This design comes from an exercise in tuning for small area on the open sky130 flow, not from production work.
Where RTL was checked, it was by simulation tests only, not by an equivalence proof against the original.
The series may have gaps, and a smaller design here may also do less where the tests do not look.
No functional check of the RTL was part of run 12.

`design.v`:
```
`timescale 1ns / 1ps
module spi_interface(
	input wire	       SCLK,
	input wire	       MOSI,
	input wire	       CSN,
	input wire	       rst_n,
	input wire [15:0]  reg_read_data,
	output reg	       MISO,
	output reg	       MISO_enable,
	output reg [7:0]   reg_addr,
	output reg [15:0]  reg_write_data,
	output reg	       reg_write_enable,
	output reg         reg_read_enable
);
	reg [15:0]			   spi_shift_reg_current;
	reg [2:0]			   state_current;
	reg [5:0]			   bit_count_current;
	reg				       reg_rw_current;   
	reg				       MISO_pos_edge;
	reg				       MISO_enable_pos_edge;
	reg [3:0]              counter;
	reg [15:0]			   spi_shift_reg_next;			       
	reg [2:0]			   state_next;
	reg [5:0]			   bit_count_next;
	reg				       reg_rw_next;
	reg [7:0]			   reg_addr_next;
	reg [15:0]			   reg_write_data_next;
	reg				       reg_write_enable_next;
	reg				       reg_read_enable_next;
	reg				       MISO_next;
	reg				       MISO_enable_next;
	reg [3:0]              counter_next;
	parameter [2:0] S0_IDLE          = 3'd0;
	parameter [2:0] S1_RW            = 3'd1;
	parameter [2:0] S2_8_REG_ADDR    = 3'd2;
	parameter [2:0] S3_DUMMY_STATE   = 3'd3;  
    parameter [2:0] S4_READ          = 3'd4;
	parameter [2:0] S5_REG_DATA      = 3'd5;
	parameter [2:0] S6_DUMMY_STATE   = 3'd6;
    always @(posedge SCLK or negedge rst_n)
    begin
		if (rst_n == 1'b0) begin
			state_current         <= S0_IDLE;
			spi_shift_reg_current <= 15'h0000;
			bit_count_current     <= 6'd33;
			reg_rw_current        <= 1'b0;
			reg_addr              <= 8'h00;
			MISO_pos_edge         <= 1'b0;
			MISO_enable_pos_edge  <= 1'b0;
			reg_write_data        <= 16'h0000;
			reg_write_enable      <= 1'b0;
			reg_read_enable       <= 1'b0;
			counter               <= 4'b0;
		end else begin
			state_current         <= state_next;
			spi_shift_reg_current <= spi_shift_reg_next;
			bit_count_current     <= bit_count_next;
			reg_rw_current        <= reg_rw_next;
			reg_addr              <= reg_addr_next;
			MISO_pos_edge         <= MISO_next;
			MISO_enable_pos_edge  <= MISO_enable_next;
			reg_write_data        <= reg_write_data_next;
			reg_write_enable      <= reg_write_enable_next;
			reg_read_enable       <= reg_read_enable_next;
			counter               <= counter_next;
		end
    end  
    always @(negedge SCLK or negedge rst_n)
    begin
		if (rst_n == 1'b0) begin
			MISO                  <= 1'b0;
			MISO_enable           <= 1'b0;
		end else begin
			MISO                  <= MISO_pos_edge;
			MISO_enable           <= MISO_enable_pos_edge;
		end
    end  
    always @(*)
    begin
		spi_shift_reg_next = {spi_shift_reg_current[14:0], MOSI};
    end
    always @(*)
    begin
		state_next            = state_current;
		bit_count_next        = bit_count_current;
		reg_rw_next           = reg_rw_current;
		reg_addr_next         = reg_addr;
		MISO_next             = 1'b0;
		MISO_enable_next      = 1'b0;
		reg_write_data_next   = reg_write_data;
		reg_write_enable_next = 1'b0;
		reg_read_enable_next  = 1'b0;
		counter_next          = counter;
		case(state_current)
			S0_IDLE: 
			begin
				if (CSN == 1'b0) begin
					state_next     = S1_RW;
					bit_count_next = bit_count_current - 1'b1;
				end
			end
			S1_RW:
			begin
				reg_rw_next    = spi_shift_reg_current[0];
				state_next     = S2_8_REG_ADDR;
				bit_count_next = bit_count_current - 1'b1;
			end
			S2_8_REG_ADDR: 
			begin
				bit_count_next = bit_count_current - 1'b1;
				if(bit_count_current == 6'd24) begin
					reg_addr_next = spi_shift_reg_current[7:0];
					state_next = S3_DUMMY_STATE;
				end
			end
			S3_DUMMY_STATE:
			begin
				bit_count_next = bit_count_current - 1'b1;
				counter_next = 4'd15;
				if(reg_rw_current == 1'b1) begin
					reg_write_enable_next = 1'b1;
					if(bit_count_current == 6'd19) begin
						state_next = S5_REG_DATA;
					end
				end
				if(reg_rw_current == 1'b0) begin
					reg_read_enable_next = 1'b1;
					if(bit_count_current == 6'd21) begin
						state_next = S4_READ;
					end
				end
			end
			S4_READ:
			begin
				reg_read_enable_next = 1'b1;
				MISO_enable_next = 1'b1;
				counter_next = counter - 1;
				MISO_next = reg_read_data[counter];
				bit_count_next = bit_count_current - 1'b1;
				if (counter == 4'd0) begin
					state_next = S6_DUMMY_STATE;
				end
			end
			S5_REG_DATA: 
			begin
				reg_write_enable_next = 1'b1;
				bit_count_next = bit_count_current - 1'b1;
				if (bit_count_current == 6'd3) begin
					state_next = S6_DUMMY_STATE;    
					reg_write_data_next = spi_shift_reg_current[15:0];
				end
			end
			S6_DUMMY_STATE : begin
				bit_count_next = bit_count_current - 1'b1;
				if(bit_count_current == 6'd0) begin
					state_next = S0_IDLE;
					bit_count_next = 6'd33;
				end
			end
		endcase  
    end  
endmodule  
`timescale 1ns / 1ps
module register_array(
    input wire clk,
    input wire rst_n,
    input wire [7:0] reg_addr,
    input wire [15:0] reg_write_data,
    input wire reg_write_enable,
    input wire reg_read_enable,
    output reg [15:0] reg_read_data
);
wire [16*256-1:0] reg_flat;
genvar g;
generate
    for (g = 0; g < 256; g = g + 1) begin : row
        reg [15:0] data;
        always @(posedge clk or negedge rst_n)
        begin
            if (rst_n == 1'b0) begin
                data <= 16'b0;
            end else if (reg_write_enable && reg_addr == g) begin
                data <= reg_write_data;
            end
        end
        assign reg_flat[16*g +: 16] = data;
    end
endgenerate
always @(posedge clk or negedge rst_n)
begin
    if (rst_n == 1'b0) begin
        reg_read_data <= 16'b0;
    end else if (reg_read_enable) begin
        if (reg_write_enable)
            reg_read_data <= reg_write_data;
        else
            reg_read_data <= reg_flat[16*reg_addr +: 16];
    end
end
endmodule
`timescale 1 ns / 1 ps 
module rst_syn(
    input wire clk,
    input wire rst_n,
    output reg rst_n_syn
);
reg out1;
always @(posedge clk or negedge rst_n)
begin
    if(rst_n == 0) begin
        out1 <= 1'b0;
        rst_n_syn <= 1'b0;
    end else begin
        out1 <= 1'b1;
        rst_n_syn <= out1;
    end
end
endmodule
`timescale 1ns / 1ps
module proj9_top(
	input wire  SCLK,
	input wire  MOSI,
	input wire  CSN,
	input wire  rst_n,
	output wire MISO,
	output wire MISO_enable		     
);
   wire [15:0]	reg_read_data;   
   wire [7:0]	reg_addr;   
   wire [15:0]	reg_write_data;
   wire	        reg_write_enable;
   wire		reg_read_enable;
   wire         rst_n_syn;
   spi_interface cmd_interface(			       
		.SCLK(SCLK),
		.MOSI(MOSI),
		.CSN(CSN),
		.rst_n(rst_n_syn),
		.reg_read_data(reg_read_data),
		.MISO(MISO),
		.MISO_enable(MISO_enable),
		.reg_addr(reg_addr),
		.reg_write_data(reg_write_data),
		.reg_write_enable(reg_write_enable),
		.reg_read_enable(reg_read_enable)
	);
   register_array regi_modu(
		.clk(SCLK),
		.rst_n(rst_n_syn),
		.reg_addr(reg_addr),
		.reg_write_data(reg_write_data),
		.reg_write_enable(reg_write_enable),
		.reg_read_enable(reg_read_enable),
		.reg_read_data(reg_read_data)
   );
   rst_syn reset_s(
		.clk(SCLK),
		.rst_n(rst_n),
		.rst_n_syn(rst_n_syn)
   );
endmodule  
```
`run.sh`:
```
#!/bin/bash
# synth_recipe.tcl (not shown) runs the flow's synth.tcl, then flattens the netlist and writes it again
# the make line also repeats each setting of config.mk as NAME=value (left out here)
make -C /OpenROAD-flow-scripts/flow DESIGN_CONFIG=/design/flow/config.mk WORK_HOME=/design/flow/orfs CLKGATE_MAP_FILE= SYNTH_SCRIPT=/design/flow/synth_recipe.tcl finish
```
`config.mk`:
```
export PLATFORM = sky130hd
export DESIGN_NAME = proj9_top
export DESIGN_NICKNAME = proj9_top
export VERILOG_FILES = /design/flow/design.v
export SDC_FILE = /design/flow/constraint.sdc
export NUM_CORES = 8
export LEC_CHECK = 0
export CAP_MARGIN = 35
export CORE_MARGIN = 2
export CORE_UTILIZATION = 55
export SLEW_MARGIN = 35
```
`constraint.sdc`:
```
create_clock -name core_clock -period 10.0 [get_ports {SCLK}]
set_input_delay 2.0000 -clock core_clock [delete_from_list [all_inputs] [get_ports {SCLK}]]
set_output_delay 2.0000 -clock core_clock [all_outputs]
set_load 0.01 [all_outputs]
```
==> impl_metrics.ini, run 1 <==
[final_layout]
seqCellArea_um2 = 104500
final_common_cell = dfrtp_1
multi_input_gates = 6347
top_register = regi_modu.row.data
n_all_buffers = 418
clk_share = 0.07189
num_antenna_cells = 15
final_cell_mix = dfrtp_1 (4146), mux2_2 (4074), mux4_2 (1115), clkbuf_16 (457), a22oi_1 (361)
fillers = 24760

[yosys]
synth_edf_count = 0
async_flop_share = 1.000
synth_compound_area_frac = 0.02391
synth_top_area_frac = 0.5560
synthMuxAreaShare = 0.3818
synth_seq_cells = 4174
yosys.cell_count.top_type = dfrtp_1
synth_fa_ha_area_frac = 0.0003333
synth.yosys.seq_area_share = 0.5566
syn-num-nets = 11660
avgSynthCellArea_um2 = 16.11
synthCells = 11650
yosysWarnings = 3

[outcome]
status = finished clean

[detailed_routing]
met2WireLength_um = 253000
ant_nets = 0
drc = 0
drtIter0Drc = 8121

[global_route]
use_met2 = 0.4909
grt_pass1_vias = 113100
use_met1 = 0.4417
antenna_found_initial = 23

[worst_hold_path]
hp-class = reg -> async

[timing]
holdWs_ps = 285.3
relSlewSlack = 0.2879
worst_pin_slew_ps = 1057
setup-tns-final_ps = 0

[clock_tree]
cts_made_buffers = 442
cts_root_buf = clkbuf_16
hold_buffers = 0

[placement]
dp_hpwl_um = 322100
place_area_um2 = 192800

[setup_path]
worstPathArrival_ps = 6830
cp_slowest_stage_delay_ps = 530
path_class = reg -> out
cp_top_family = buffers and inverters
crit_chain = clkdlybuf4s50_1
r2r_start = reset_s.rst_n_syn$_DFF_PN0_
slowest_stage = clkdlybuf4s50_1
critPathMaxFanout = 1

[die]
start_util = 0.5523
nWellTaps = 4536
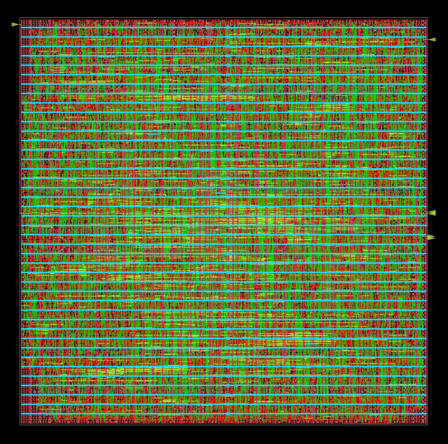
*Finished layout with every layer on, run 1*
IO Pins: 6
Final Util: 0.6132
Die H: 588.2 um
final instance area: 208400 um2

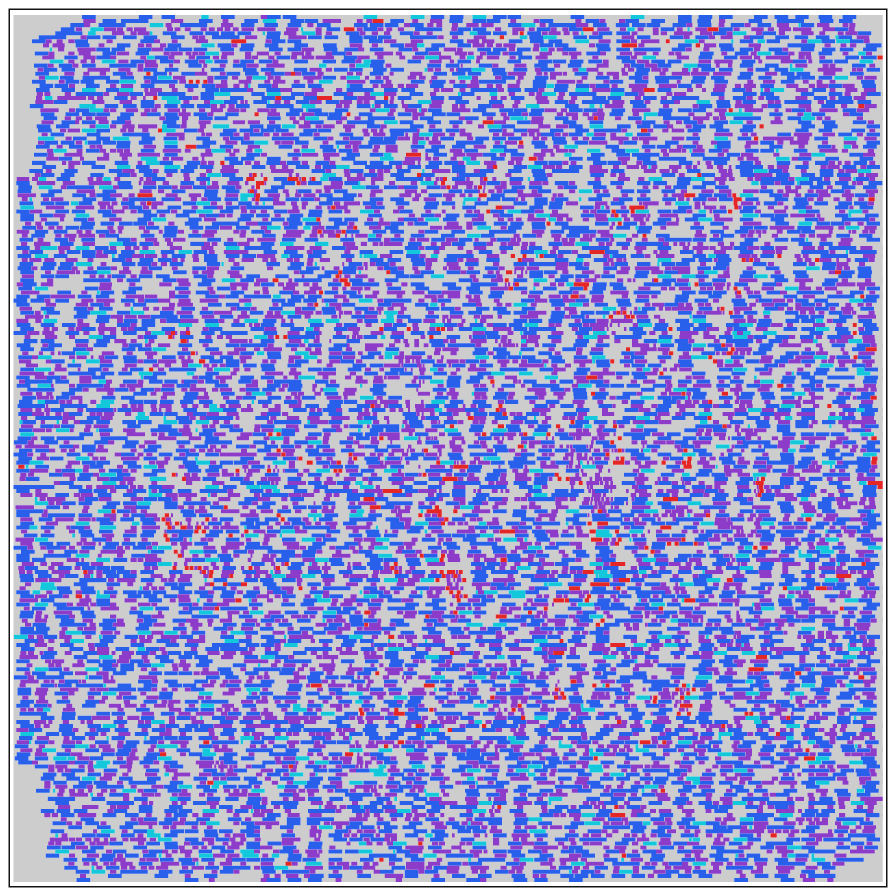
*Placement by cell class, run 1*
Fill, decap, tap and diode cells in grey.
| colour | class | cells | share of their area |
|---|---|---|---|
| blue | registers | 4174 | 52% |
| red | remaining buffers and delay cells | 418 | 2.0% |
| purple | remaining logic cells | 6358 | 39% |
| cyan | clock drivers and dummy loads | 818 | 7.4% |
fraction of area in registers: 0.5017
Core Area: 339800 um2

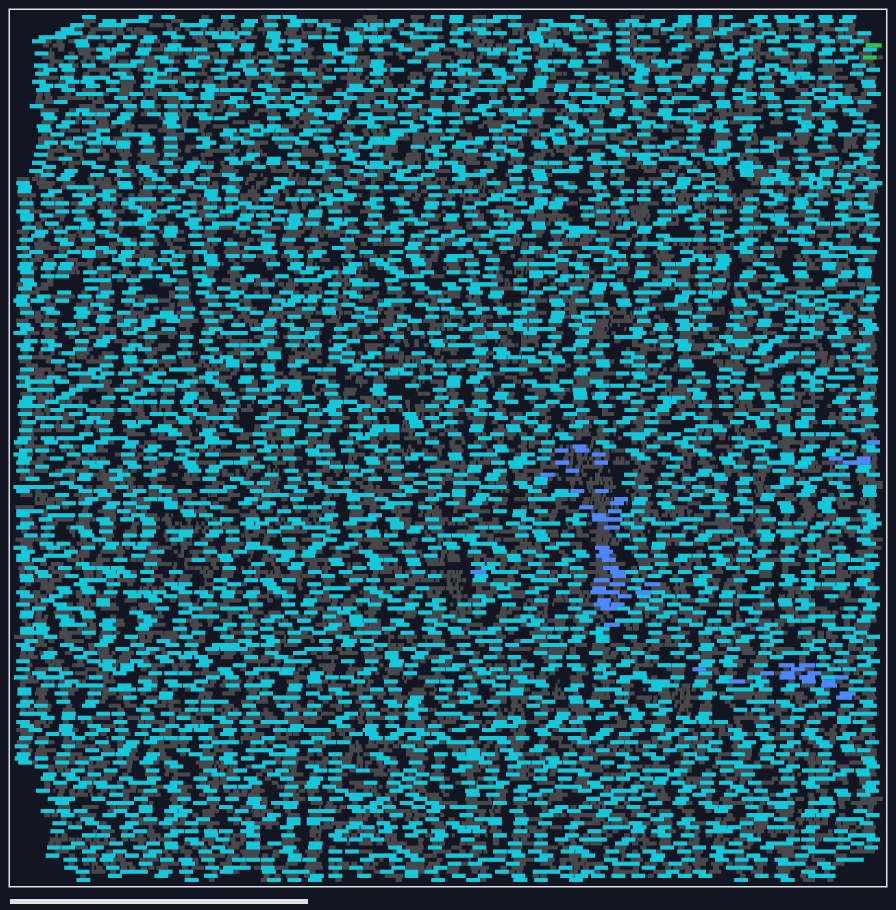
*Hierarchy map of the flops, run 1*
The bar under the picture is 200 um long. Other cells in grey.
| colour | scope | flops |
|---|---|---|
| blue | cmd_interface | 60 |
| cyan | regi_modu | 4112 |
| green | reset_s | 2 |
Finished Layout Cells: 16320
die area: 345900 um2

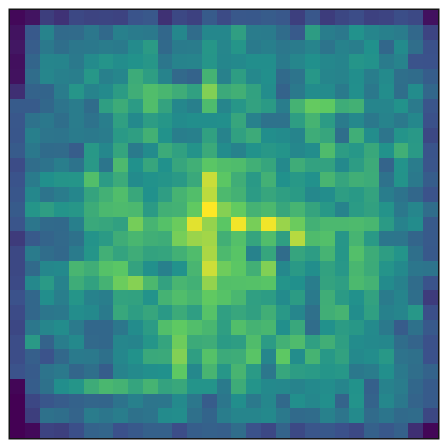
*Wiring heat map, run 1*
The die is cut into 29 by 29 equal tiles; dark purple is low, yellow is high, scaled to the fullest tile. Values are wire area over tile area, all layers added.
tiles over half the peak: 42%
densest ninth of the die: centre
nearly empty tiles: 0.60%
per-cell routed wire length: 32.76 um
total number of vias: 105900

### Routed clock nets over the placement, run 1

The bar under the picture is 200 um long.
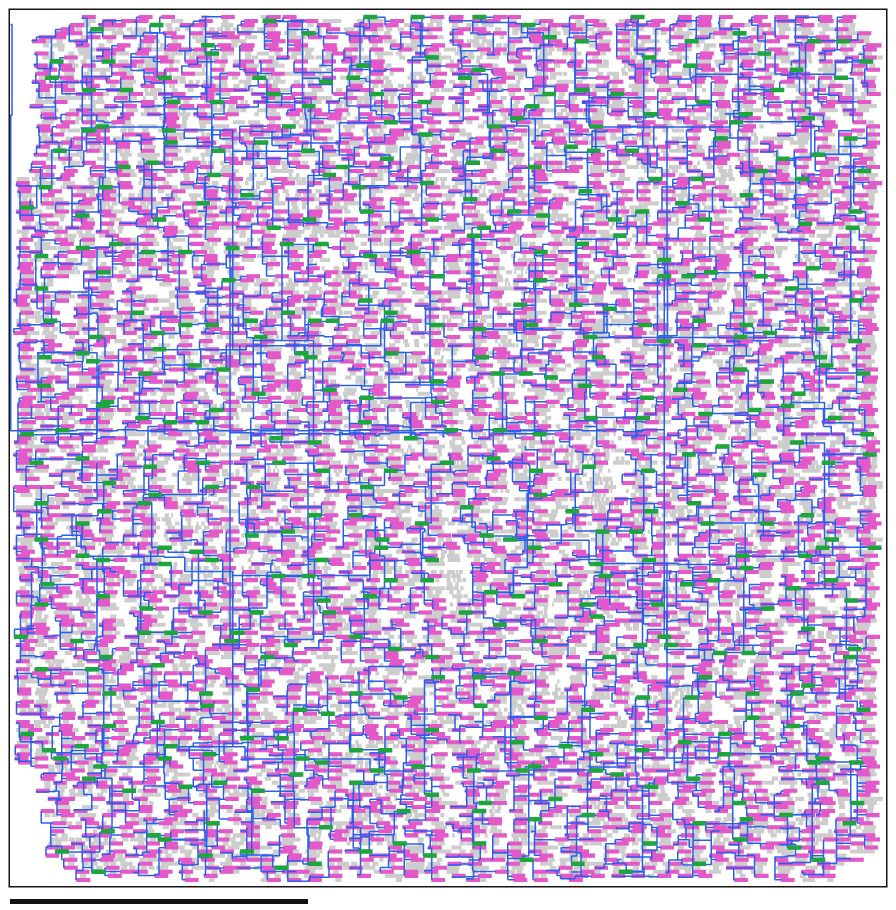

==> run 2, diff against run 1 <==
==> design.v (replaced) <==
`timescale 1ns / 1ps
module spi_interface(
	input wire	       SCLK,
	input wire	       MOSI,
	input wire	       CSN,
	input wire	       rst_n,
	input wire         tap,
	output reg	       MISO,
	output reg	       MISO_enable,
	output wire        clr,
	output wire        ins_act,
	output wire        ins_bit,
	output reg [7:0]   wadr,
	output reg [7:0]   radr,
	output wire [1:0]  rq
);
	reg [5:0]  pos;       
	reg        rw;        
	reg [3:0]  ph;        
	reg        done;      
	reg [3:0]  e;         
	reg [3:0]  z;         
	reg [15:0] sr;        
	reg [3:0]  k;         
	reg        wact;      
	wire start    = (pos == 6'd0 || pos == 6'd34) && !CSN;
	wire in_data  = pos >= 6'd14 && pos <= 6'd29;    
	wire win_go   = rw && pos >= 6'd15 && pos <= 6'd30 && ph == 4'd0;
	assign clr     = !done;
	assign ins_act = wact | win_go;
	assign ins_bit = sr[k] & done;
	assign rq      = e[3:2];
	always @(posedge SCLK or negedge rst_n)
	begin
		if (rst_n == 1'b0) begin
			pos  <= 6'd0;
			ph   <= 4'd0;
			done <= 1'b0;
			wact <= 1'b0;
		end else begin
			if (start)
				pos <= 6'd1;
			else if (pos == 6'd0 || pos == 6'd34)
				pos <= 6'd0;
			else
				pos <= pos + 1'b1;
			ph <= ph + 1'b1;
			if (ph == 4'd13)
				done <= 1'b1;
			if (win_go)
				wact <= 1'b1;
			else if (ph == 4'd15)
				wact <= 1'b0;
		end
	end
	always @(posedge SCLK)
	begin
		if (start)
			rw <= MOSI;
		if (pos >= 6'd1 && pos <= 6'd8)
			radr <= {radr[6:0], MOSI};
		if (pos == 6'd9)
			e <= ph + 4'd3;
		if (pos == 6'd14) begin
			k    <= ~ph;
			wadr <= radr;
		end
		sr <= {sr[14:0], in_data ? MOSI : sr[15]};
		z  <= {z[2:0], tap & done};
	end
	always @(negedge SCLK or negedge rst_n)
	begin
		if (rst_n == 1'b0) begin
			MISO        <= 1'b0;
			MISO_enable <= 1'b0;
		end else begin
			MISO_enable <= !rw && pos >= 6'd14 && pos <= 6'd29;
			MISO        <= !rw && pos >= 6'd14 && pos <= 6'd29 && z[e[1:0]];
		end
	end
endmodule  
`timescale 1ns / 1ps
module register_array(
    input wire clk,
    input wire clr,           
    input wire ins_act,       
    input wire ins_bit,       
    input wire [7:0] wadr,
    input wire [7:0] radr,
    input wire [1:0] rq,      
    output wire tap
);
wire [4*256-1:0] taps;
genvar g;
generate
    for (g = 0; g < 256; g = g + 1) begin : row
        reg [15:0] ring;
        wire sel = clr | (ins_act && wadr == g);
        always @(posedge clk)
            ring <= {ring[14:0], sel ? ins_bit : ring[15]};
        assign taps[4*g +: 4] = {ring[12], ring[8], ring[4], ring[0]};
    end
endgenerate
assign tap = taps[{radr, rq}];
endmodule
`timescale 1 ns / 1 ps 
module rst_syn(
    input wire clk,
    input wire rst_n,
    output reg rst_n_syn
);
reg out1;
always @(posedge clk or negedge rst_n)
begin
    if(rst_n == 0) begin
        out1 <= 1'b0;
        rst_n_syn <= 1'b0;
    end else begin
        out1 <= 1'b1;
        rst_n_syn <= out1;
    end
end
endmodule
`timescale 1ns / 1ps
module proj9_top(
	input wire  SCLK,
	input wire  MOSI,
	input wire  CSN,
	input wire  rst_n,
	output wire MISO,
	output wire MISO_enable
);
   wire         rst_n_syn;
   wire         clr;
   wire         ins_act;
   wire         ins_bit;
   wire [7:0]   wadr;
   wire [7:0]   radr;
   wire [1:0]   rq;
   wire         tap;
   spi_interface cmd_interface(
		.SCLK(SCLK),
		.MOSI(MOSI),
		.CSN(CSN),
		.rst_n(rst_n_syn),
		.tap(tap),
		.MISO(MISO),
		.MISO_enable(MISO_enable),
		.clr(clr),
		.ins_act(ins_act),
		.ins_bit(ins_bit),
		.wadr(wadr),
		.radr(radr),
		.rq(rq)
	);
   register_array regi_modu(
		.clk(SCLK),
		.clr(clr),
		.ins_act(ins_act),
		.ins_bit(ins_bit),
		.wadr(wadr),
		.radr(radr),
		.rq(rq),
		.tap(tap)
   );
   rst_syn reset_s(
		.clk(SCLK),
		.rst_n(rst_n),
		.rst_n_syn(rst_n_syn)
   );
endmodule  
--- a/config.mk
+++ b/config.mk
@@ -5,7 +5,9 @@
 export SDC_FILE = /design/flow/constraint.sdc
 export NUM_CORES = 8
 export LEC_CHECK = 0
-export CAP_MARGIN = 35
+export CAP_MARGIN = 20
 export CORE_MARGIN = 2
-export CORE_UTILIZATION = 55
-export SLEW_MARGIN = 35
+export CORE_UTILIZATION = 70
+export CTS_BUF_LIST = sky130_fd_sc_hd__clkbuf_8
+export CTS_CLUSTER_SIZE = 40
+export SLEW_MARGIN = 20
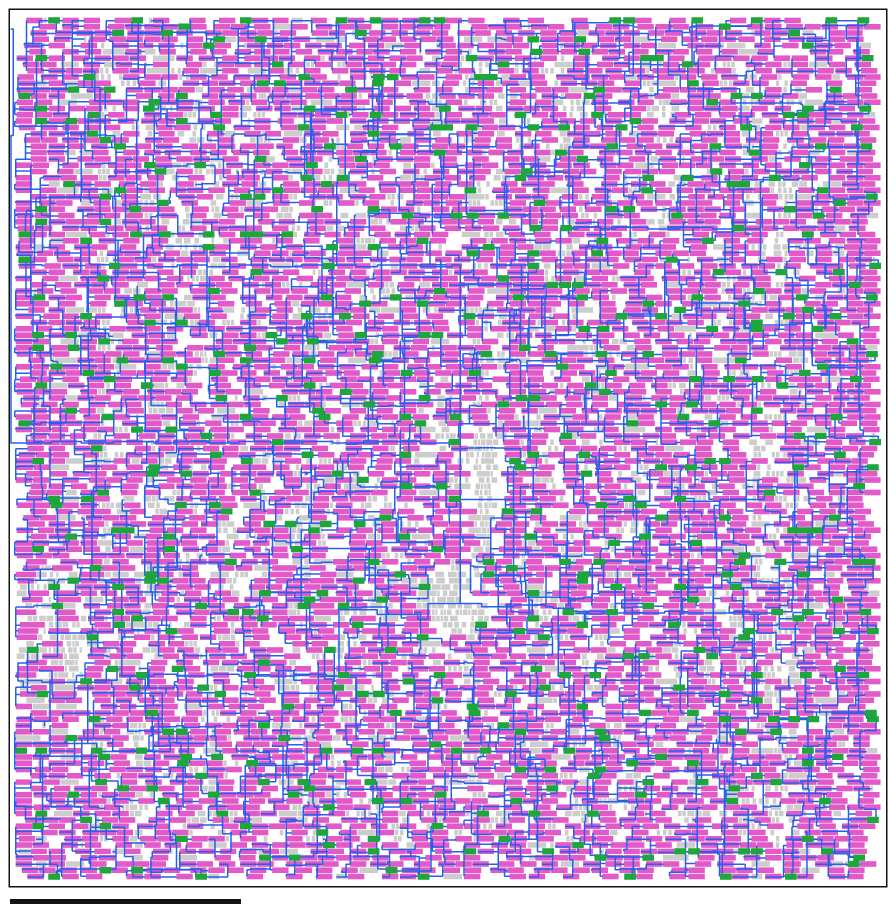
*Routed clock nets over the placement, run 2*
The bar under the picture is 100 um long.
[blue] clock wires | length: 39.8 mm
[green] clock-net drivers | count: 589
[magenta] flip-flops | count: 4157
flops lie: widely spread
worst skew pair latency: 1000 ps
skew final: 123.8 ps

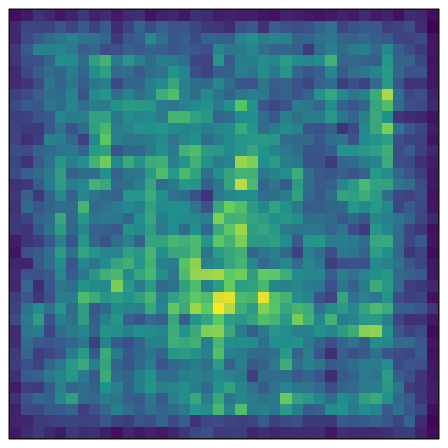
*Wiring heat map, run 2*
The die is cut into 38 by 38 equal tiles; dark purple is low, yellow is high, scaled to the fullest tile. Values are wire area over tile area, all layers added.
densest ninth of the die: centre
tiles over half the peak: 22%
fullest tile: 0.59
mean over tiles: 0.22
nearly empty tiles: 0.10%

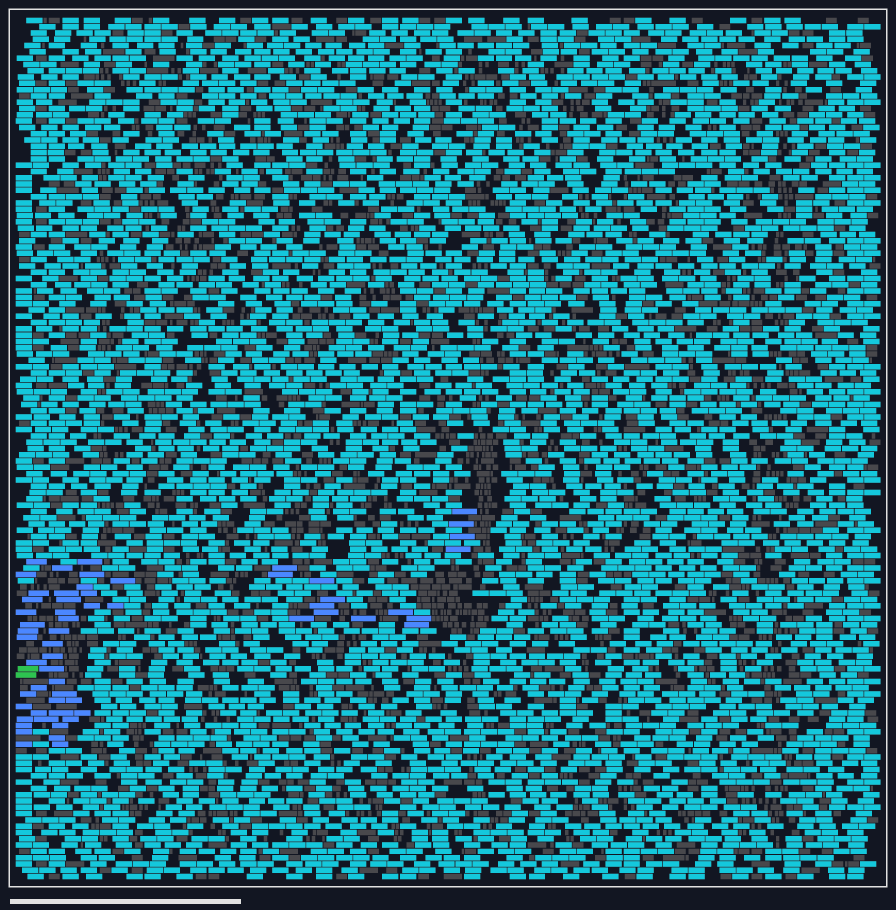
*Hierarchy map of the flops, run 2*
The bar under the picture is 100 um long. Other cells in grey.
| colour | scope | flops |
|---|---|---|
| blue | cmd_interface | 59 |
| green | reset_s | 2 |
| cyan | regi_modu | 4096 |
die area: 143300 um2
Finished Layout Cells: 8822

==> impl_metrics.ini, run 2 <==
[outcome]
status = finished clean

[global_route]
antenna_found_initial = 20
use_met1 = 0.4141
use_met2 = 0.4279

[setup_path]
worstPathArrival_ps = 6800
critPathMaxFanout = 1
slowest_stage = clkdlybuf4s50_1
cp_slowest_stage_delay_ps = 530
crit_chain = clkdlybuf4s50_1
path_class = reg -> out
cp_top_family = buffers and inverters

[final_layout]
final_cell_mix = dfxtp_1 (4116), clkbuf_8 (748), a21oi_1 (310), o21ai_0 (298), nand3_1 (282)
final_common_cell = dfxtp_1
num_antenna_cells = 4
top_register = regi_modu.row.ring
final_util = 0.7990
fillers = 7798
multi_input_gates = 1705
seqCellArea_um2 = 83550
clk_share = 0.1024
seq_share = 0.7503
n_all_buffers = 79
postLayoutCellArea_um2 = 111400

[detailed_routing]
num_vias = 46980
met2WireLength_um = 90350
ant_nets = 0
drc = 0
wl_per_cell_um = 22.88
drtIter0Drc = 3535

[timing]
setup-tns-final_ps = 0
relSlewSlack = 0.1944
worst_pin_slew_ps = 1202

[yosys]
synth_top_area_frac = 0.8393
synth_compound_area_frac = 0.04638
synthMuxAreaShare = 0.05840
syn-num-nets = 6134
yosysWarnings = 3
synthCells = 6121
avgSynthCellArea_um2 = 16.04
async_flop_share = 0.003849
synth_edf_count = 25
synth_fa_ha_area_frac = 0.001147
synthXorXnorAreaFrac = 0.0007137
yosys.cell_count.top_type = dfxtp_1
synth_seq_cells = 4157

[die]
start_util = 0.7044
die_y_um = 378.5
fp.coreArea_um2 = 139400
nWellTaps = 1876

[clock_tree]
hold_buffers = 0
cts_tree = built
cts_made_buffers = 589

[placement]
dp_hpwl_um = 107100
place_area_um2 = 99940

[worst_hold_path]
hp-class = reg -> async
### Placement by cell class, run 2

Fill, decap, tap and diode cells in grey.
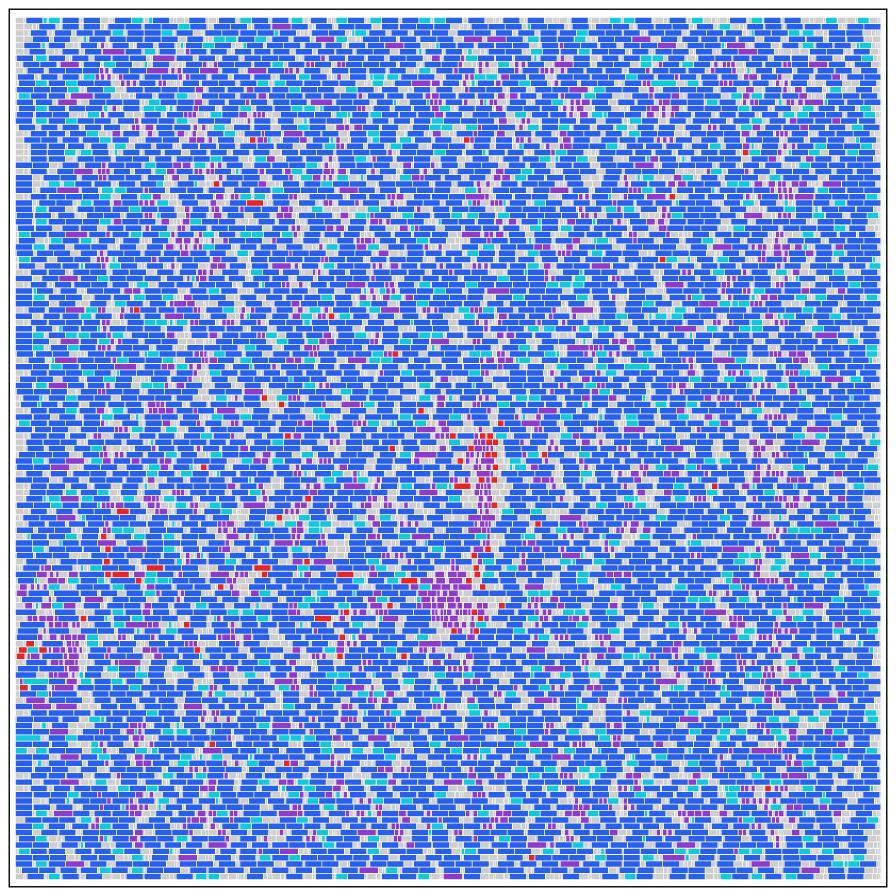

==> run 3, diff against run 2 <==
--- a/config.mk
+++ b/config.mk
@@ -8,6 +8,6 @@
 export CAP_MARGIN = 20
 export CORE_MARGIN = 2
 export CORE_UTILIZATION = 70
-export CTS_BUF_LIST = sky130_fd_sc_hd__clkbuf_8
-export CTS_CLUSTER_SIZE = 40
+export CTS_BUF_LIST = sky130_fd_sc_hd__clkbuf_4
+export CTS_CLUSTER_SIZE = 20
 export SLEW_MARGIN = 20
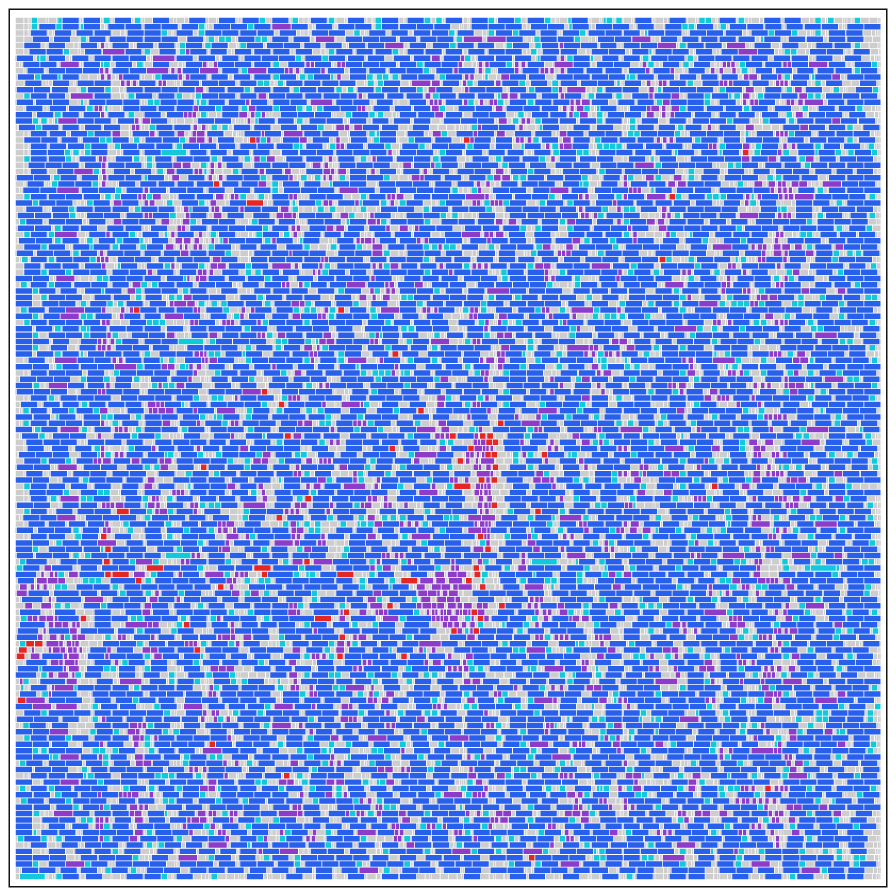
*Placement by cell class, run 3*
Fill, decap, tap and diode cells in grey.
| colour | class | cells | share of their area |
|---|---|---|---|
| cyan | clock drivers and dummy loads | 1568 | 10% |
| purple | remaining logic cells | 1717 | 12% |
| red | remaining buffers and delay cells | 79 | 0.65% |
| blue | registers | 4157 | 77% |
final instance area: 111300 um2
# rows: 137
Final Util: 0.7987
Core Area: 139400 um2

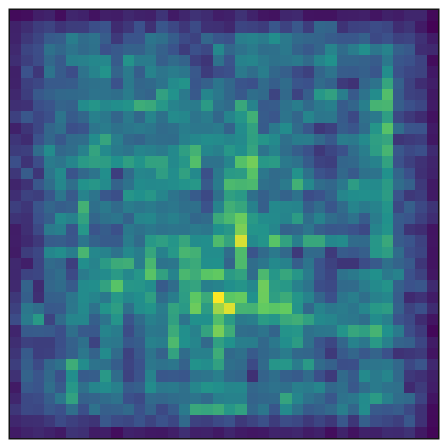
*Wiring heat map, run 3*
The die is cut into 38 by 38 equal tiles; dark purple is low, yellow is high, scaled to the fullest tile. Values are wire area over tile area, all layers added.
nearly empty tiles: 0.10%
mean over tiles: 0.22
fullest tile: 0.64
densest ninth of the die: centre
tiles over half the peak: 15%

==> impl_metrics.ini, run 3 <==
[yosys]
synthCells = 6121
synthXorXnorAreaFrac = 0.0007137
synth_top_area_frac = 0.8393
synth_fa_ha_area_frac = 0.001147
synth_compound_area_frac = 0.04638
yosys.cell_count.top_type = dfxtp_1
synthMuxAreaShare = 0.05840
async_flop_share = 0.003849
synth_edf_count = 25

[final_layout]
final_common_cell = dfxtp_1
n_all_buffers = 79
layoutNonFillerInstCount = 9409
final_cell_mix = dfxtp_1 (4116), clkbuf_4 (1398), a21oi_1 (310), o21ai_0 (298), nand3_1 (282)
multi_input_gates = 1705
clk_share = 0.1018
fillers = 8144

[global_route]
use_met2 = 0.4254
use_met1 = 0.4135

[detailed_routing]
drtIter0Drc = 3227
wl_per_cell_um = 21.50
met2WireLength_um = 90650

[die]
fp.dieArea_um2 = 143300

[clock_tree]
hold_buffers = 0

[outcome]
status = finished clean

[timing]
skew_ps = 188.8

[setup_path]
cp_slowest_stage_delay_ps = 530
worstPathArrival_ps = 7050
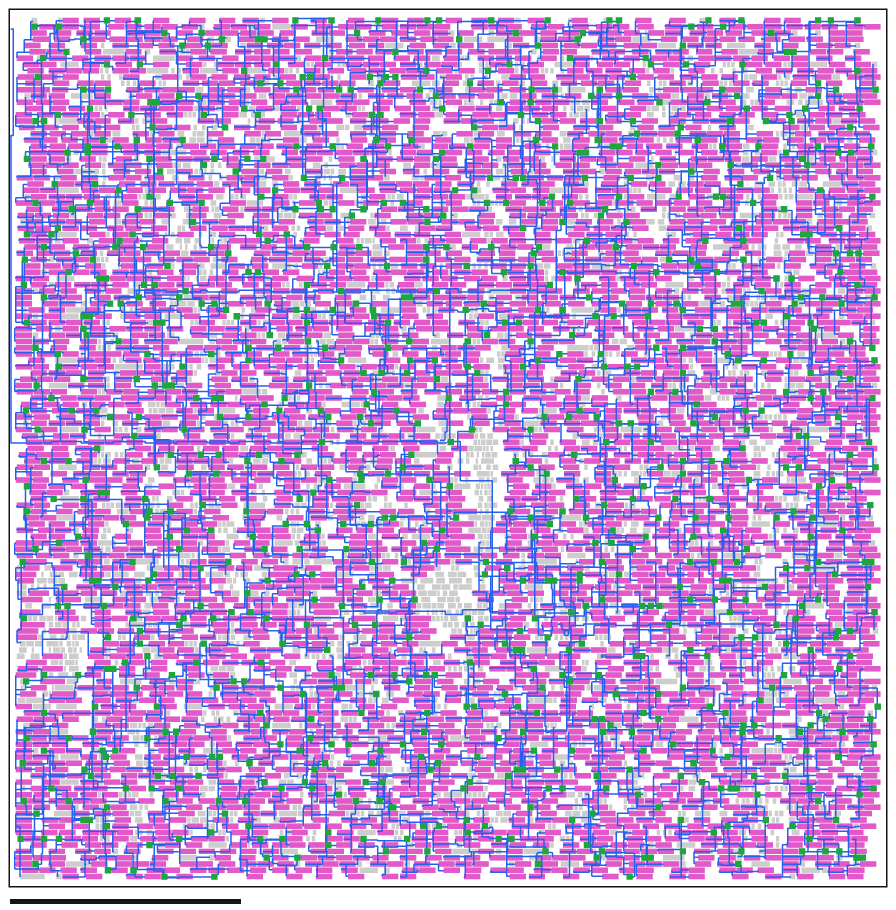
*Routed clock nets over the placement, run 3*
The bar under the picture is 100 um long.
[magenta] flip-flops | count: 4157
[blue] clock wires | length: 41.4 mm
[green] clock-net drivers | count: 898
flops lie: widely spread
routed clock nets: 899

### Hierarchy map of the flops, run 3

The bar under the picture is 100 um long. Other cells in grey.
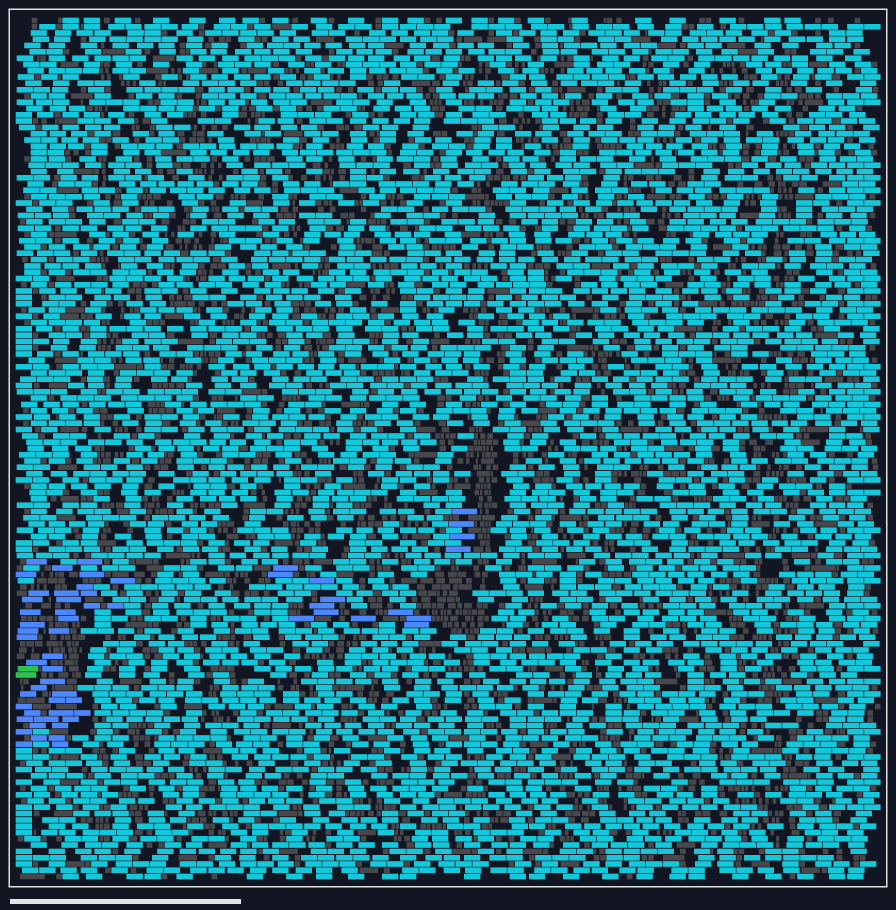

==> run 4, diff against run 3 <==
==> config.mk (replaced) <==
export PLATFORM = sky130hd
export DESIGN_NAME = proj9_top
export DESIGN_NICKNAME = proj9_top
export VERILOG_FILES = /design/flow/design.v
export SDC_FILE = /design/flow/constraint.sdc
export NUM_CORES = 8
export LEC_CHECK = 0
export CAP_MARGIN = 35
export CORE_MARGIN = 2
export CORE_UTILIZATION = 55
export SLEW_MARGIN = 35
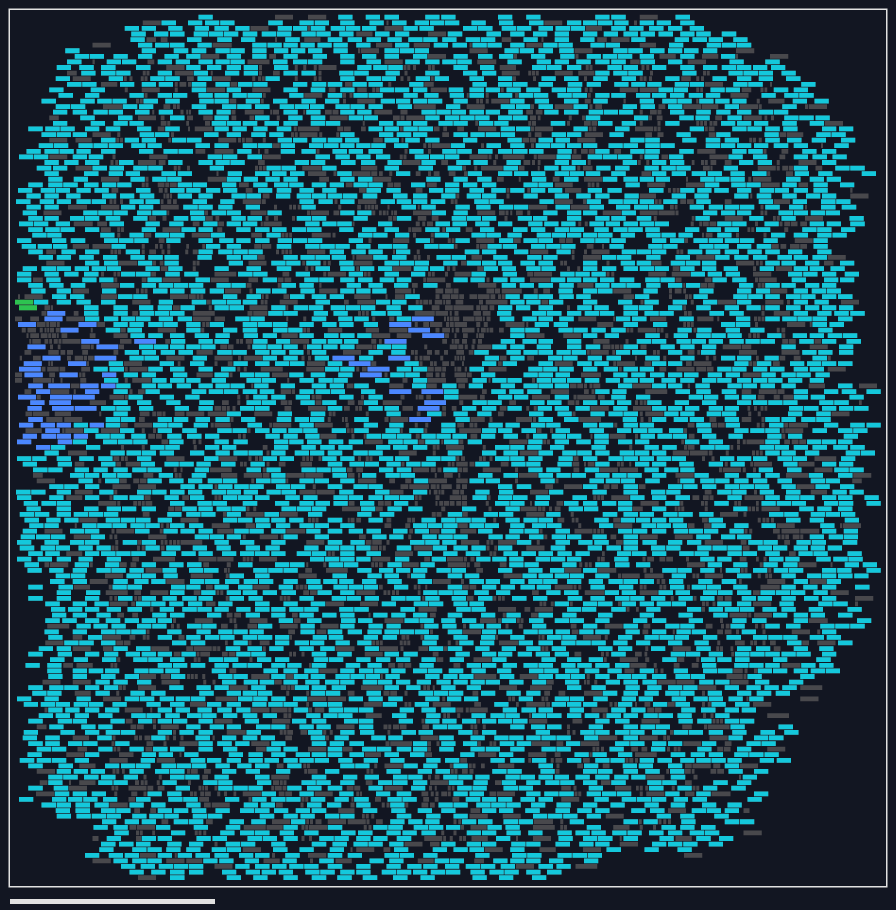
*Hierarchy map of the flops, run 4*
The bar under the picture is 100 um long. Other cells in grey.
| colour | scope | flops |
|---|---|---|
| green | reset_s | 2 |
| blue | cmd_interface | 59 |
| cyan | regi_modu | 4096 |
Finished Layout Cells: 9006
Final Util: 0.6388
die area: 181900 um2

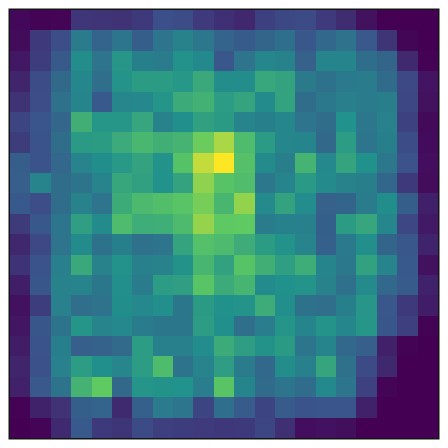
*Wiring heat map, run 4*
The die is cut into 21 by 21 equal tiles; dark purple is low, yellow is high, scaled to the fullest tile. Values are wire area over tile area, all layers added.
mean over tiles: 0.18
tiles over half the peak: 27%
densest ninth of the die: centre
GRT Total Usage: 0.2245
final WL: 204000 um
total number of vias: 45680
per-cell routed wire length: 22.65 um

==> impl_metrics.ini, run 4 <==
[outcome]
status = finished clean

[setup_path]
critPathLaunchType = flop
cp_slowest_stage_delay_ps = 540
worstRegToRegCells = 8
worstPathArrival_ps = 6810
cp-endpoint = MISO_enable
r2r_start = cmd_interface.pos[0]$_DFF_PN0_
r2r_setup_slack_ps = 3290

[detailed_routing]
met2WireLength_um = 87960
ant_nets = 0
drc = 0
wl_met3_um = 9884
routed.top_layer = met5
drtIter0Drc = 3026

[die]
start_util = 0.5520
fp.coreArea_um2 = 177800
num_rows = 155

[clock_tree]
ctsResizeCount = 0
htree_num_levels = 5
hold_buffers = 0

[yosys]
yosys.cell_count.top_type = dfxtp_1
synthMuxAreaShare = 0.05840
synthXorXnorAreaFrac = 0.0007137
async_flop_share = 0.003849
synth_simple_gate_area_frac = 0.02603
synth_fa_ha_area_frac = 0.001147
synthCells = 6121
synth_compound_area_frac = 0.04638
synth_edf_count = 25
synth_top_area_frac = 0.8393
ys_types = 64

[final_layout]
multi_input_gates = 1705
top_register = regi_modu.row.ring
final_common_cell = dfxtp_1
multiInputGateArea_um2 = 13360
n_all_buffers = 86
multi_input_area_share = 0.1176
syn_to_final_growth_pct = 15.71
inv_count = 12
postLayoutCellArea_um2 = 113600
final_cell_mix = dfxtp_1 (4116), clkbuf_16 (392), a21oi_1 (310), o21ai_0 (298), nand3_1 (280)
fillers = 12740
seqCellArea_um2 = 83550
clk_share = 0.1120

[placement]
gp_congestion = 0.7663

[timing]
skew_ps = 72.06
relSlewSlack = 0.2130
rsz0062_at_grt = no

[global_route]
use_met2 = 0.3327
grt_pass1_wl_um = 300500
use_met1 = 0.3329
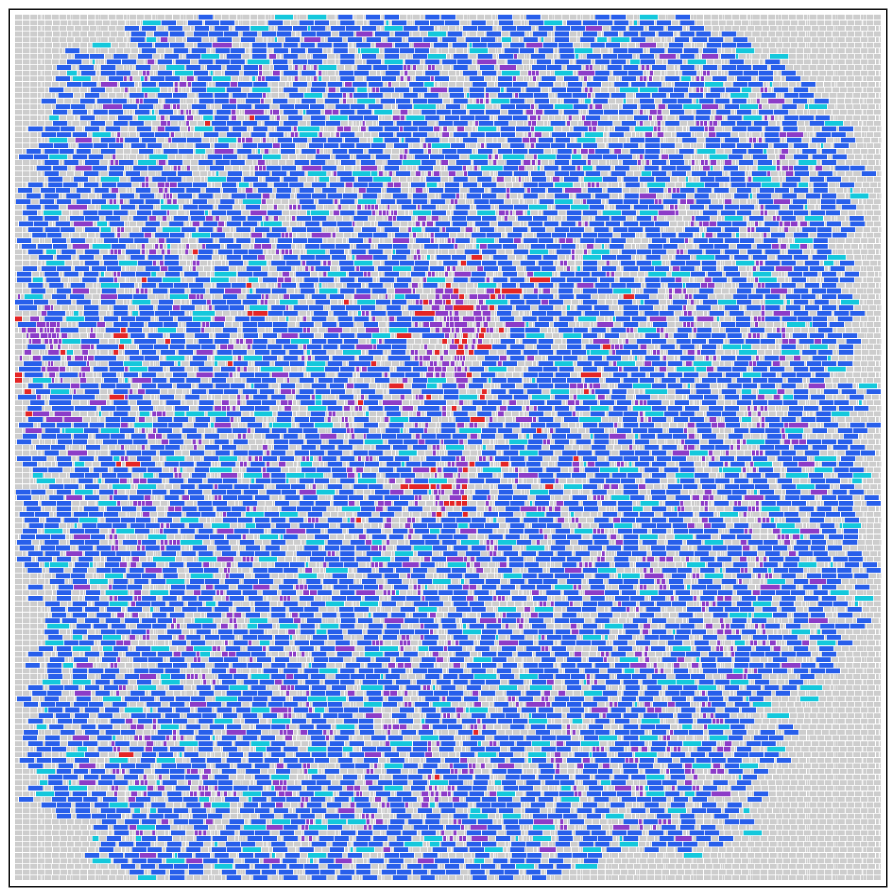
*Placement by cell class, run 4*
Fill, decap, tap and diode cells in grey.
| colour | class | cells | share of their area |
|---|---|---|---|
| cyan | clock drivers and dummy loads | 680 | 11% |
| blue | registers | 4157 | 76% |
| purple | remaining logic cells | 1717 | 12% |
| red | remaining buffers and delay cells | 86 | 0.84% |

### Routed clock nets over the placement, run 4

The bar under the picture is 100 um long.
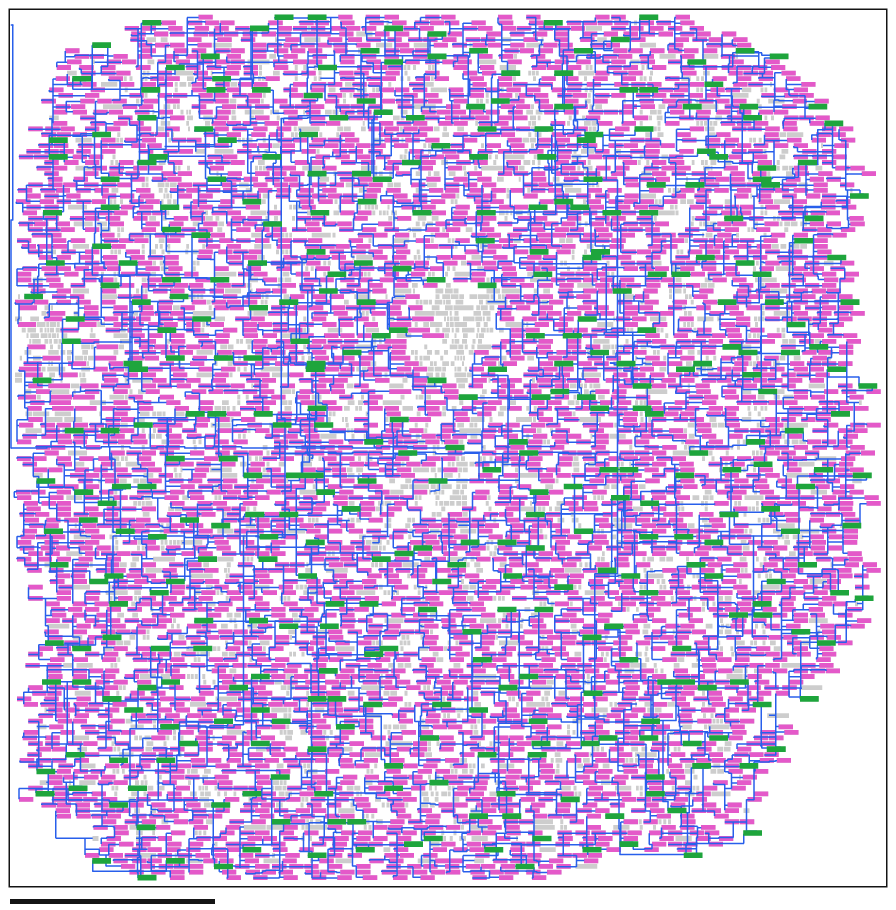

==> run 5: a larger rewrite; changed files in full <==
==> design.v <==
`timescale 1ns / 1ps
module spi_interface(
	input wire	       SCLK,
	input wire	       MOSI,
	input wire	       CSN,
	input wire	       rst_n,
	input wire         tap_e,
	input wire         tap_o,
	output reg	       MISO,
	output reg	       MISO_enable,
	output wire [15:0] set_hi,
	output wire [15:0] clr_hi,
	output wire [15:0] sel_lo,
	output wire [7:0]  ra,
	output wire        rq
);
	reg [5:0]  pos;       
	reg        rw;        
	reg [7:0]  radr;      
	reg [3:0]  ph;        
	reg        done;      
	reg [3:0]  e;         
	reg [7:0]  wadr;      
	reg [6:0]  z;         
	reg        co;        
	reg [15:0] sr;        
	reg [3:0]  k;         
	reg        wact;      
	reg        cact;      
	wire start    = (pos == 6'd0 || pos == 6'd34) && !CSN;
	wire in_data  = pos >= 6'd14 && pos <= 6'd29;    
	wire win_go   = rw && pos >= 6'd15 && pos <= 6'd30 && ph == 4'd0;
	wire rd_on    = !rw && pos >= 6'd14 && pos <= 6'd29;
	assign ra      = {radr[7:2], pos == 6'd7 ? MOSI : radr[1], pos == 6'd8 ? MOSI : radr[0]};
	assign rq      = e[3];
	wire ins_act = wact | win_go;
	wire ins_bit = sr[k];
	assign set_hi = (ins_act & ins_bit & done) ? (16'd1 << wadr[7:4]) : 16'd0;
	assign clr_hi = done ? (cact ? (16'd1 << wadr[7:4]) : 16'd0) : 16'hffff;
	assign sel_lo = done ? (16'd1 << wadr[3:0]) : 16'hffff;
	wire tap = ra[0] ? tap_o : tap_e;
	wire z0_in = (pos == 6'd7 ? tap_e : tap) & done;
	wire z1_in = (pos == 6'd8 && MOSI) ? co : z[0];
	wire rd_bit = e[2:0] == 3'd0 ? (tap & done) : z[e[2:0] - 3'd1];
	always @(posedge SCLK or negedge rst_n)
	begin
		if (rst_n == 1'b0) begin
			pos  <= 6'd0;
			ph   <= 4'd0;
			done <= 1'b0;
			wact <= 1'b0;
			cact <= 1'b0;
		end else begin
			if (start)
				pos <= 6'd1;
			else if (pos == 6'd0 || pos == 6'd34)
				pos <= 6'd0;
			else
				pos <= pos + 1'b1;
			ph <= ph + 1'b1;
			if (ph == 4'd13)
				done <= 1'b1;
			if (win_go)
				wact <= 1'b1;
			else if (ph == 4'd15)
				wact <= 1'b0;
			cact <= ins_act & !ins_bit;
		end
	end
	integer i;
	always @(posedge SCLK)
	begin
		if (start)
			rw <= MOSI;
		for (i = 0; i < 8; i = i + 1)
			if (pos == 6'd8 - i)
				radr[i] <= MOSI;
		if (pos == 6'd6)
			e <= ph;
		if (pos == 6'd14) begin
			k    <= ~ph;
			wadr <= radr;
		end
		sr <= {sr[14:0], in_data ? MOSI : sr[15]};
		z  <= {z[5:1], z1_in, z0_in};
		co <= tap_o & done;
	end
	always @(negedge SCLK or negedge rst_n)
	begin
		if (rst_n == 1'b0) begin
			MISO        <= 1'b0;
			MISO_enable <= 1'b0;
		end else begin
			MISO_enable <= rd_on;
			MISO        <= rd_on && rd_bit;
		end
	end
endmodule  
`timescale 1ns / 1ps
module register_array(
    input wire clk,
    input wire [15:0] set_hi,     
    input wire [15:0] clr_hi,     
    input wire [15:0] sel_lo,
    input wire [7:0] ra,          
    input wire rq,                
    output wire tap_e,            
    output wire tap_o             
);
wire [7:0] rl = 8'd1 << {rq, ra[7:6]};
wire [63:0] grp;
genvar g;
generate
    for (g = 0; g < 256; g = g + 1) begin : row
        reg [15:0] ring;
        always @(posedge clk) begin
            ring[0]    <= ~(ring[15] | (set_hi[g / 16] & sel_lo[g % 16]));
            ring[1]    <= ~(ring[0]  | (clr_hi[g / 16] & sel_lo[g % 16]));
            ring[15:2] <= ring[14:1];
        end
    end
    for (g = 0; g < 64; g = g + 1) begin : grp_or
        assign grp[g] = (rl[0] & row[g      ].ring[7])  | (rl[1] & row[g +  64].ring[7])  |
                        (rl[2] & row[g + 128].ring[7])  | (rl[3] & row[g + 192].ring[7])  |
                        (rl[4] & row[g      ].ring[15]) | (rl[5] & row[g +  64].ring[15]) |
                        (rl[6] & row[g + 128].ring[15]) | (rl[7] & row[g + 192].ring[15]);
    end
endgenerate
wire [3:0] v = grp[ra[5:2] * 4 +: 4];
assign tap_e = ra[1] ? v[2] : v[0];
assign tap_o = ra[1] ? v[3] : v[1];
endmodule
`timescale 1 ns / 1 ps 
module rst_syn(
    input wire clk,
    input wire rst_n,
    output reg rst_n_syn
);
reg out1;
always @(posedge clk or negedge rst_n)
begin
    if(rst_n == 0) begin
        out1 <= 1'b0;
        rst_n_syn <= 1'b0;
    end else begin
        out1 <= 1'b1;
        rst_n_syn <= out1;
    end
end
endmodule
`timescale 1ns / 1ps
module proj9_top(
	input wire  SCLK,
	input wire  MOSI,
	input wire  CSN,
	input wire  rst_n,
	output wire MISO,
	output wire MISO_enable
);
   wire         rst_n_syn;
   wire [15:0]  set_hi;
   wire [15:0]  clr_hi;
   wire [15:0]  sel_lo;
   wire [7:0]   ra;
   wire         rq;
   wire         tap_e;
   wire         tap_o;
   spi_interface cmd_interface(
		.SCLK(SCLK),
		.MOSI(MOSI),
		.CSN(CSN),
		.rst_n(rst_n_syn),
		.tap_e(tap_e),
		.tap_o(tap_o),
		.MISO(MISO),
		.MISO_enable(MISO_enable),
		.set_hi(set_hi),
		.clr_hi(clr_hi),
		.sel_lo(sel_lo),
		.ra(ra),
		.rq(rq)
	);
   register_array regi_modu(
		.clk(SCLK),
		.set_hi(set_hi),
		.clr_hi(clr_hi),
		.sel_lo(sel_lo),
		.ra(ra),
		.rq(rq),
		.tap_e(tap_e),
		.tap_o(tap_o)
   );
   rst_syn reset_s(
		.clk(SCLK),
		.rst_n(rst_n),
		.rst_n_syn(rst_n_syn)
   );
endmodule  
==> config.mk <==
export PLATFORM = sky130hd
export DESIGN_NAME = proj9_top
export DESIGN_NICKNAME = proj9_top
export VERILOG_FILES = /design/flow/design.v
export SDC_FILE = /design/flow/constraint.sdc
export NUM_CORES = 8
export LEC_CHECK = 0
export CAP_MARGIN = 20
export CORE_MARGIN = 2
export CORE_UTILIZATION = 70
export CTS_BUF_LIST = sky130_fd_sc_hd__clkbuf_16
export CTS_CLUSTER_DIAMETER = 50
export CTS_CLUSTER_SIZE = 36
export SLEW_MARGIN = 20
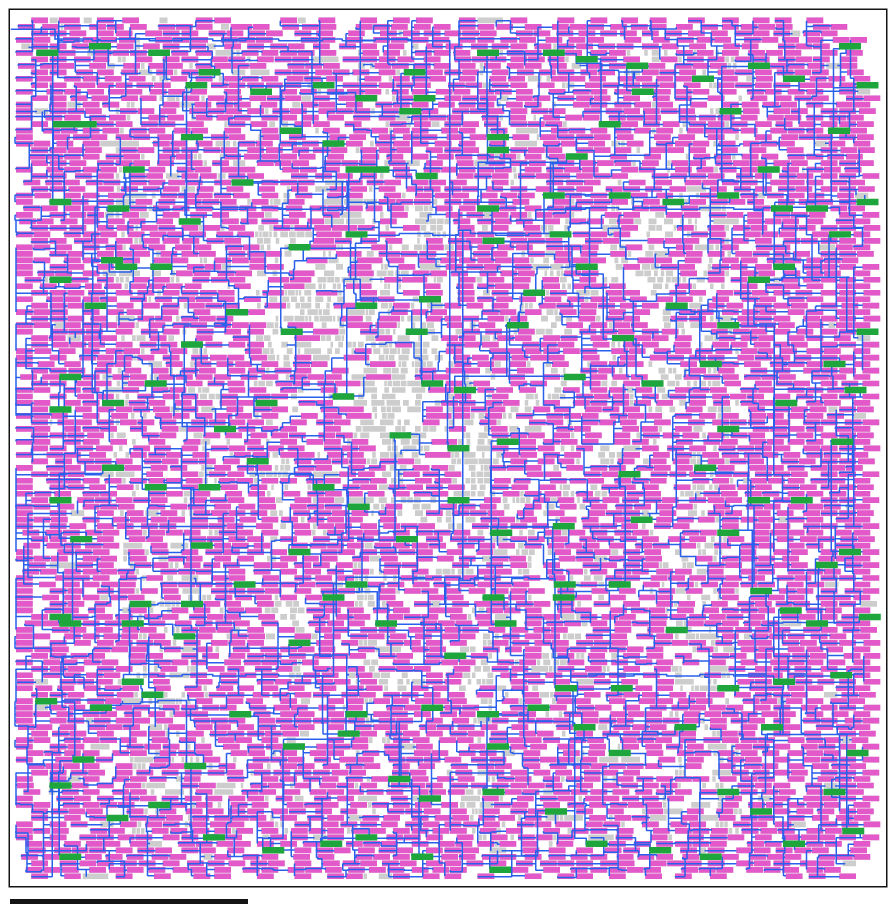
*Routed clock nets over the placement, run 5*
The bar under the picture is 100 um long.
[magenta] flip-flops | count: 4162
[blue] clock wires | length: 32.6 mm
[green] clock-net drivers | count: 184
routed clock nets: 185

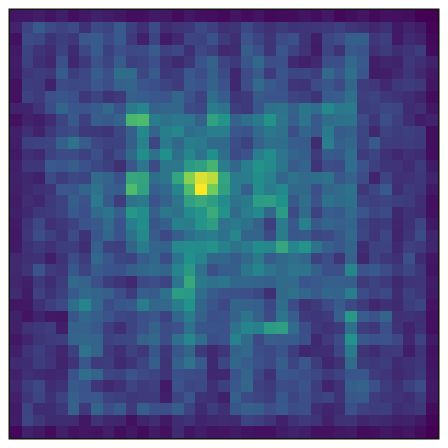
*Wiring heat map, run 5*
The die is cut into 37 by 37 equal tiles; dark purple is low, yellow is high, scaled to the fullest tile. Values are wire area over tile area, all layers added.
mean over tiles: 0.20
densest ninth of the die: centre
fullest tile: 0.85

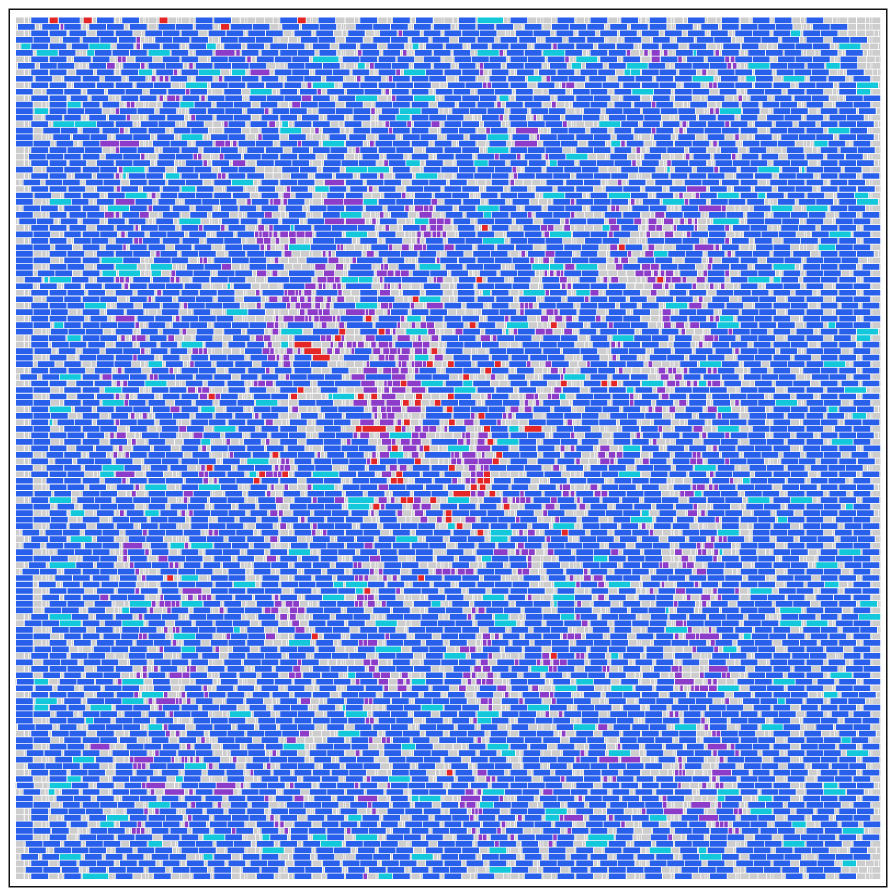
*Placement by cell class, run 5*
Fill, decap, tap and diode cells in grey.
| colour | class | cells | share of their area |
|---|---|---|---|
| red | remaining buffers and delay cells | 87 | 0.75% |
| cyan | clock drivers and dummy loads | 344 | 6.9% |
| blue | registers | 4162 | 84% |
| purple | remaining logic cells | 1162 | 8.3% |
# rows: 133
Final Util: 0.7746
fraction of area in registers: 0.8224
final instance area: 101700 um2

==> impl_metrics.ini, run 5 <==
[yosys]
synth_fa_ha_area_frac = 0.001353
async_flop_share = 0.004085
synth_simple_gate_area_frac = 0.01231
yosys.cell_count.top_type = dfxtp_1
synth_top_area_frac = 0.8922
synthXorXnorAreaFrac = 0.0005682
synth_edf_count = 23
synth_compound_area_frac = 0.05014
synthMuxAreaShare = 0.02085
ys_types = 78
synthCells = 5487

[setup_path]
cp_slowest_stage_delay_ps = 900
worstRegToRegCells = 10
crit_required_ps = 5740
r2r_start = cmd_interface.radr[7]$_DFFE_PN_
worstPathArrival_ps = 4710
critPathLaunchType = flop
cp_num_cells = 10
cp-endpoint = cmd_interface.MISO$_DFF_NN0_

[worst_hold_path]
hp-start = regi_modu.row[71].ring[5]$_DFF_P_

[global_route]
use_met1 = 0.3725
track_usage = 0.2530
grt_pass1_wl_um = 248400
use_met2 = 0.3865

[detailed_routing]
wirelength_um = 170400
wl_per_cell_um = 22.68
num_vias = 38510
drc = 0
routed.top_layer = met4
ant_nets = 0
wl_met3_um = 9196
met2WireLength_um = 75770

[die]
fp.coreArea_um2 = 131300
fp.dieArea_um2 = 135000
start_util = 0.7044

[final_layout]
final_cell_mix = dfxtp_1 (4122), a21oi_1 (544), clkbuf_16 (190), buf_4 (76), mux2_2 (58)
fillers = 7394
multiInputGateArea_um2 = 8167
layoutNonFillerInstCount = 7511
clk_share = 0.06763
n_all_buffers = 87
top_register = regi_modu.row.ring
multi_input_area_share = 0.08030
nFlopsAndLatches = 4162
inv_count = 19
multi_input_gates = 1143
seqCellArea_um2 = 83640
final_common_cell = dfxtp_1

[clock_tree]
htree_num_levels = 4
ctsResizeCount = 0

[timing]
rsz0062_at_grt = no
relSlewSlack = 0.2753
skew_ps = 111.6

[outcome]
status = finished clean

[placement]
gp_congestion = 0.8321
### Finished layout with every layer on, run 5

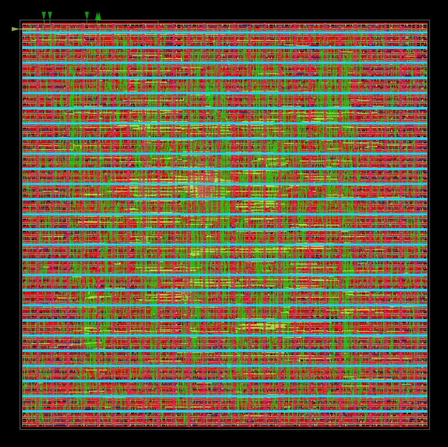

==> run 6, diff against run 5 <==
--- a/config.mk
+++ b/config.mk
@@ -9,6 +9,6 @@
 export CORE_MARGIN = 2
 export CORE_UTILIZATION = 70
 export CTS_BUF_LIST = sky130_fd_sc_hd__clkbuf_16
-export CTS_CLUSTER_DIAMETER = 50
-export CTS_CLUSTER_SIZE = 36
+export CTS_CLUSTER_DIAMETER = 60
+export CTS_CLUSTER_SIZE = 30
 export SLEW_MARGIN = 20
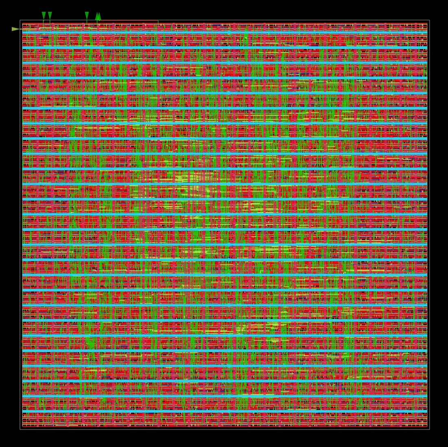
*Finished layout with every layer on, run 6*
Finished Layout Cells: 7408
Final Util: 0.7607
final instance area: 99880 um2

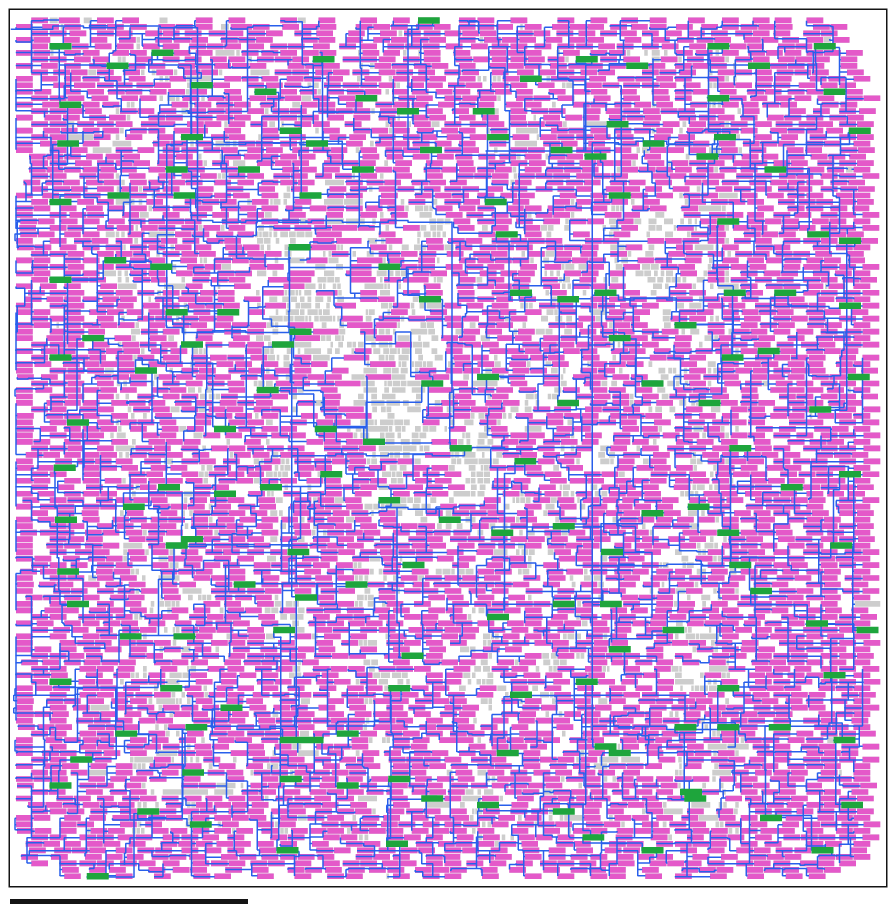
*Routed clock nets over the placement, run 6*
The bar under the picture is 100 um long.
[magenta] flip-flops | count: 4162
[blue] clock wires | length: 32.3 mm
[green] clock-net drivers | count: 166
flops lie: widely spread
routed clock nets: 167

==> impl_metrics.ini, run 6 <==
[yosys]
async_flop_share = 0.004085
synth_top_area_frac = 0.8922
synth_compound_area_frac = 0.05014
synthMuxAreaShare = 0.02085
synth_simple_gate_area_frac = 0.01231
synthCells = 5487
synth_fa_ha_area_frac = 0.001353
synthXorXnorAreaFrac = 0.0005682
synth_edf_count = 23
synth.yosys.seq_area_share = 0.9043
yosys.cell_count.top_type = dfxtp_1

[final_layout]
nFlopsAndLatches = 4162
multiInputGateArea_um2 = 8167
top_register = regi_modu.row.ring
multi_input_area_share = 0.08176
inv_count = 19
clk_share = 0.05065
n_all_buffers = 87
final_common_cell = dfxtp_1
fillers = 7643
multi_input_gates = 1143
final_cell_mix = dfxtp_1 (4122), a21oi_1 (544), clkbuf_16 (174), buf_4 (76), mux2_2 (58)

[setup_path]
crit_required_ps = 5750
critPathLaunchType = flop
cp_slowest_stage_delay_ps = 910
cp-endpoint = cmd_interface.MISO$_DFF_NN0_
worstRegToRegCells = 10
r2r_start = cmd_interface.radr[7]$_DFFE_PN_

[global_route]
use_met2 = 0.3732
use_met1 = 0.3711
grt_pass1_vias = 37500
grt_pass1_wl_um = 243700
track_usage = 0.2488

[clock_tree]
ctsResizeCount = 0
htree_num_levels = 4

[detailed_routing]
num_vias = 38030
met2WireLength_um = 73260
ant_nets = 0
drc = 0
wirelength_um = 167600
wl_met3_um = 7893

[die]
start_util = 0.7044
num_rows = 133

[outcome]
status = finished clean

[worst_hold_path]
hp-start = regi_modu.row[225].ring[10]$_DFF_P_

[timing]
worst_pin_slew_ps = 1140
skew_ps = 90.56

[placement]
gp_congestion = 0.8321
dp_hpwl_um = 100800
pre_cts_slack_ps = 628.8
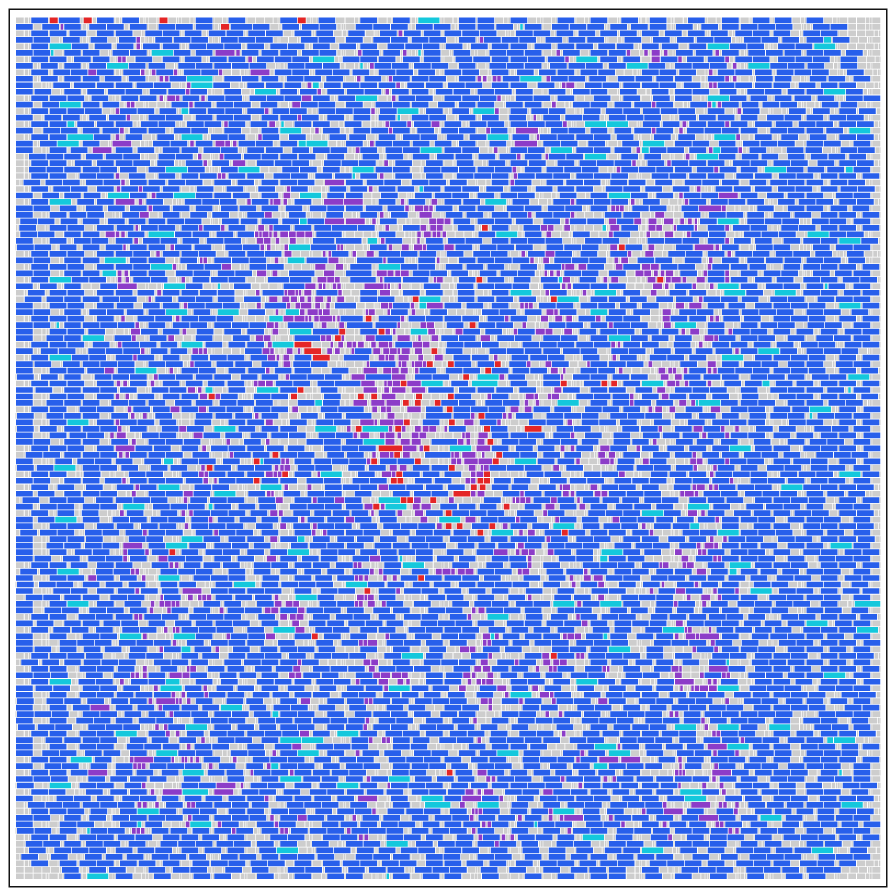
*Placement by cell class, run 6*
Fill, decap, tap and diode cells in grey.
| colour | class | cells | share of their area |
|---|---|---|---|
| purple | remaining logic cells | 1162 | 8.4% |
| red | remaining buffers and delay cells | 87 | 0.77% |
| cyan | clock drivers and dummy loads | 241 | 5.2% |
| blue | registers | 4162 | 86% |
Core Area: 131300 um2
fraction of area in registers: 0.8374

### Hierarchy map of the flops, run 6

The bar under the picture is 100 um long. Other cells in grey.
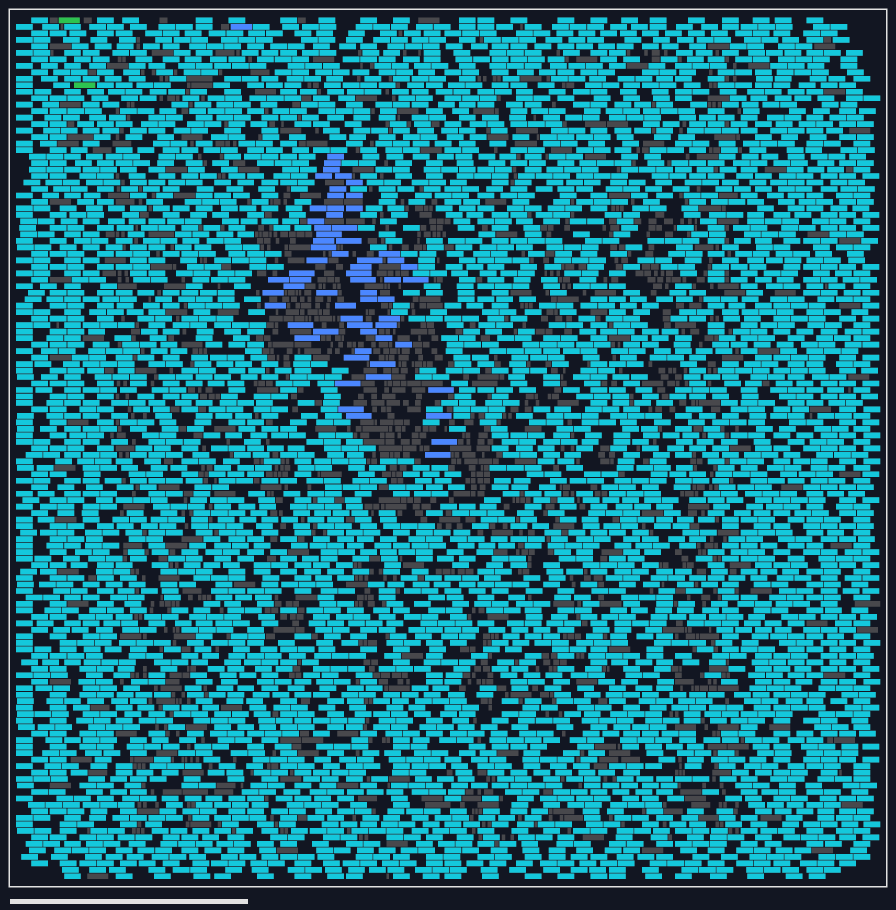

==> run 7, diff against run 6 <==
--- a/config.mk
+++ b/config.mk
@@ -8,7 +8,7 @@
 export CAP_MARGIN = 20
 export CORE_MARGIN = 2
 export CORE_UTILIZATION = 70
-export CTS_BUF_LIST = sky130_fd_sc_hd__clkbuf_16
-export CTS_CLUSTER_DIAMETER = 60
-export CTS_CLUSTER_SIZE = 30
+export CTS_BUF_LIST = sky130_fd_sc_hd__clkbuf_4
+export CTS_CLUSTER_DIAMETER = 30
+export CTS_CLUSTER_SIZE = 10
 export SLEW_MARGIN = 20
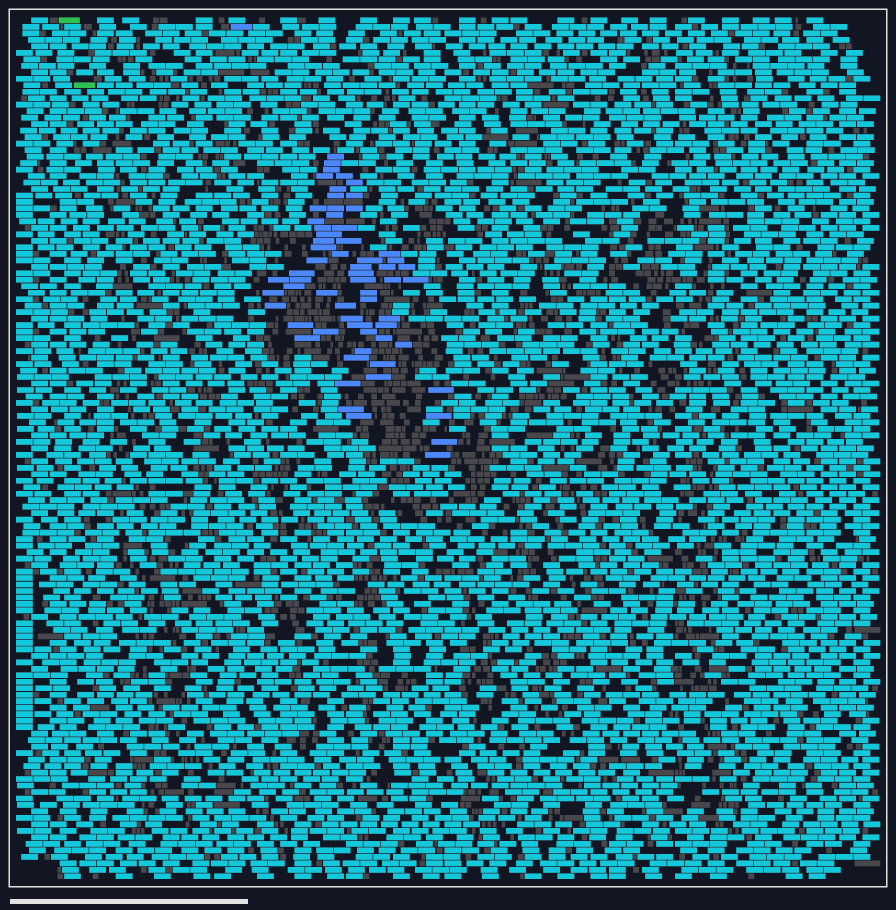
*Hierarchy map of the flops, run 7*
The bar under the picture is 100 um long. Other cells in grey.
| colour | scope | flops |
|---|---|---|
| cyan | regi_modu | 4096 |
| green | reset_s | 2 |
| blue | cmd_interface | 64 |
die area: 135000 um2
Final Util: 0.7734

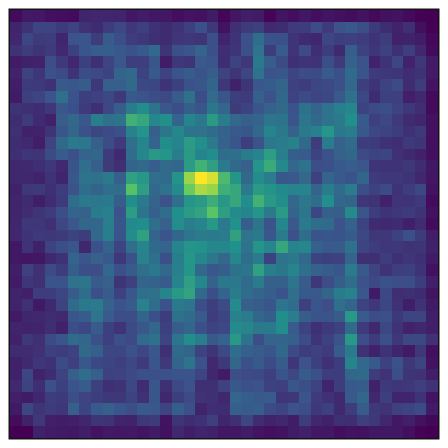
*Wiring heat map, run 7*
The die is cut into 37 by 37 equal tiles; dark purple is low, yellow is high, scaled to the fullest tile. Values are wire area over tile area, all layers added.
mean over tiles: 0.20
nearly empty tiles: 0.70%
tiles over half the peak: 4.7%
densest ninth of the die: centre
fullest tile: 0.81
per-cell routed wire length: 21.08 um
final WL: 169300 um
total number of vias: 40530
GRT Total Usage: 0.2525

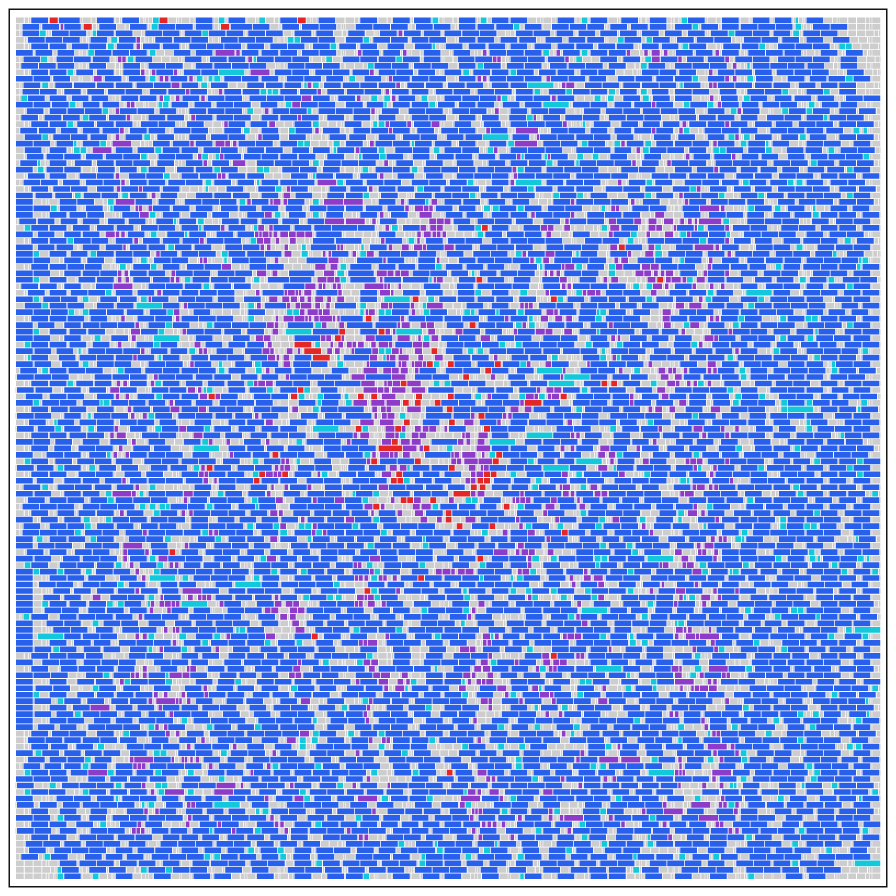
*Placement by cell class, run 7*
Fill, decap, tap and diode cells in grey.
| colour | class | cells | share of their area |
|---|---|---|---|
| cyan | clock drivers and dummy loads | 853 | 6.7% |
| red | remaining buffers and delay cells | 87 | 0.75% |
| purple | remaining logic cells | 1162 | 8.3% |
| blue | registers | 4162 | 84% |

==> impl_metrics.ini, run 7 <==
[yosys]
synthCells = 5487
synth_fa_ha_area_frac = 0.001353
synthMuxAreaShare = 0.02085
async_flop_share = 0.004085
synth_compound_area_frac = 0.05014

[global_route]
use_met2 = 0.3714
use_met1 = 0.3664
grt_pass1_wl_um = 249300

[outcome]
status = finished clean

[final_layout]
n_all_buffers = 87
fillers = 7715
multi_input_area_share = 0.08043
postLayoutCellArea_um2 = 101500
final_cell_mix = dfxtp_1 (4122), clkbuf_4 (660), a21oi_1 (544), clkinv_1 (78), buf_4 (76)

[setup_path]
worstRegToRegCells = 10
r2r_start = cmd_interface.radr[7]$_DFFE_PN_

[die]
fp.coreArea_um2 = 131300

[clock_tree]
htree_num_levels = 6

[placement]
pre_cts_slack_ps = 628.8

[timing]
worst_pin_slew_ps = 1118

[detailed_routing]
wl_met3_um = 9871
### Routed clock nets over the placement, run 7

The bar under the picture is 100 um long.
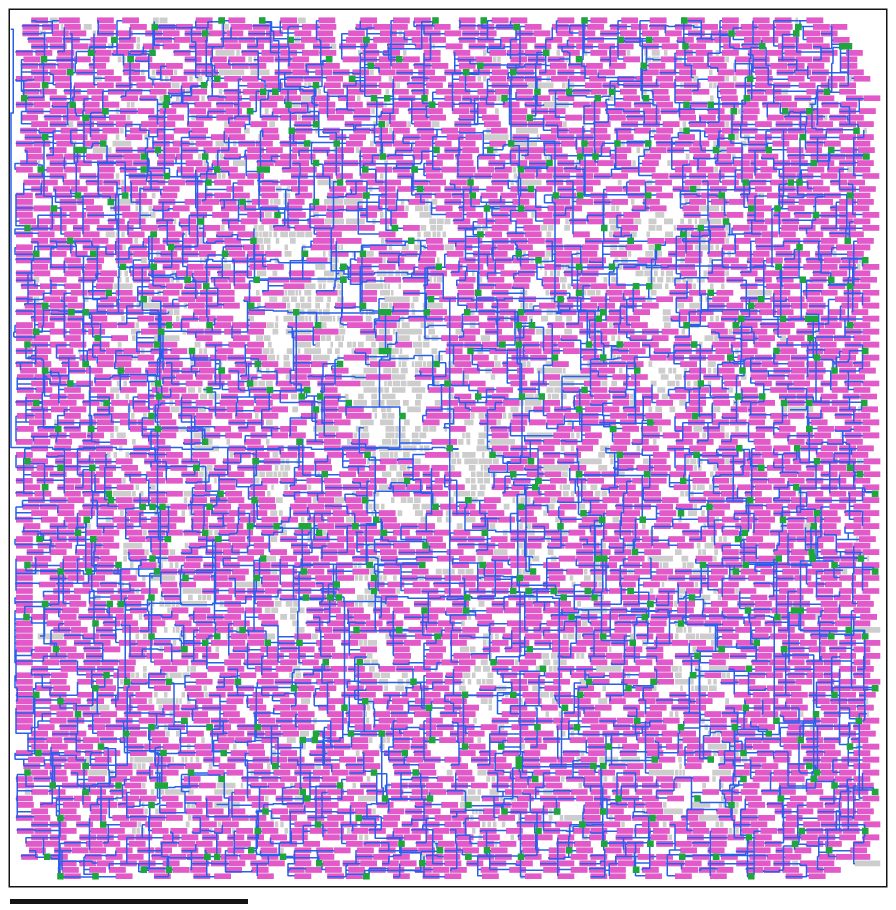

==> run 8, diff against run 7 <==
--- a/config.mk
+++ b/config.mk
@@ -8,7 +8,7 @@
 export CAP_MARGIN = 20
 export CORE_MARGIN = 2
 export CORE_UTILIZATION = 70
-export CTS_BUF_LIST = sky130_fd_sc_hd__clkbuf_4
-export CTS_CLUSTER_DIAMETER = 30
-export CTS_CLUSTER_SIZE = 10
+export CTS_BUF_LIST = sky130_fd_sc_hd__clkbuf_8
+export CTS_CLUSTER_DIAMETER = 45
+export CTS_CLUSTER_SIZE = 20
 export SLEW_MARGIN = 20
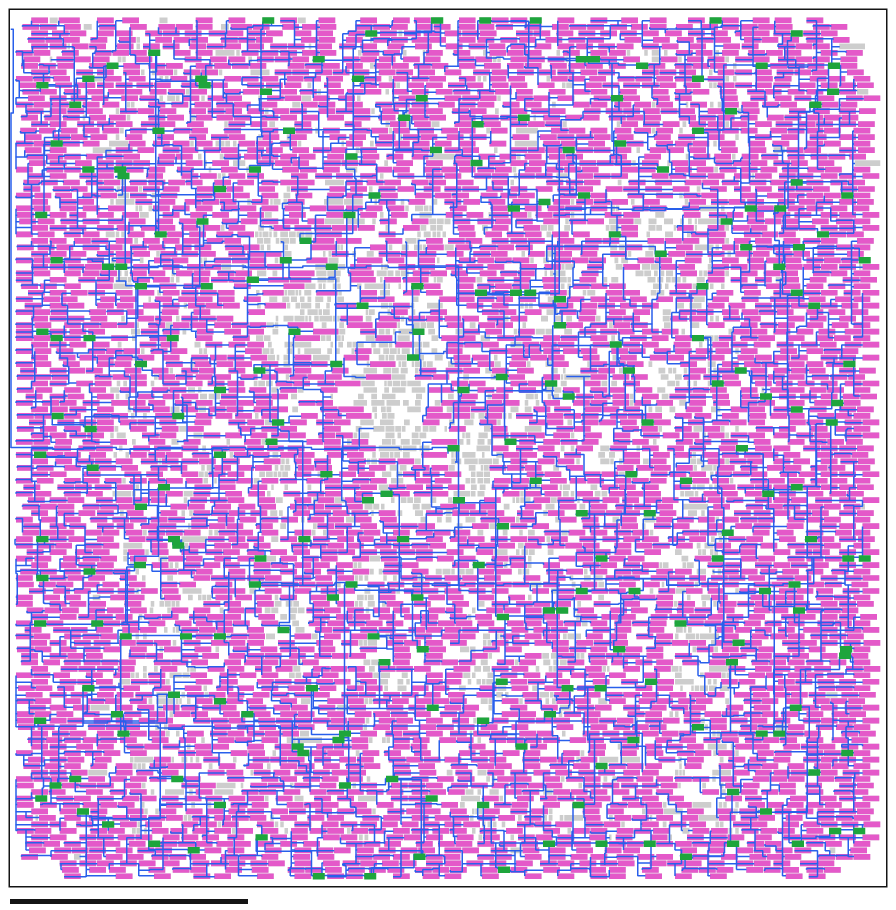
*Routed clock nets over the placement, run 8*
The bar under the picture is 100 um long.
[blue] clock wires | length: 32.8 mm
[magenta] flip-flops | count: 4162
[green] clock-net drivers | count: 236
flops lie: widely spread

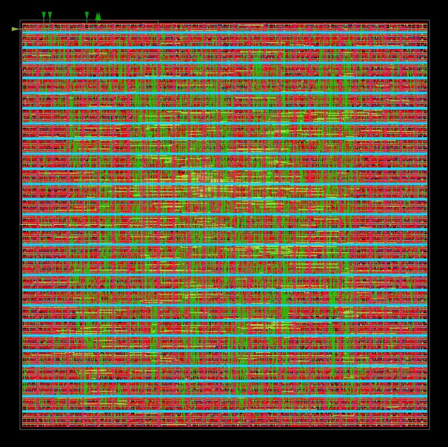
*Finished layout with every layer on, run 8*
Die H: 367.5 um
final WL: 164300 um
Final Util: 0.7536

==> impl_metrics.ini, run 8 <==
[outcome]
status = finished clean

[timing]
worst_pin_slew_ps = 1111

[yosys]
synthCells = 5487
synth_fa_ha_area_frac = 0.001353
synthMuxAreaShare = 0.02085
synth_compound_area_frac = 0.05014
synth.yosys.seq_area_share = 0.9043
async_flop_share = 0.004085
synth_edf_count = 23

[detailed_routing]
num_vias = 38180
wl_met3_um = 8769
wl_per_cell_um = 21.92
routed.top_layer = met4

[global_route]
use_met2 = 0.3622
track_usage = 0.2442
use_met1 = 0.3672

[setup_path]
r2r_start = cmd_interface.radr[7]$_DFFE_PN_
cp_slowest_stage_delay_ps = 920
worstRegToRegCells = 10
r2r_setup_slack_ps = 940
critPathMaxFanout = 14

[placement]
dp_hpwl_um = 100800

[final_layout]
final_cell_mix = dfxtp_1 (4122), a21oi_1 (544), clkbuf_8 (258), buf_4 (76), mux2_2 (58)
fillers = 7889
multi_input_area_share = 0.08253

[die]
fp.coreArea_um2 = 131300

[clock_tree]
htree_num_levels = 4

[worst_hold_path]
hold_depth = 0
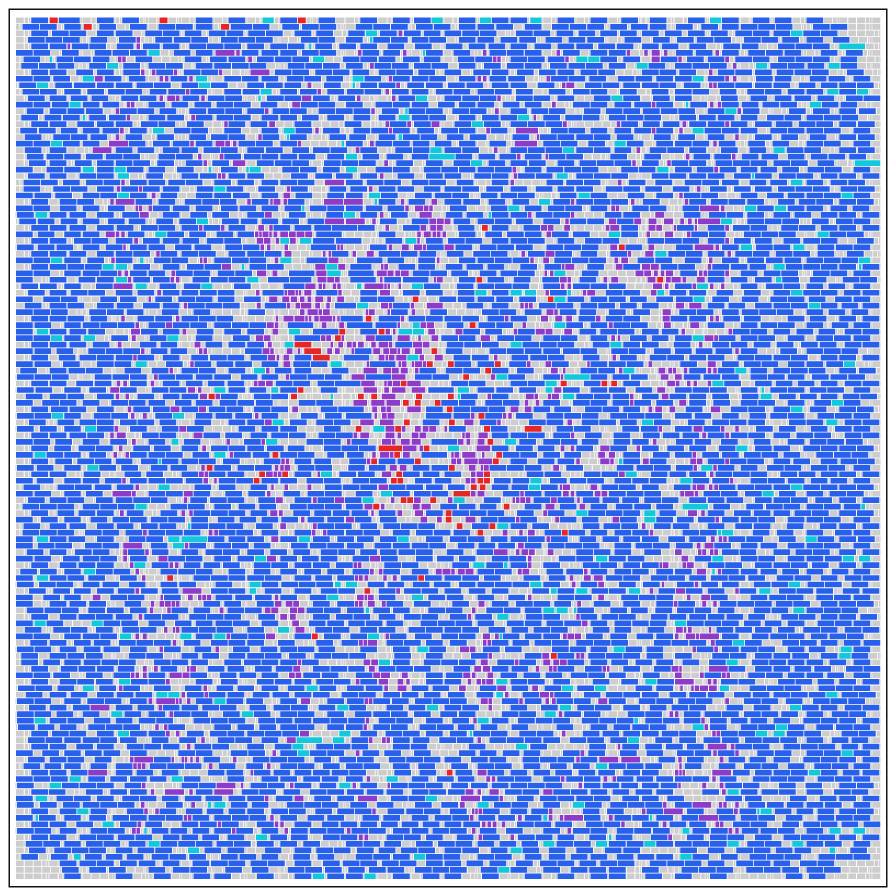
*Placement by cell class, run 8*
Fill, decap, tap and diode cells in grey.
| colour | class | cells | share of their area |
|---|---|---|---|
| purple | remaining logic cells | 1162 | 8.5% |
| cyan | clock drivers and dummy loads | 328 | 4.3% |
| red | remaining buffers and delay cells | 87 | 0.77% |
| blue | registers | 4162 | 86% |
final instance area: 98950 um2
fraction of area in registers: 0.8453

==> run 9, diff against run 8 <==
--- a/config.mk
+++ b/config.mk
@@ -7,8 +7,9 @@
 export LEC_CHECK = 0
 export CAP_MARGIN = 20
 export CORE_MARGIN = 2
-export CORE_UTILIZATION = 70
+export CORE_UTILIZATION = 80
 export CTS_BUF_LIST = sky130_fd_sc_hd__clkbuf_8
 export CTS_CLUSTER_DIAMETER = 45
 export CTS_CLUSTER_SIZE = 20
+export PLACE_DENSITY = 0.85
 export SLEW_MARGIN = 20
==> impl_metrics.ini, run 9 <==
[clock_tree]
cts_sinks = 4162
htree_num_levels = 4
cts_root_buf = clkbuf_8
ctsResizeCount = 0

[yosys]
synthXorXnorAreaFrac = 0.0005682
syn-num-nets = 5501
synth.yosys.seq_area_share = 0.9043
synthCells = 5487
synth_edf_count = 23
synth_top_area_frac = 0.8922
synthesis.area_um2 = 92490
synth_compound_area_frac = 0.05014
synthMuxAreaShare = 0.02085
async_flop_share = 0.004085
yosysWarnings = 3
yosys.cell_count.top_type = dfxtp_1
avgSynthCellArea_um2 = 16.86
synth_fa_ha_area_frac = 0.001353
ys.flop_type = dfxtp_1
netlist_top_cells_area = dfxtp_1 (89%), a21oi_1 (2.9%), mux4_2 (0.90%), edfxtp_1 (0.75%), mux2_2 (0.71%)

[die]
ioPinCount = 6
die_y_um = 344.0

[placement]
gp_congestion = 0.9329
dp_hpwl_um = 128300

[outcome]
status = aborted with a tool error
failing_step = clock tree synthesis
stop_error = [ERROR DPL-0033] detailed placement checks failed during check placement.
==> run 10, diff against run 9 <==
==> flow/run.sh (new file) <==
#!/bin/bash
# Own layout flow: the standard ORFS flow (standard.sh) with two changes:
#  - synthesis maps the combinational logic with ABC's area-oriented default
#    mapping (flow/abc_map.script) instead of ORFS's delay-oriented script;
#    registers are mapped exactly as in the standard synthesis;
#  - clock tree synthesis inserts no dummy loads.
# ORFS writes each step's full log under orfs/logs/; make's output for each
# phase goes to logs/ here.
set -euo pipefail
W=$PWD
mkdir -p "$W/logs"
rm -rf "$W/scripts_mod"
cp -r "$FLOW_HOME/scripts" "$W/scripts_mod"
cp "$W/flow/abc_map.script" "$W/scripts_mod/abc_speed.script"
bash standard.sh SCRIPTS_DIR="$W/scripts_mod" synth > "$W/logs/synth.log" 2>&1
export CTS_ARGS="-sink_clustering_enable -repair_clock_nets -sink_clustering_size 20 -sink_clustering_max_diameter 45 -buf_list sky130_fd_sc_hd__clkbuf_8 -dont_use_dummy_load"
bash standard.sh finish > "$W/logs/finish.log" 2>&1
==> flow/abc_map.script (new file) <==
strash
&get -n
&fraig -x
&put
scorr
dc2
strash
&get -n
&dch -f
&nf
&put
==> standard.sh (new file) <==
#!/bin/bash
# synth_recipe.tcl (not shown) runs the flow's synth.tcl, then flattens the netlist and writes it again
# the make line also repeats each setting of config.mk as NAME=value (left out here)
make -C /OpenROAD-flow-scripts/flow DESIGN_CONFIG=/design/flow/config.mk WORK_HOME=/design/flow/orfs CLKGATE_MAP_FILE= SYNTH_SCRIPT=/design/flow/synth_recipe.tcl "${@:-finish}"
--- a/config.mk
+++ b/config.mk
@@ -7,9 +7,8 @@
 export LEC_CHECK = 0
 export CAP_MARGIN = 20
 export CORE_MARGIN = 2
-export CORE_UTILIZATION = 80
+export CORE_UTILIZATION = 70
 export CTS_BUF_LIST = sky130_fd_sc_hd__clkbuf_8
 export CTS_CLUSTER_DIAMETER = 45
 export CTS_CLUSTER_SIZE = 20
-export PLACE_DENSITY = 0.85
 export SLEW_MARGIN = 20
removed: run.sh
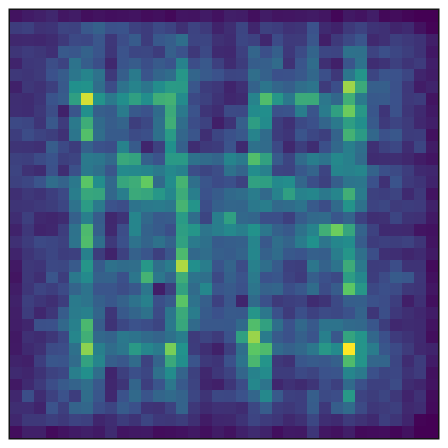
*Wiring heat map, run 10*
The die is cut into 36 by 36 equal tiles; dark purple is low, yellow is high, scaled to the fullest tile. Values are wire area over tile area, all layers added.
fullest tile: 0.70
mean over tiles: 0.19
densest ninth of the die: centre
nearly empty tiles: 0.80%
tiles over half the peak: 8.3%
per-cell routed wire length: 21.39 um
final WL: 153400 um
total number of vias: 37310

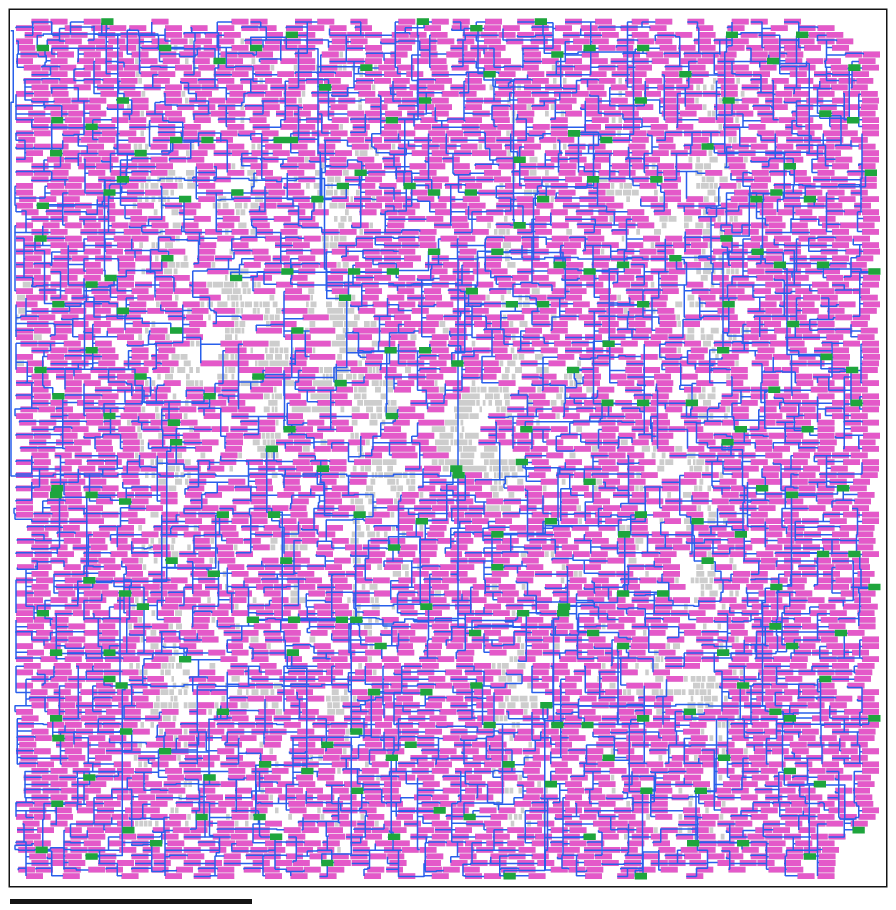
*Routed clock nets over the placement, run 10*
The bar under the picture is 100 um long.
[blue] clock wires | length: 32.6 mm
[magenta] flip-flops | count: 4162
[green] clock-net drivers | count: 234
routed clock nets: 235

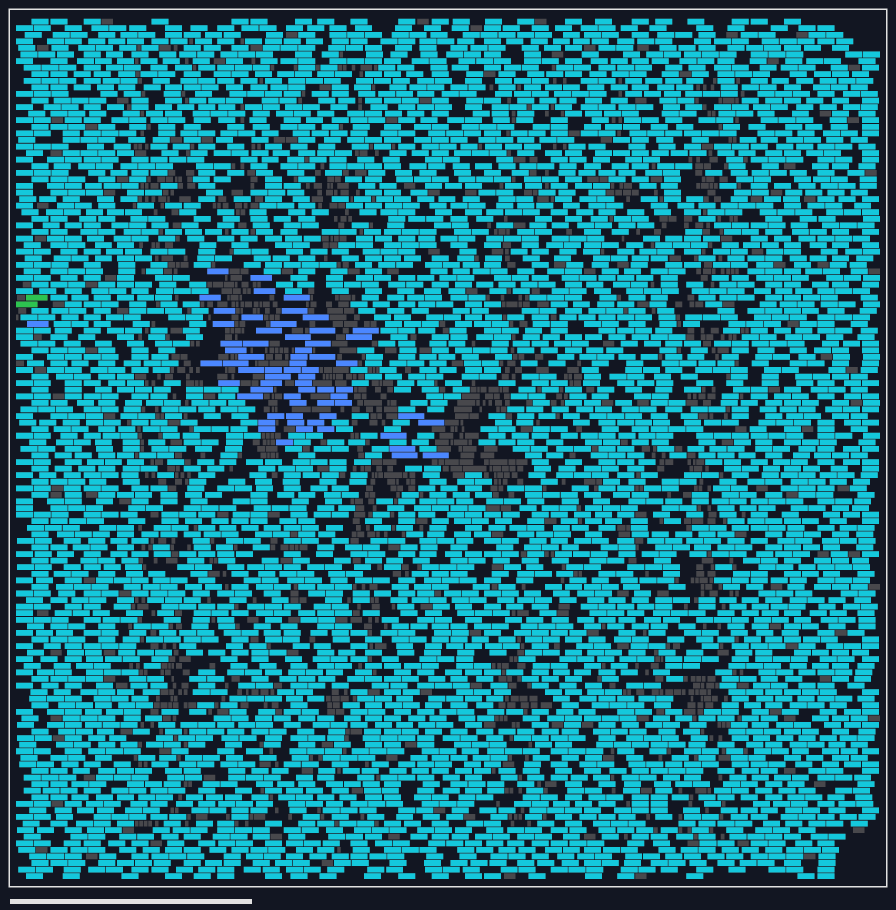
*Hierarchy map of the flops, run 10*
The bar under the picture is 100 um long. Other cells in grey.
| colour | scope | flops |
|---|---|---|
| green | reset_s | 2 |
| blue | cmd_interface | 64 |
| cyan | regi_modu | 4096 |
die area: 131400 um2
Finished Layout Cells: 7170
Final Util: 0.7560

==> impl_metrics.ini, run 10 <==
[clock_tree]
cts_root_buf = clkbuf_8
ctsResizeCount = 0
htree_num_levels = 4
cts_sinks = 4162

[yosys]
synth_compound_area_frac = 0.05641
synthMuxAreaShare = 0.001613
synthCells = 5184
synth.yosys.seq_area_share = 0.9297
yosys.cell_count.top_type = dfxtp_1
synth_fa_ha_area_frac = 0.001391
ys.flop_type = dfxtp_1
synthesis.area_um2 = 89960
synthXorXnorAreaFrac = 0.0004868
synth_top_area_frac = 0.9172
yosysWarnings = 3
synth_edf_count = 23
netlist_top_cells_area = dfxtp_1 (92%), a21oi_1 (2.9%), a222oi_1 (1.3%), edfxtp_1 (0.77%), a221oi_1 (0.55%)
syn-num-nets = 5198
async_flop_share = 0.004085

[placement]
dp_hpwl_um = 90990
dp.cells = 6932

[final_layout]
top_register = regi_modu.row.ring
syn_to_final_growth_pct = 7.157
seqCellArea_um2 = 83640
reg_top3 = regi_modu.row.ring x4096, cmd_interface.sr x16

[timing]
skew_ps = 187.9

[run]
max_cap_viol_count = 0

[outcome]
status = finished clean

[detailed_routing]
ant_nets = 0

[global_route]
grt_pass1_vias = 36530
grt_use_met3 = 0.04523

[die]
die_y_um = 362.5
ioPinCount = 6
### Placement by cell class, run 10

Fill, decap, tap and diode cells in grey.
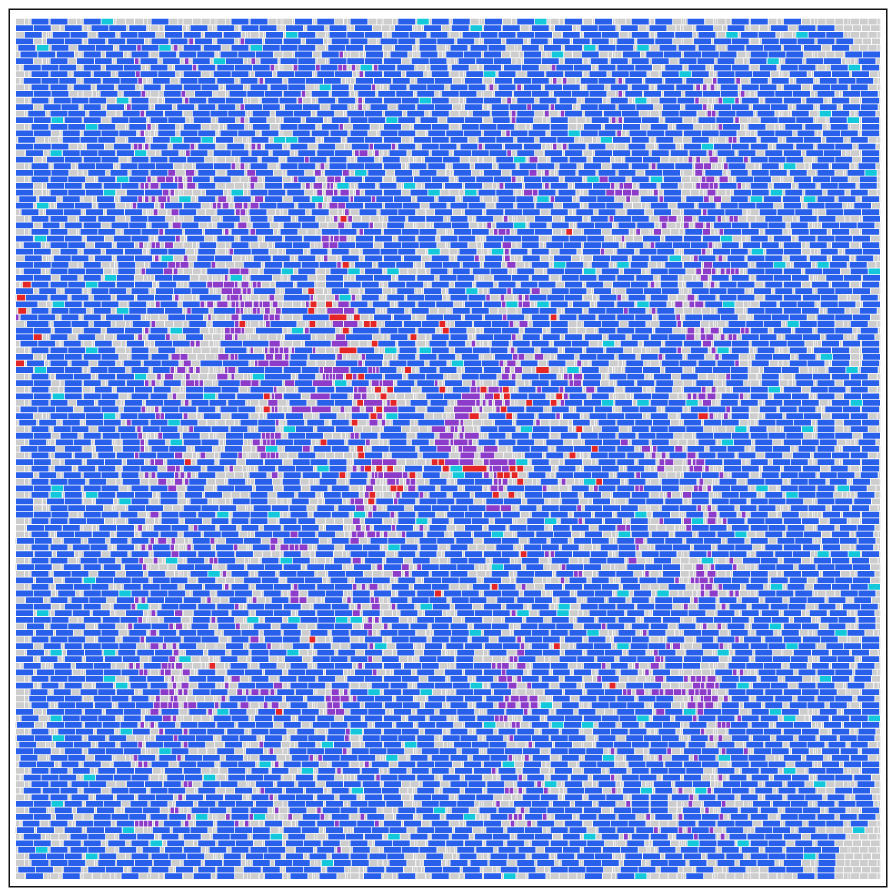

==> run 11, diff against run 10 <==
==> config.mk (replaced) <==
export PLATFORM = sky130hd
export DESIGN_NAME = proj9_top
export DESIGN_NICKNAME = proj9_top
export VERILOG_FILES = /design/flow/design.v
export SDC_FILE = /design/flow/constraint.sdc
export NUM_CORES = 8
export LEC_CHECK = 0
export CAP_MARGIN = 5
export CORE_MARGIN = 2
export CORE_UTILIZATION = 75
export SLEW_MARGIN = 5
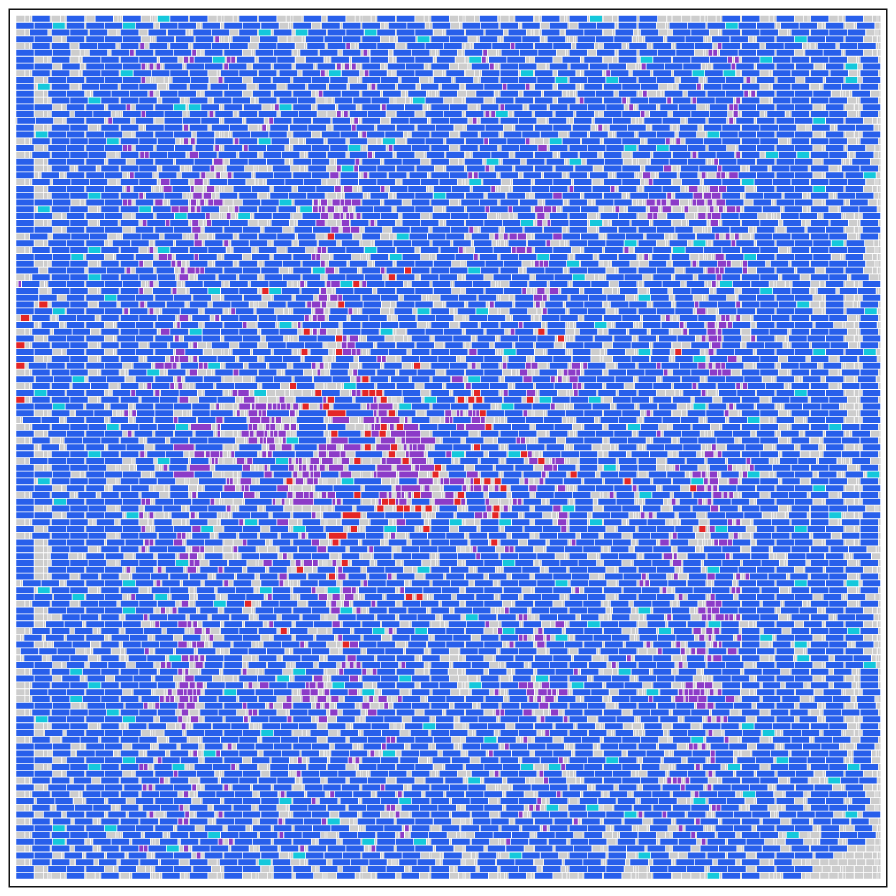
*Placement by cell class, run 11*
Fill, decap, tap and diode cells in grey.
| colour | class | cells | share of their area |
|---|---|---|---|
| purple | remaining logic cells | 1022 | 7.1% |
| red | remaining buffers and delay cells | 89 | 0.76% |
| cyan | clock-net drivers | 233 | 3.4% |
| blue | registers | 4162 | 89% |

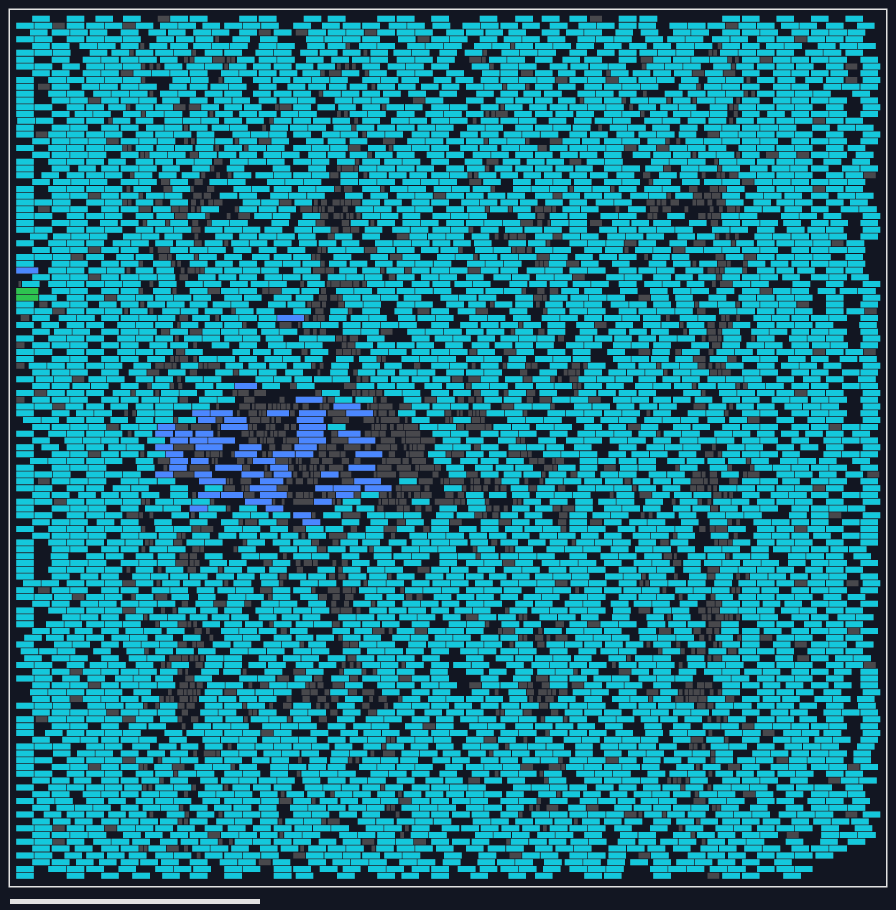
*Hierarchy map of the flops, run 11*
The bar under the picture is 100 um long. Other cells in grey.
| colour | scope | flops |
|---|---|---|
| blue | cmd_interface | 64 |
| cyan | regi_modu | 4096 |
| green | reset_s | 2 |

==> impl_metrics.ini, run 11 <==
[yosys]
yosys.cell_count.top_type = dfxtp_1
synth_fa_ha_area_frac = 0.001391
synthMuxAreaShare = 0.001613
netlist_top_cells_area = dfxtp_1 (92%), a21oi_1 (2.9%), a222oi_1 (1.3%), edfxtp_1 (0.77%), a221oi_1 (0.55%)
synthCells = 5184
async_flop_share = 0.004085
synth_compound_area_frac = 0.05641
ys.flop_type = dfxtp_1
synthesis.area_um2 = 89960
synth.yosys.seq_area_share = 0.9297
yosysWarnings = 3

[outcome]
status = finished clean

[run]
max_cap_viol_count = 0

[clock_tree]
ctsResizeCount = 0
cts_root_buf = clkbuf_8
htree_num_levels = 4
cts_sinks = 4162

[final_layout]
final_util = 0.8058
reg_top3 = regi_modu.row.ring x4096, cmd_interface.sr x16
seqCellArea_um2 = 83640
layoutNonFillerInstCount = 7120
top_register = regi_modu.row.ring

[die]
ioPinCount = 6
die_y_um = 350.3
fp.dieArea_um2 = 122700

[placement]
dp.cells = 6885
dp_hpwl_um = 94480

[global_route]
grt_pass1_vias = 37810
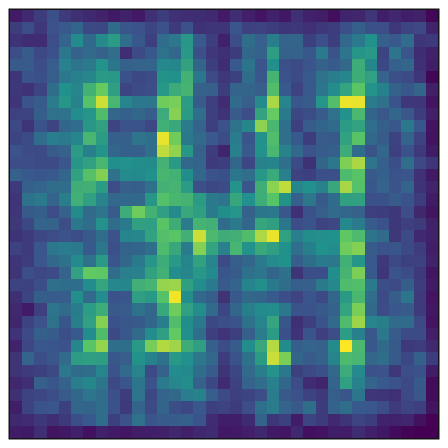
*Wiring heat map, run 11*
The die is cut into 35 by 35 equal tiles; dark purple is low, yellow is high, scaled to the fullest tile. Values are wire area over tile area, all layers added.
densest ninth of the die: centre
mean over tiles: 0.21
fullest tile: 0.61
tiles over half the peak: 19%
nearly empty tiles: 0.50%
GRT Total Usage: 0.2620
total number of vias: 37780
final WL: 160100 um
per-cell routed wire length: 22.49 um

### Finished layout with every layer on, run 11

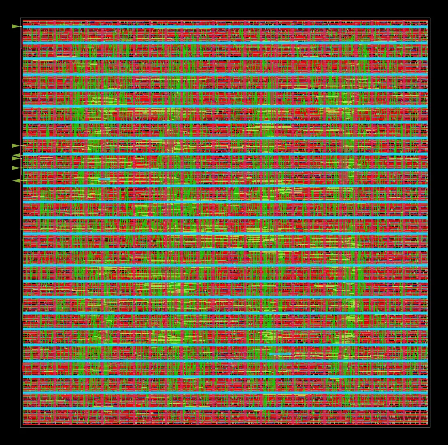

==> run 12, diff against run 11 <==
--- a/design.v
+++ b/design.v
@@ -19,7 +19,6 @@
 	reg [7:0]  radr;      
 	reg [3:0]  ph;        
 	reg        done;      
-	reg [3:0]  e;         
 	reg [7:0]  wadr;      
 	reg [6:0]  z;         
 	reg        co;        
@@ -28,9 +27,9 @@
 	reg        wact;      
 	reg        cact;      
 	wire start    = (pos == 6'd0 || pos == 6'd34) && !CSN;
-	wire in_data  = pos >= 6'd14 && pos <= 6'd29;    
 	wire win_go   = rw && pos >= 6'd15 && pos <= 6'd30 && ph == 4'd0;
 	wire rd_on    = !rw && pos >= 6'd14 && pos <= 6'd29;
+	wire [3:0] e  = ph - pos[3:0] + 4'd6;
 	assign ra      = {radr[7:2], pos == 6'd7 ? MOSI : radr[1], pos == 6'd8 ? MOSI : radr[0]};
 	assign rq      = e[3];
 	wire ins_act = wact | win_go;
@@ -75,13 +74,11 @@
 		for (i = 0; i < 8; i = i + 1)
 			if (pos == 6'd8 - i)
 				radr[i] <= MOSI;
-		if (pos == 6'd6)
-			e <= ph;
 		if (pos == 6'd14) begin
 			k    <= ~ph;
 			wadr <= radr;
 		end
-		sr <= {sr[14:0], in_data ? MOSI : sr[15]};
+		sr <= {sr[14:0], MOSI};
 		z  <= {z[5:1], z1_in, z0_in};
 		co <= tap_o & done;
 	end
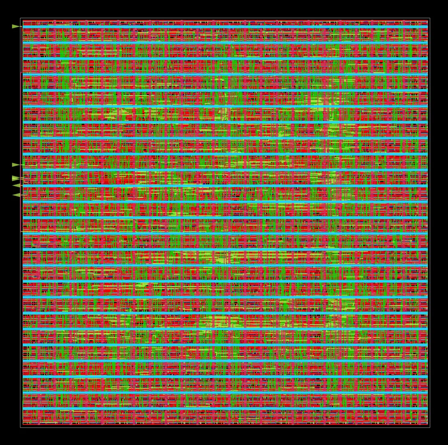
*Finished layout with every layer on, run 12*
die width: 350.3 um
Finished Layout Cells: 7134
die area: 122700 um2
final WL: 172200 um
Final Util: 0.8076

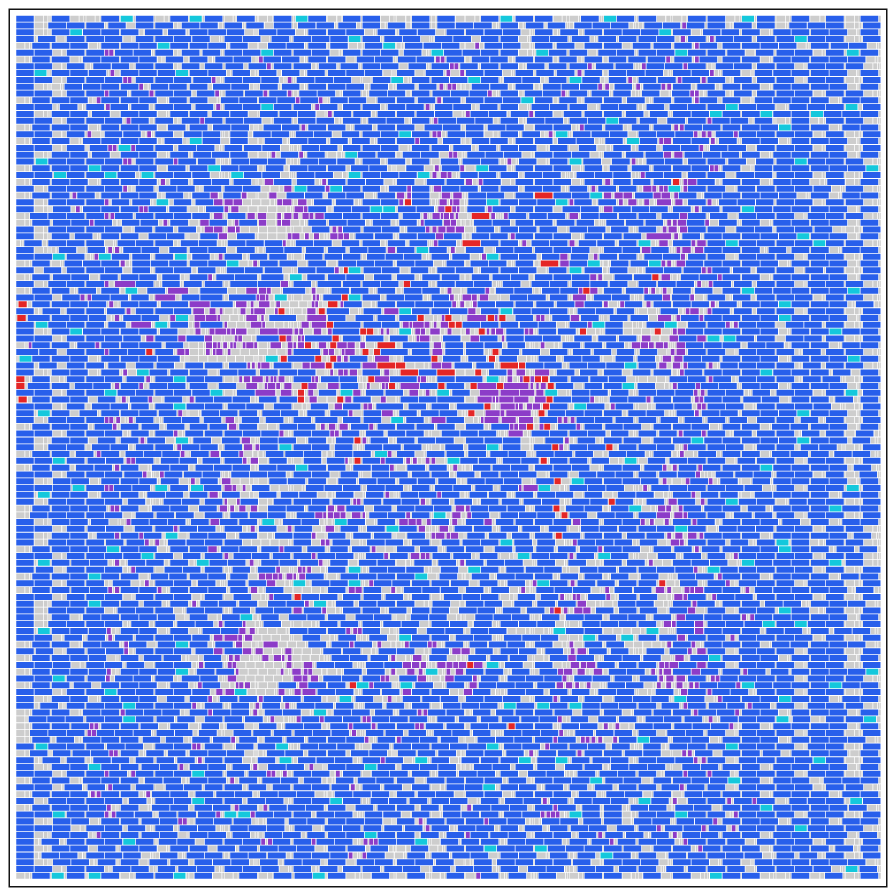
*Placement by cell class, run 12*
Fill, decap, tap and diode cells in grey.
| colour | class | cells | share of their area |
|---|---|---|---|
| red | remaining buffers and delay cells | 90 | 0.85% |
| purple | remaining logic cells | 1034 | 7.3% |
| cyan | clock-net drivers | 235 | 3.4% |
| blue | registers | 4158 | 88% |

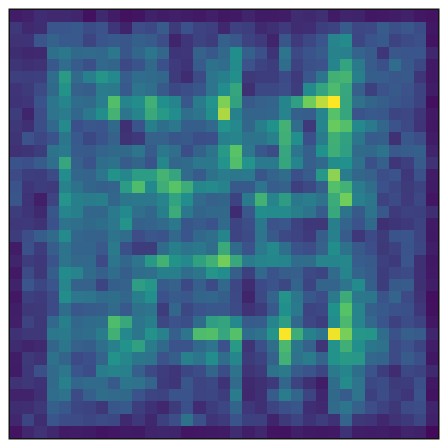
*Wiring heat map, run 12*
The die is cut into 35 by 35 equal tiles; dark purple is low, yellow is high, scaled to the fullest tile. Values are wire area over tile area, all layers added.
fullest tile: 0.75
mean over tiles: 0.23
tiles over half the peak: 9.0%
total number of vias: 38390
GRT Total Usage: 0.2819
per-cell routed wire length: 24.14 um

==> impl_metrics.ini, run 12 <==
[clock_tree]
htree_num_levels = 4
cts_root_buf = clkbuf_8
ctsResizeCount = 5
cts_sinks = 4158
postCtsSetupBuffers = 0

[detailed_routing]
routed.top_layer = met4
ant_nets = 0
drtIter0Drc = 3770

[final_layout]
inv_count = 22
multi_input_area_share = 0.07087
layout-drive-gt1-share = 0.07160
reg_top3 = regi_modu.row.ring x4096, cmd_interface.sr x16
num_antenna_cells = 5
multiInputGateArea_um2 = 6839
top_register = regi_modu.row.ring
seq_share = 0.8654
seqCellArea_um2 = 83520
syn_to_final_growth_pct = 7.325

[yosys]
synth.yosys.seq_area_share = 0.9288
ys_types = 50
synthesis.area_um2 = 89920
async_flop_share = 0.004089
synthCells = 5191
netlist_top_cells_area = dfxtp_1 (92%), a21oi_1 (2.9%), a222oi_1 (1.2%), edfxtp_1 (0.63%), a221oi_1 (0.55%)
synth_top_family_by_area = compound AO/OA/AOI/OAI gates
yosysWarnings = 3
synthMuxAreaShare = 0.001753
yosys.cell_count.top_type = dfxtp_1
synth_fa_ha_area_frac = 0.002171
synthTopCellsByCount = dfxtp_1 (4122), a21oi_1 (526), a222oi_1 (110)
ys.flop_type = dfxtp_1
synth_compound_area_frac = 0.05620

[setup_path]
critPathLaunchType = flop
worstPathArrival_ps = 5580
r2r_start = cmd_interface.ph[1]$_DFF_PN0_
crit_required_ps = 5670
cp-endpoint = cmd_interface.MISO$_DFF_NN0_
cp_top_family = compound AO/OA/AOI/OAI gates
crit_path_start = cmd_interface.ph[1]$_DFF_PN0_

[outcome]
status = finished clean

[die]
fp.coreArea_um2 = 119500
ioPinCount = 6
nWellTaps = 1612

[global_route]
use_met1 = 0.4013
use_met2 = 0.4336
grt.overflow.total = 0
grt_pass1_vias = 38760
grt_use_met3 = 0.05455

[placement]
dp.cells = 6887
dp_hpwl_um = 104100

[worst_hold_path]
hp-class = reg -> reg

[timing]
setup_viol = 0
fin_ws_ps = 87.99

[run]
max_cap_viol_count = 0

==> screenshots <==
Finished layout with every layer on.
panel A
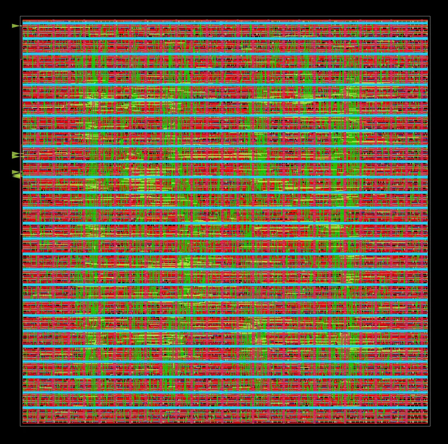
panel B
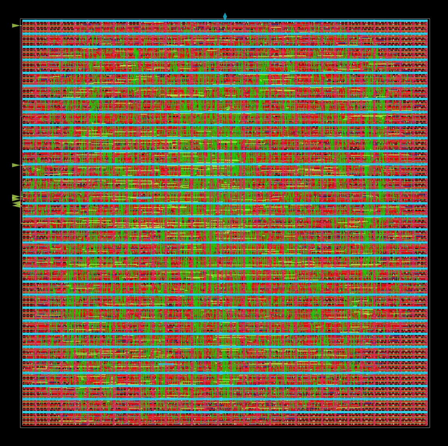
panel C
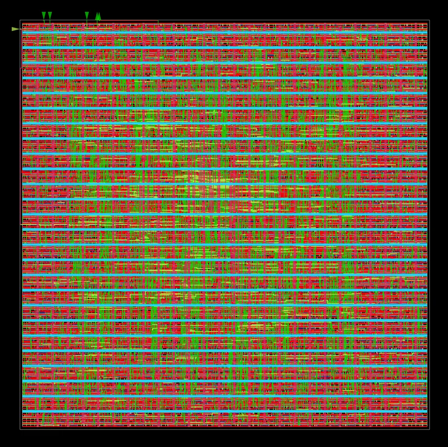
panel D
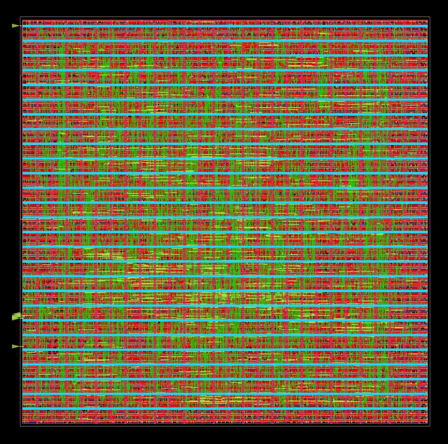
- lowest utilization: panel B
- largest die: panel B
| from | picture |
|---|---|
| run 7 | panel C |
| run 3 | panel D |
| run 10 | panel A |
| run 4 | panel B |


==> layout pictures side by side <==
Hierarchy map of the flops.
The bar under the picture is 100 um long. Other cells in grey.
picture 1
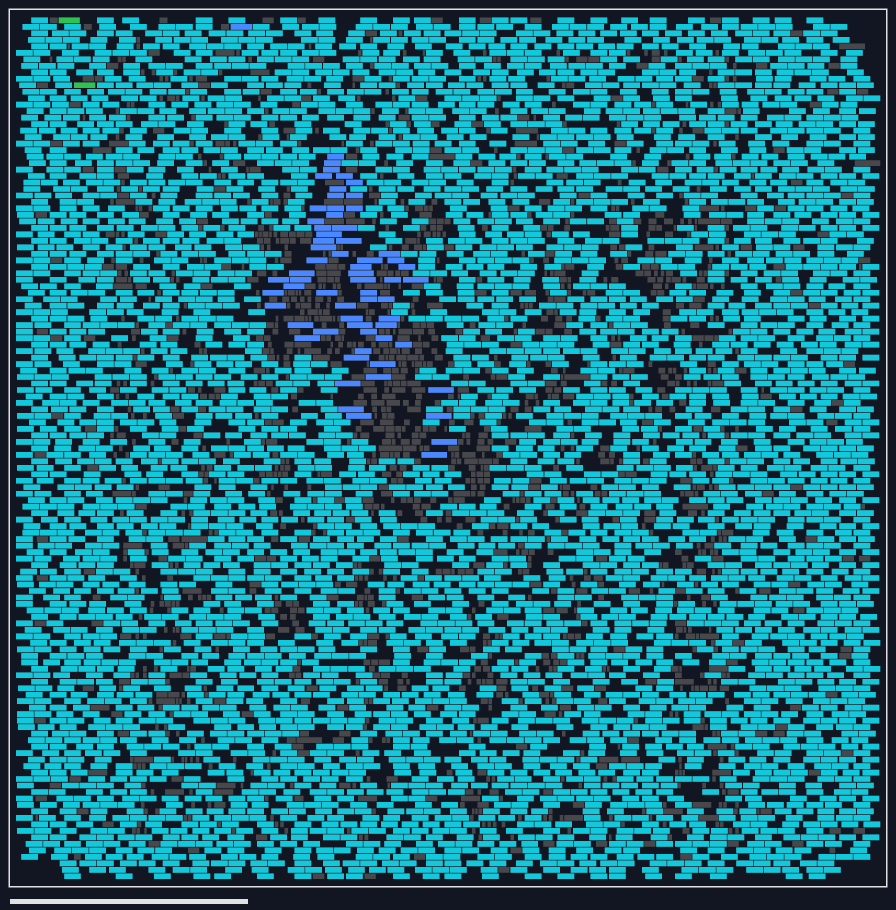
picture 2
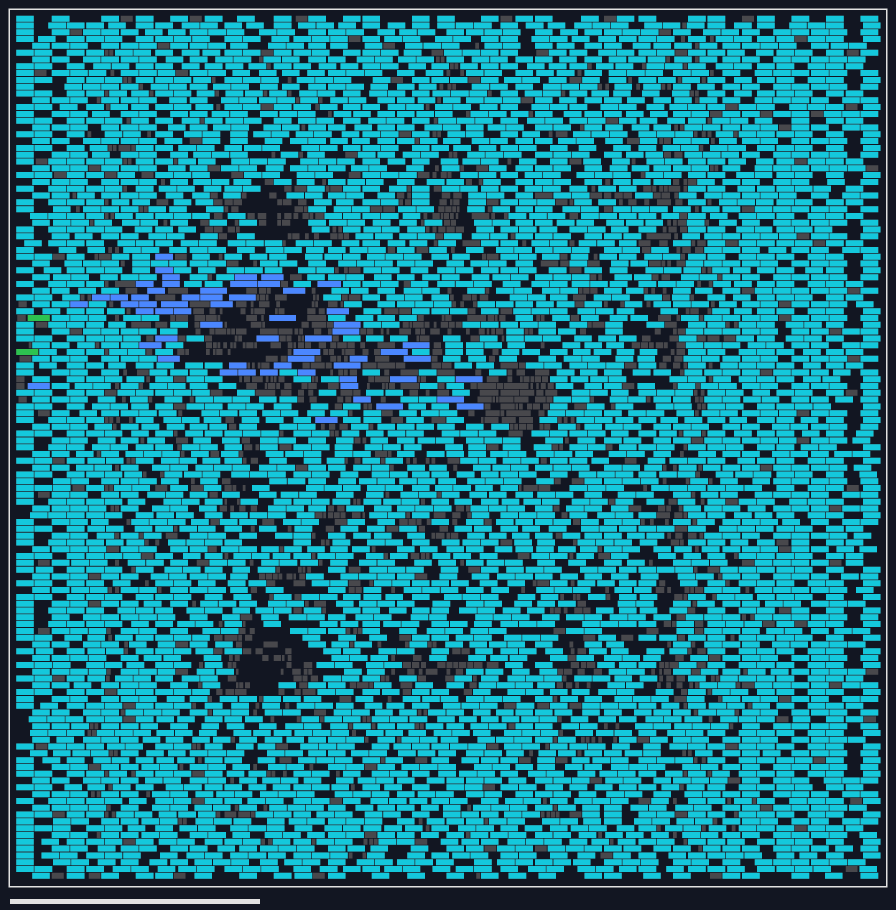
picture 1: run 8
picture 2: run 12

Key to picture 1:
| colour | scope | flops |
|---|---|---|
| green | reset_s | 2 |
| cyan | regi_modu | 4096 |
| blue | cmd_interface | 64 |

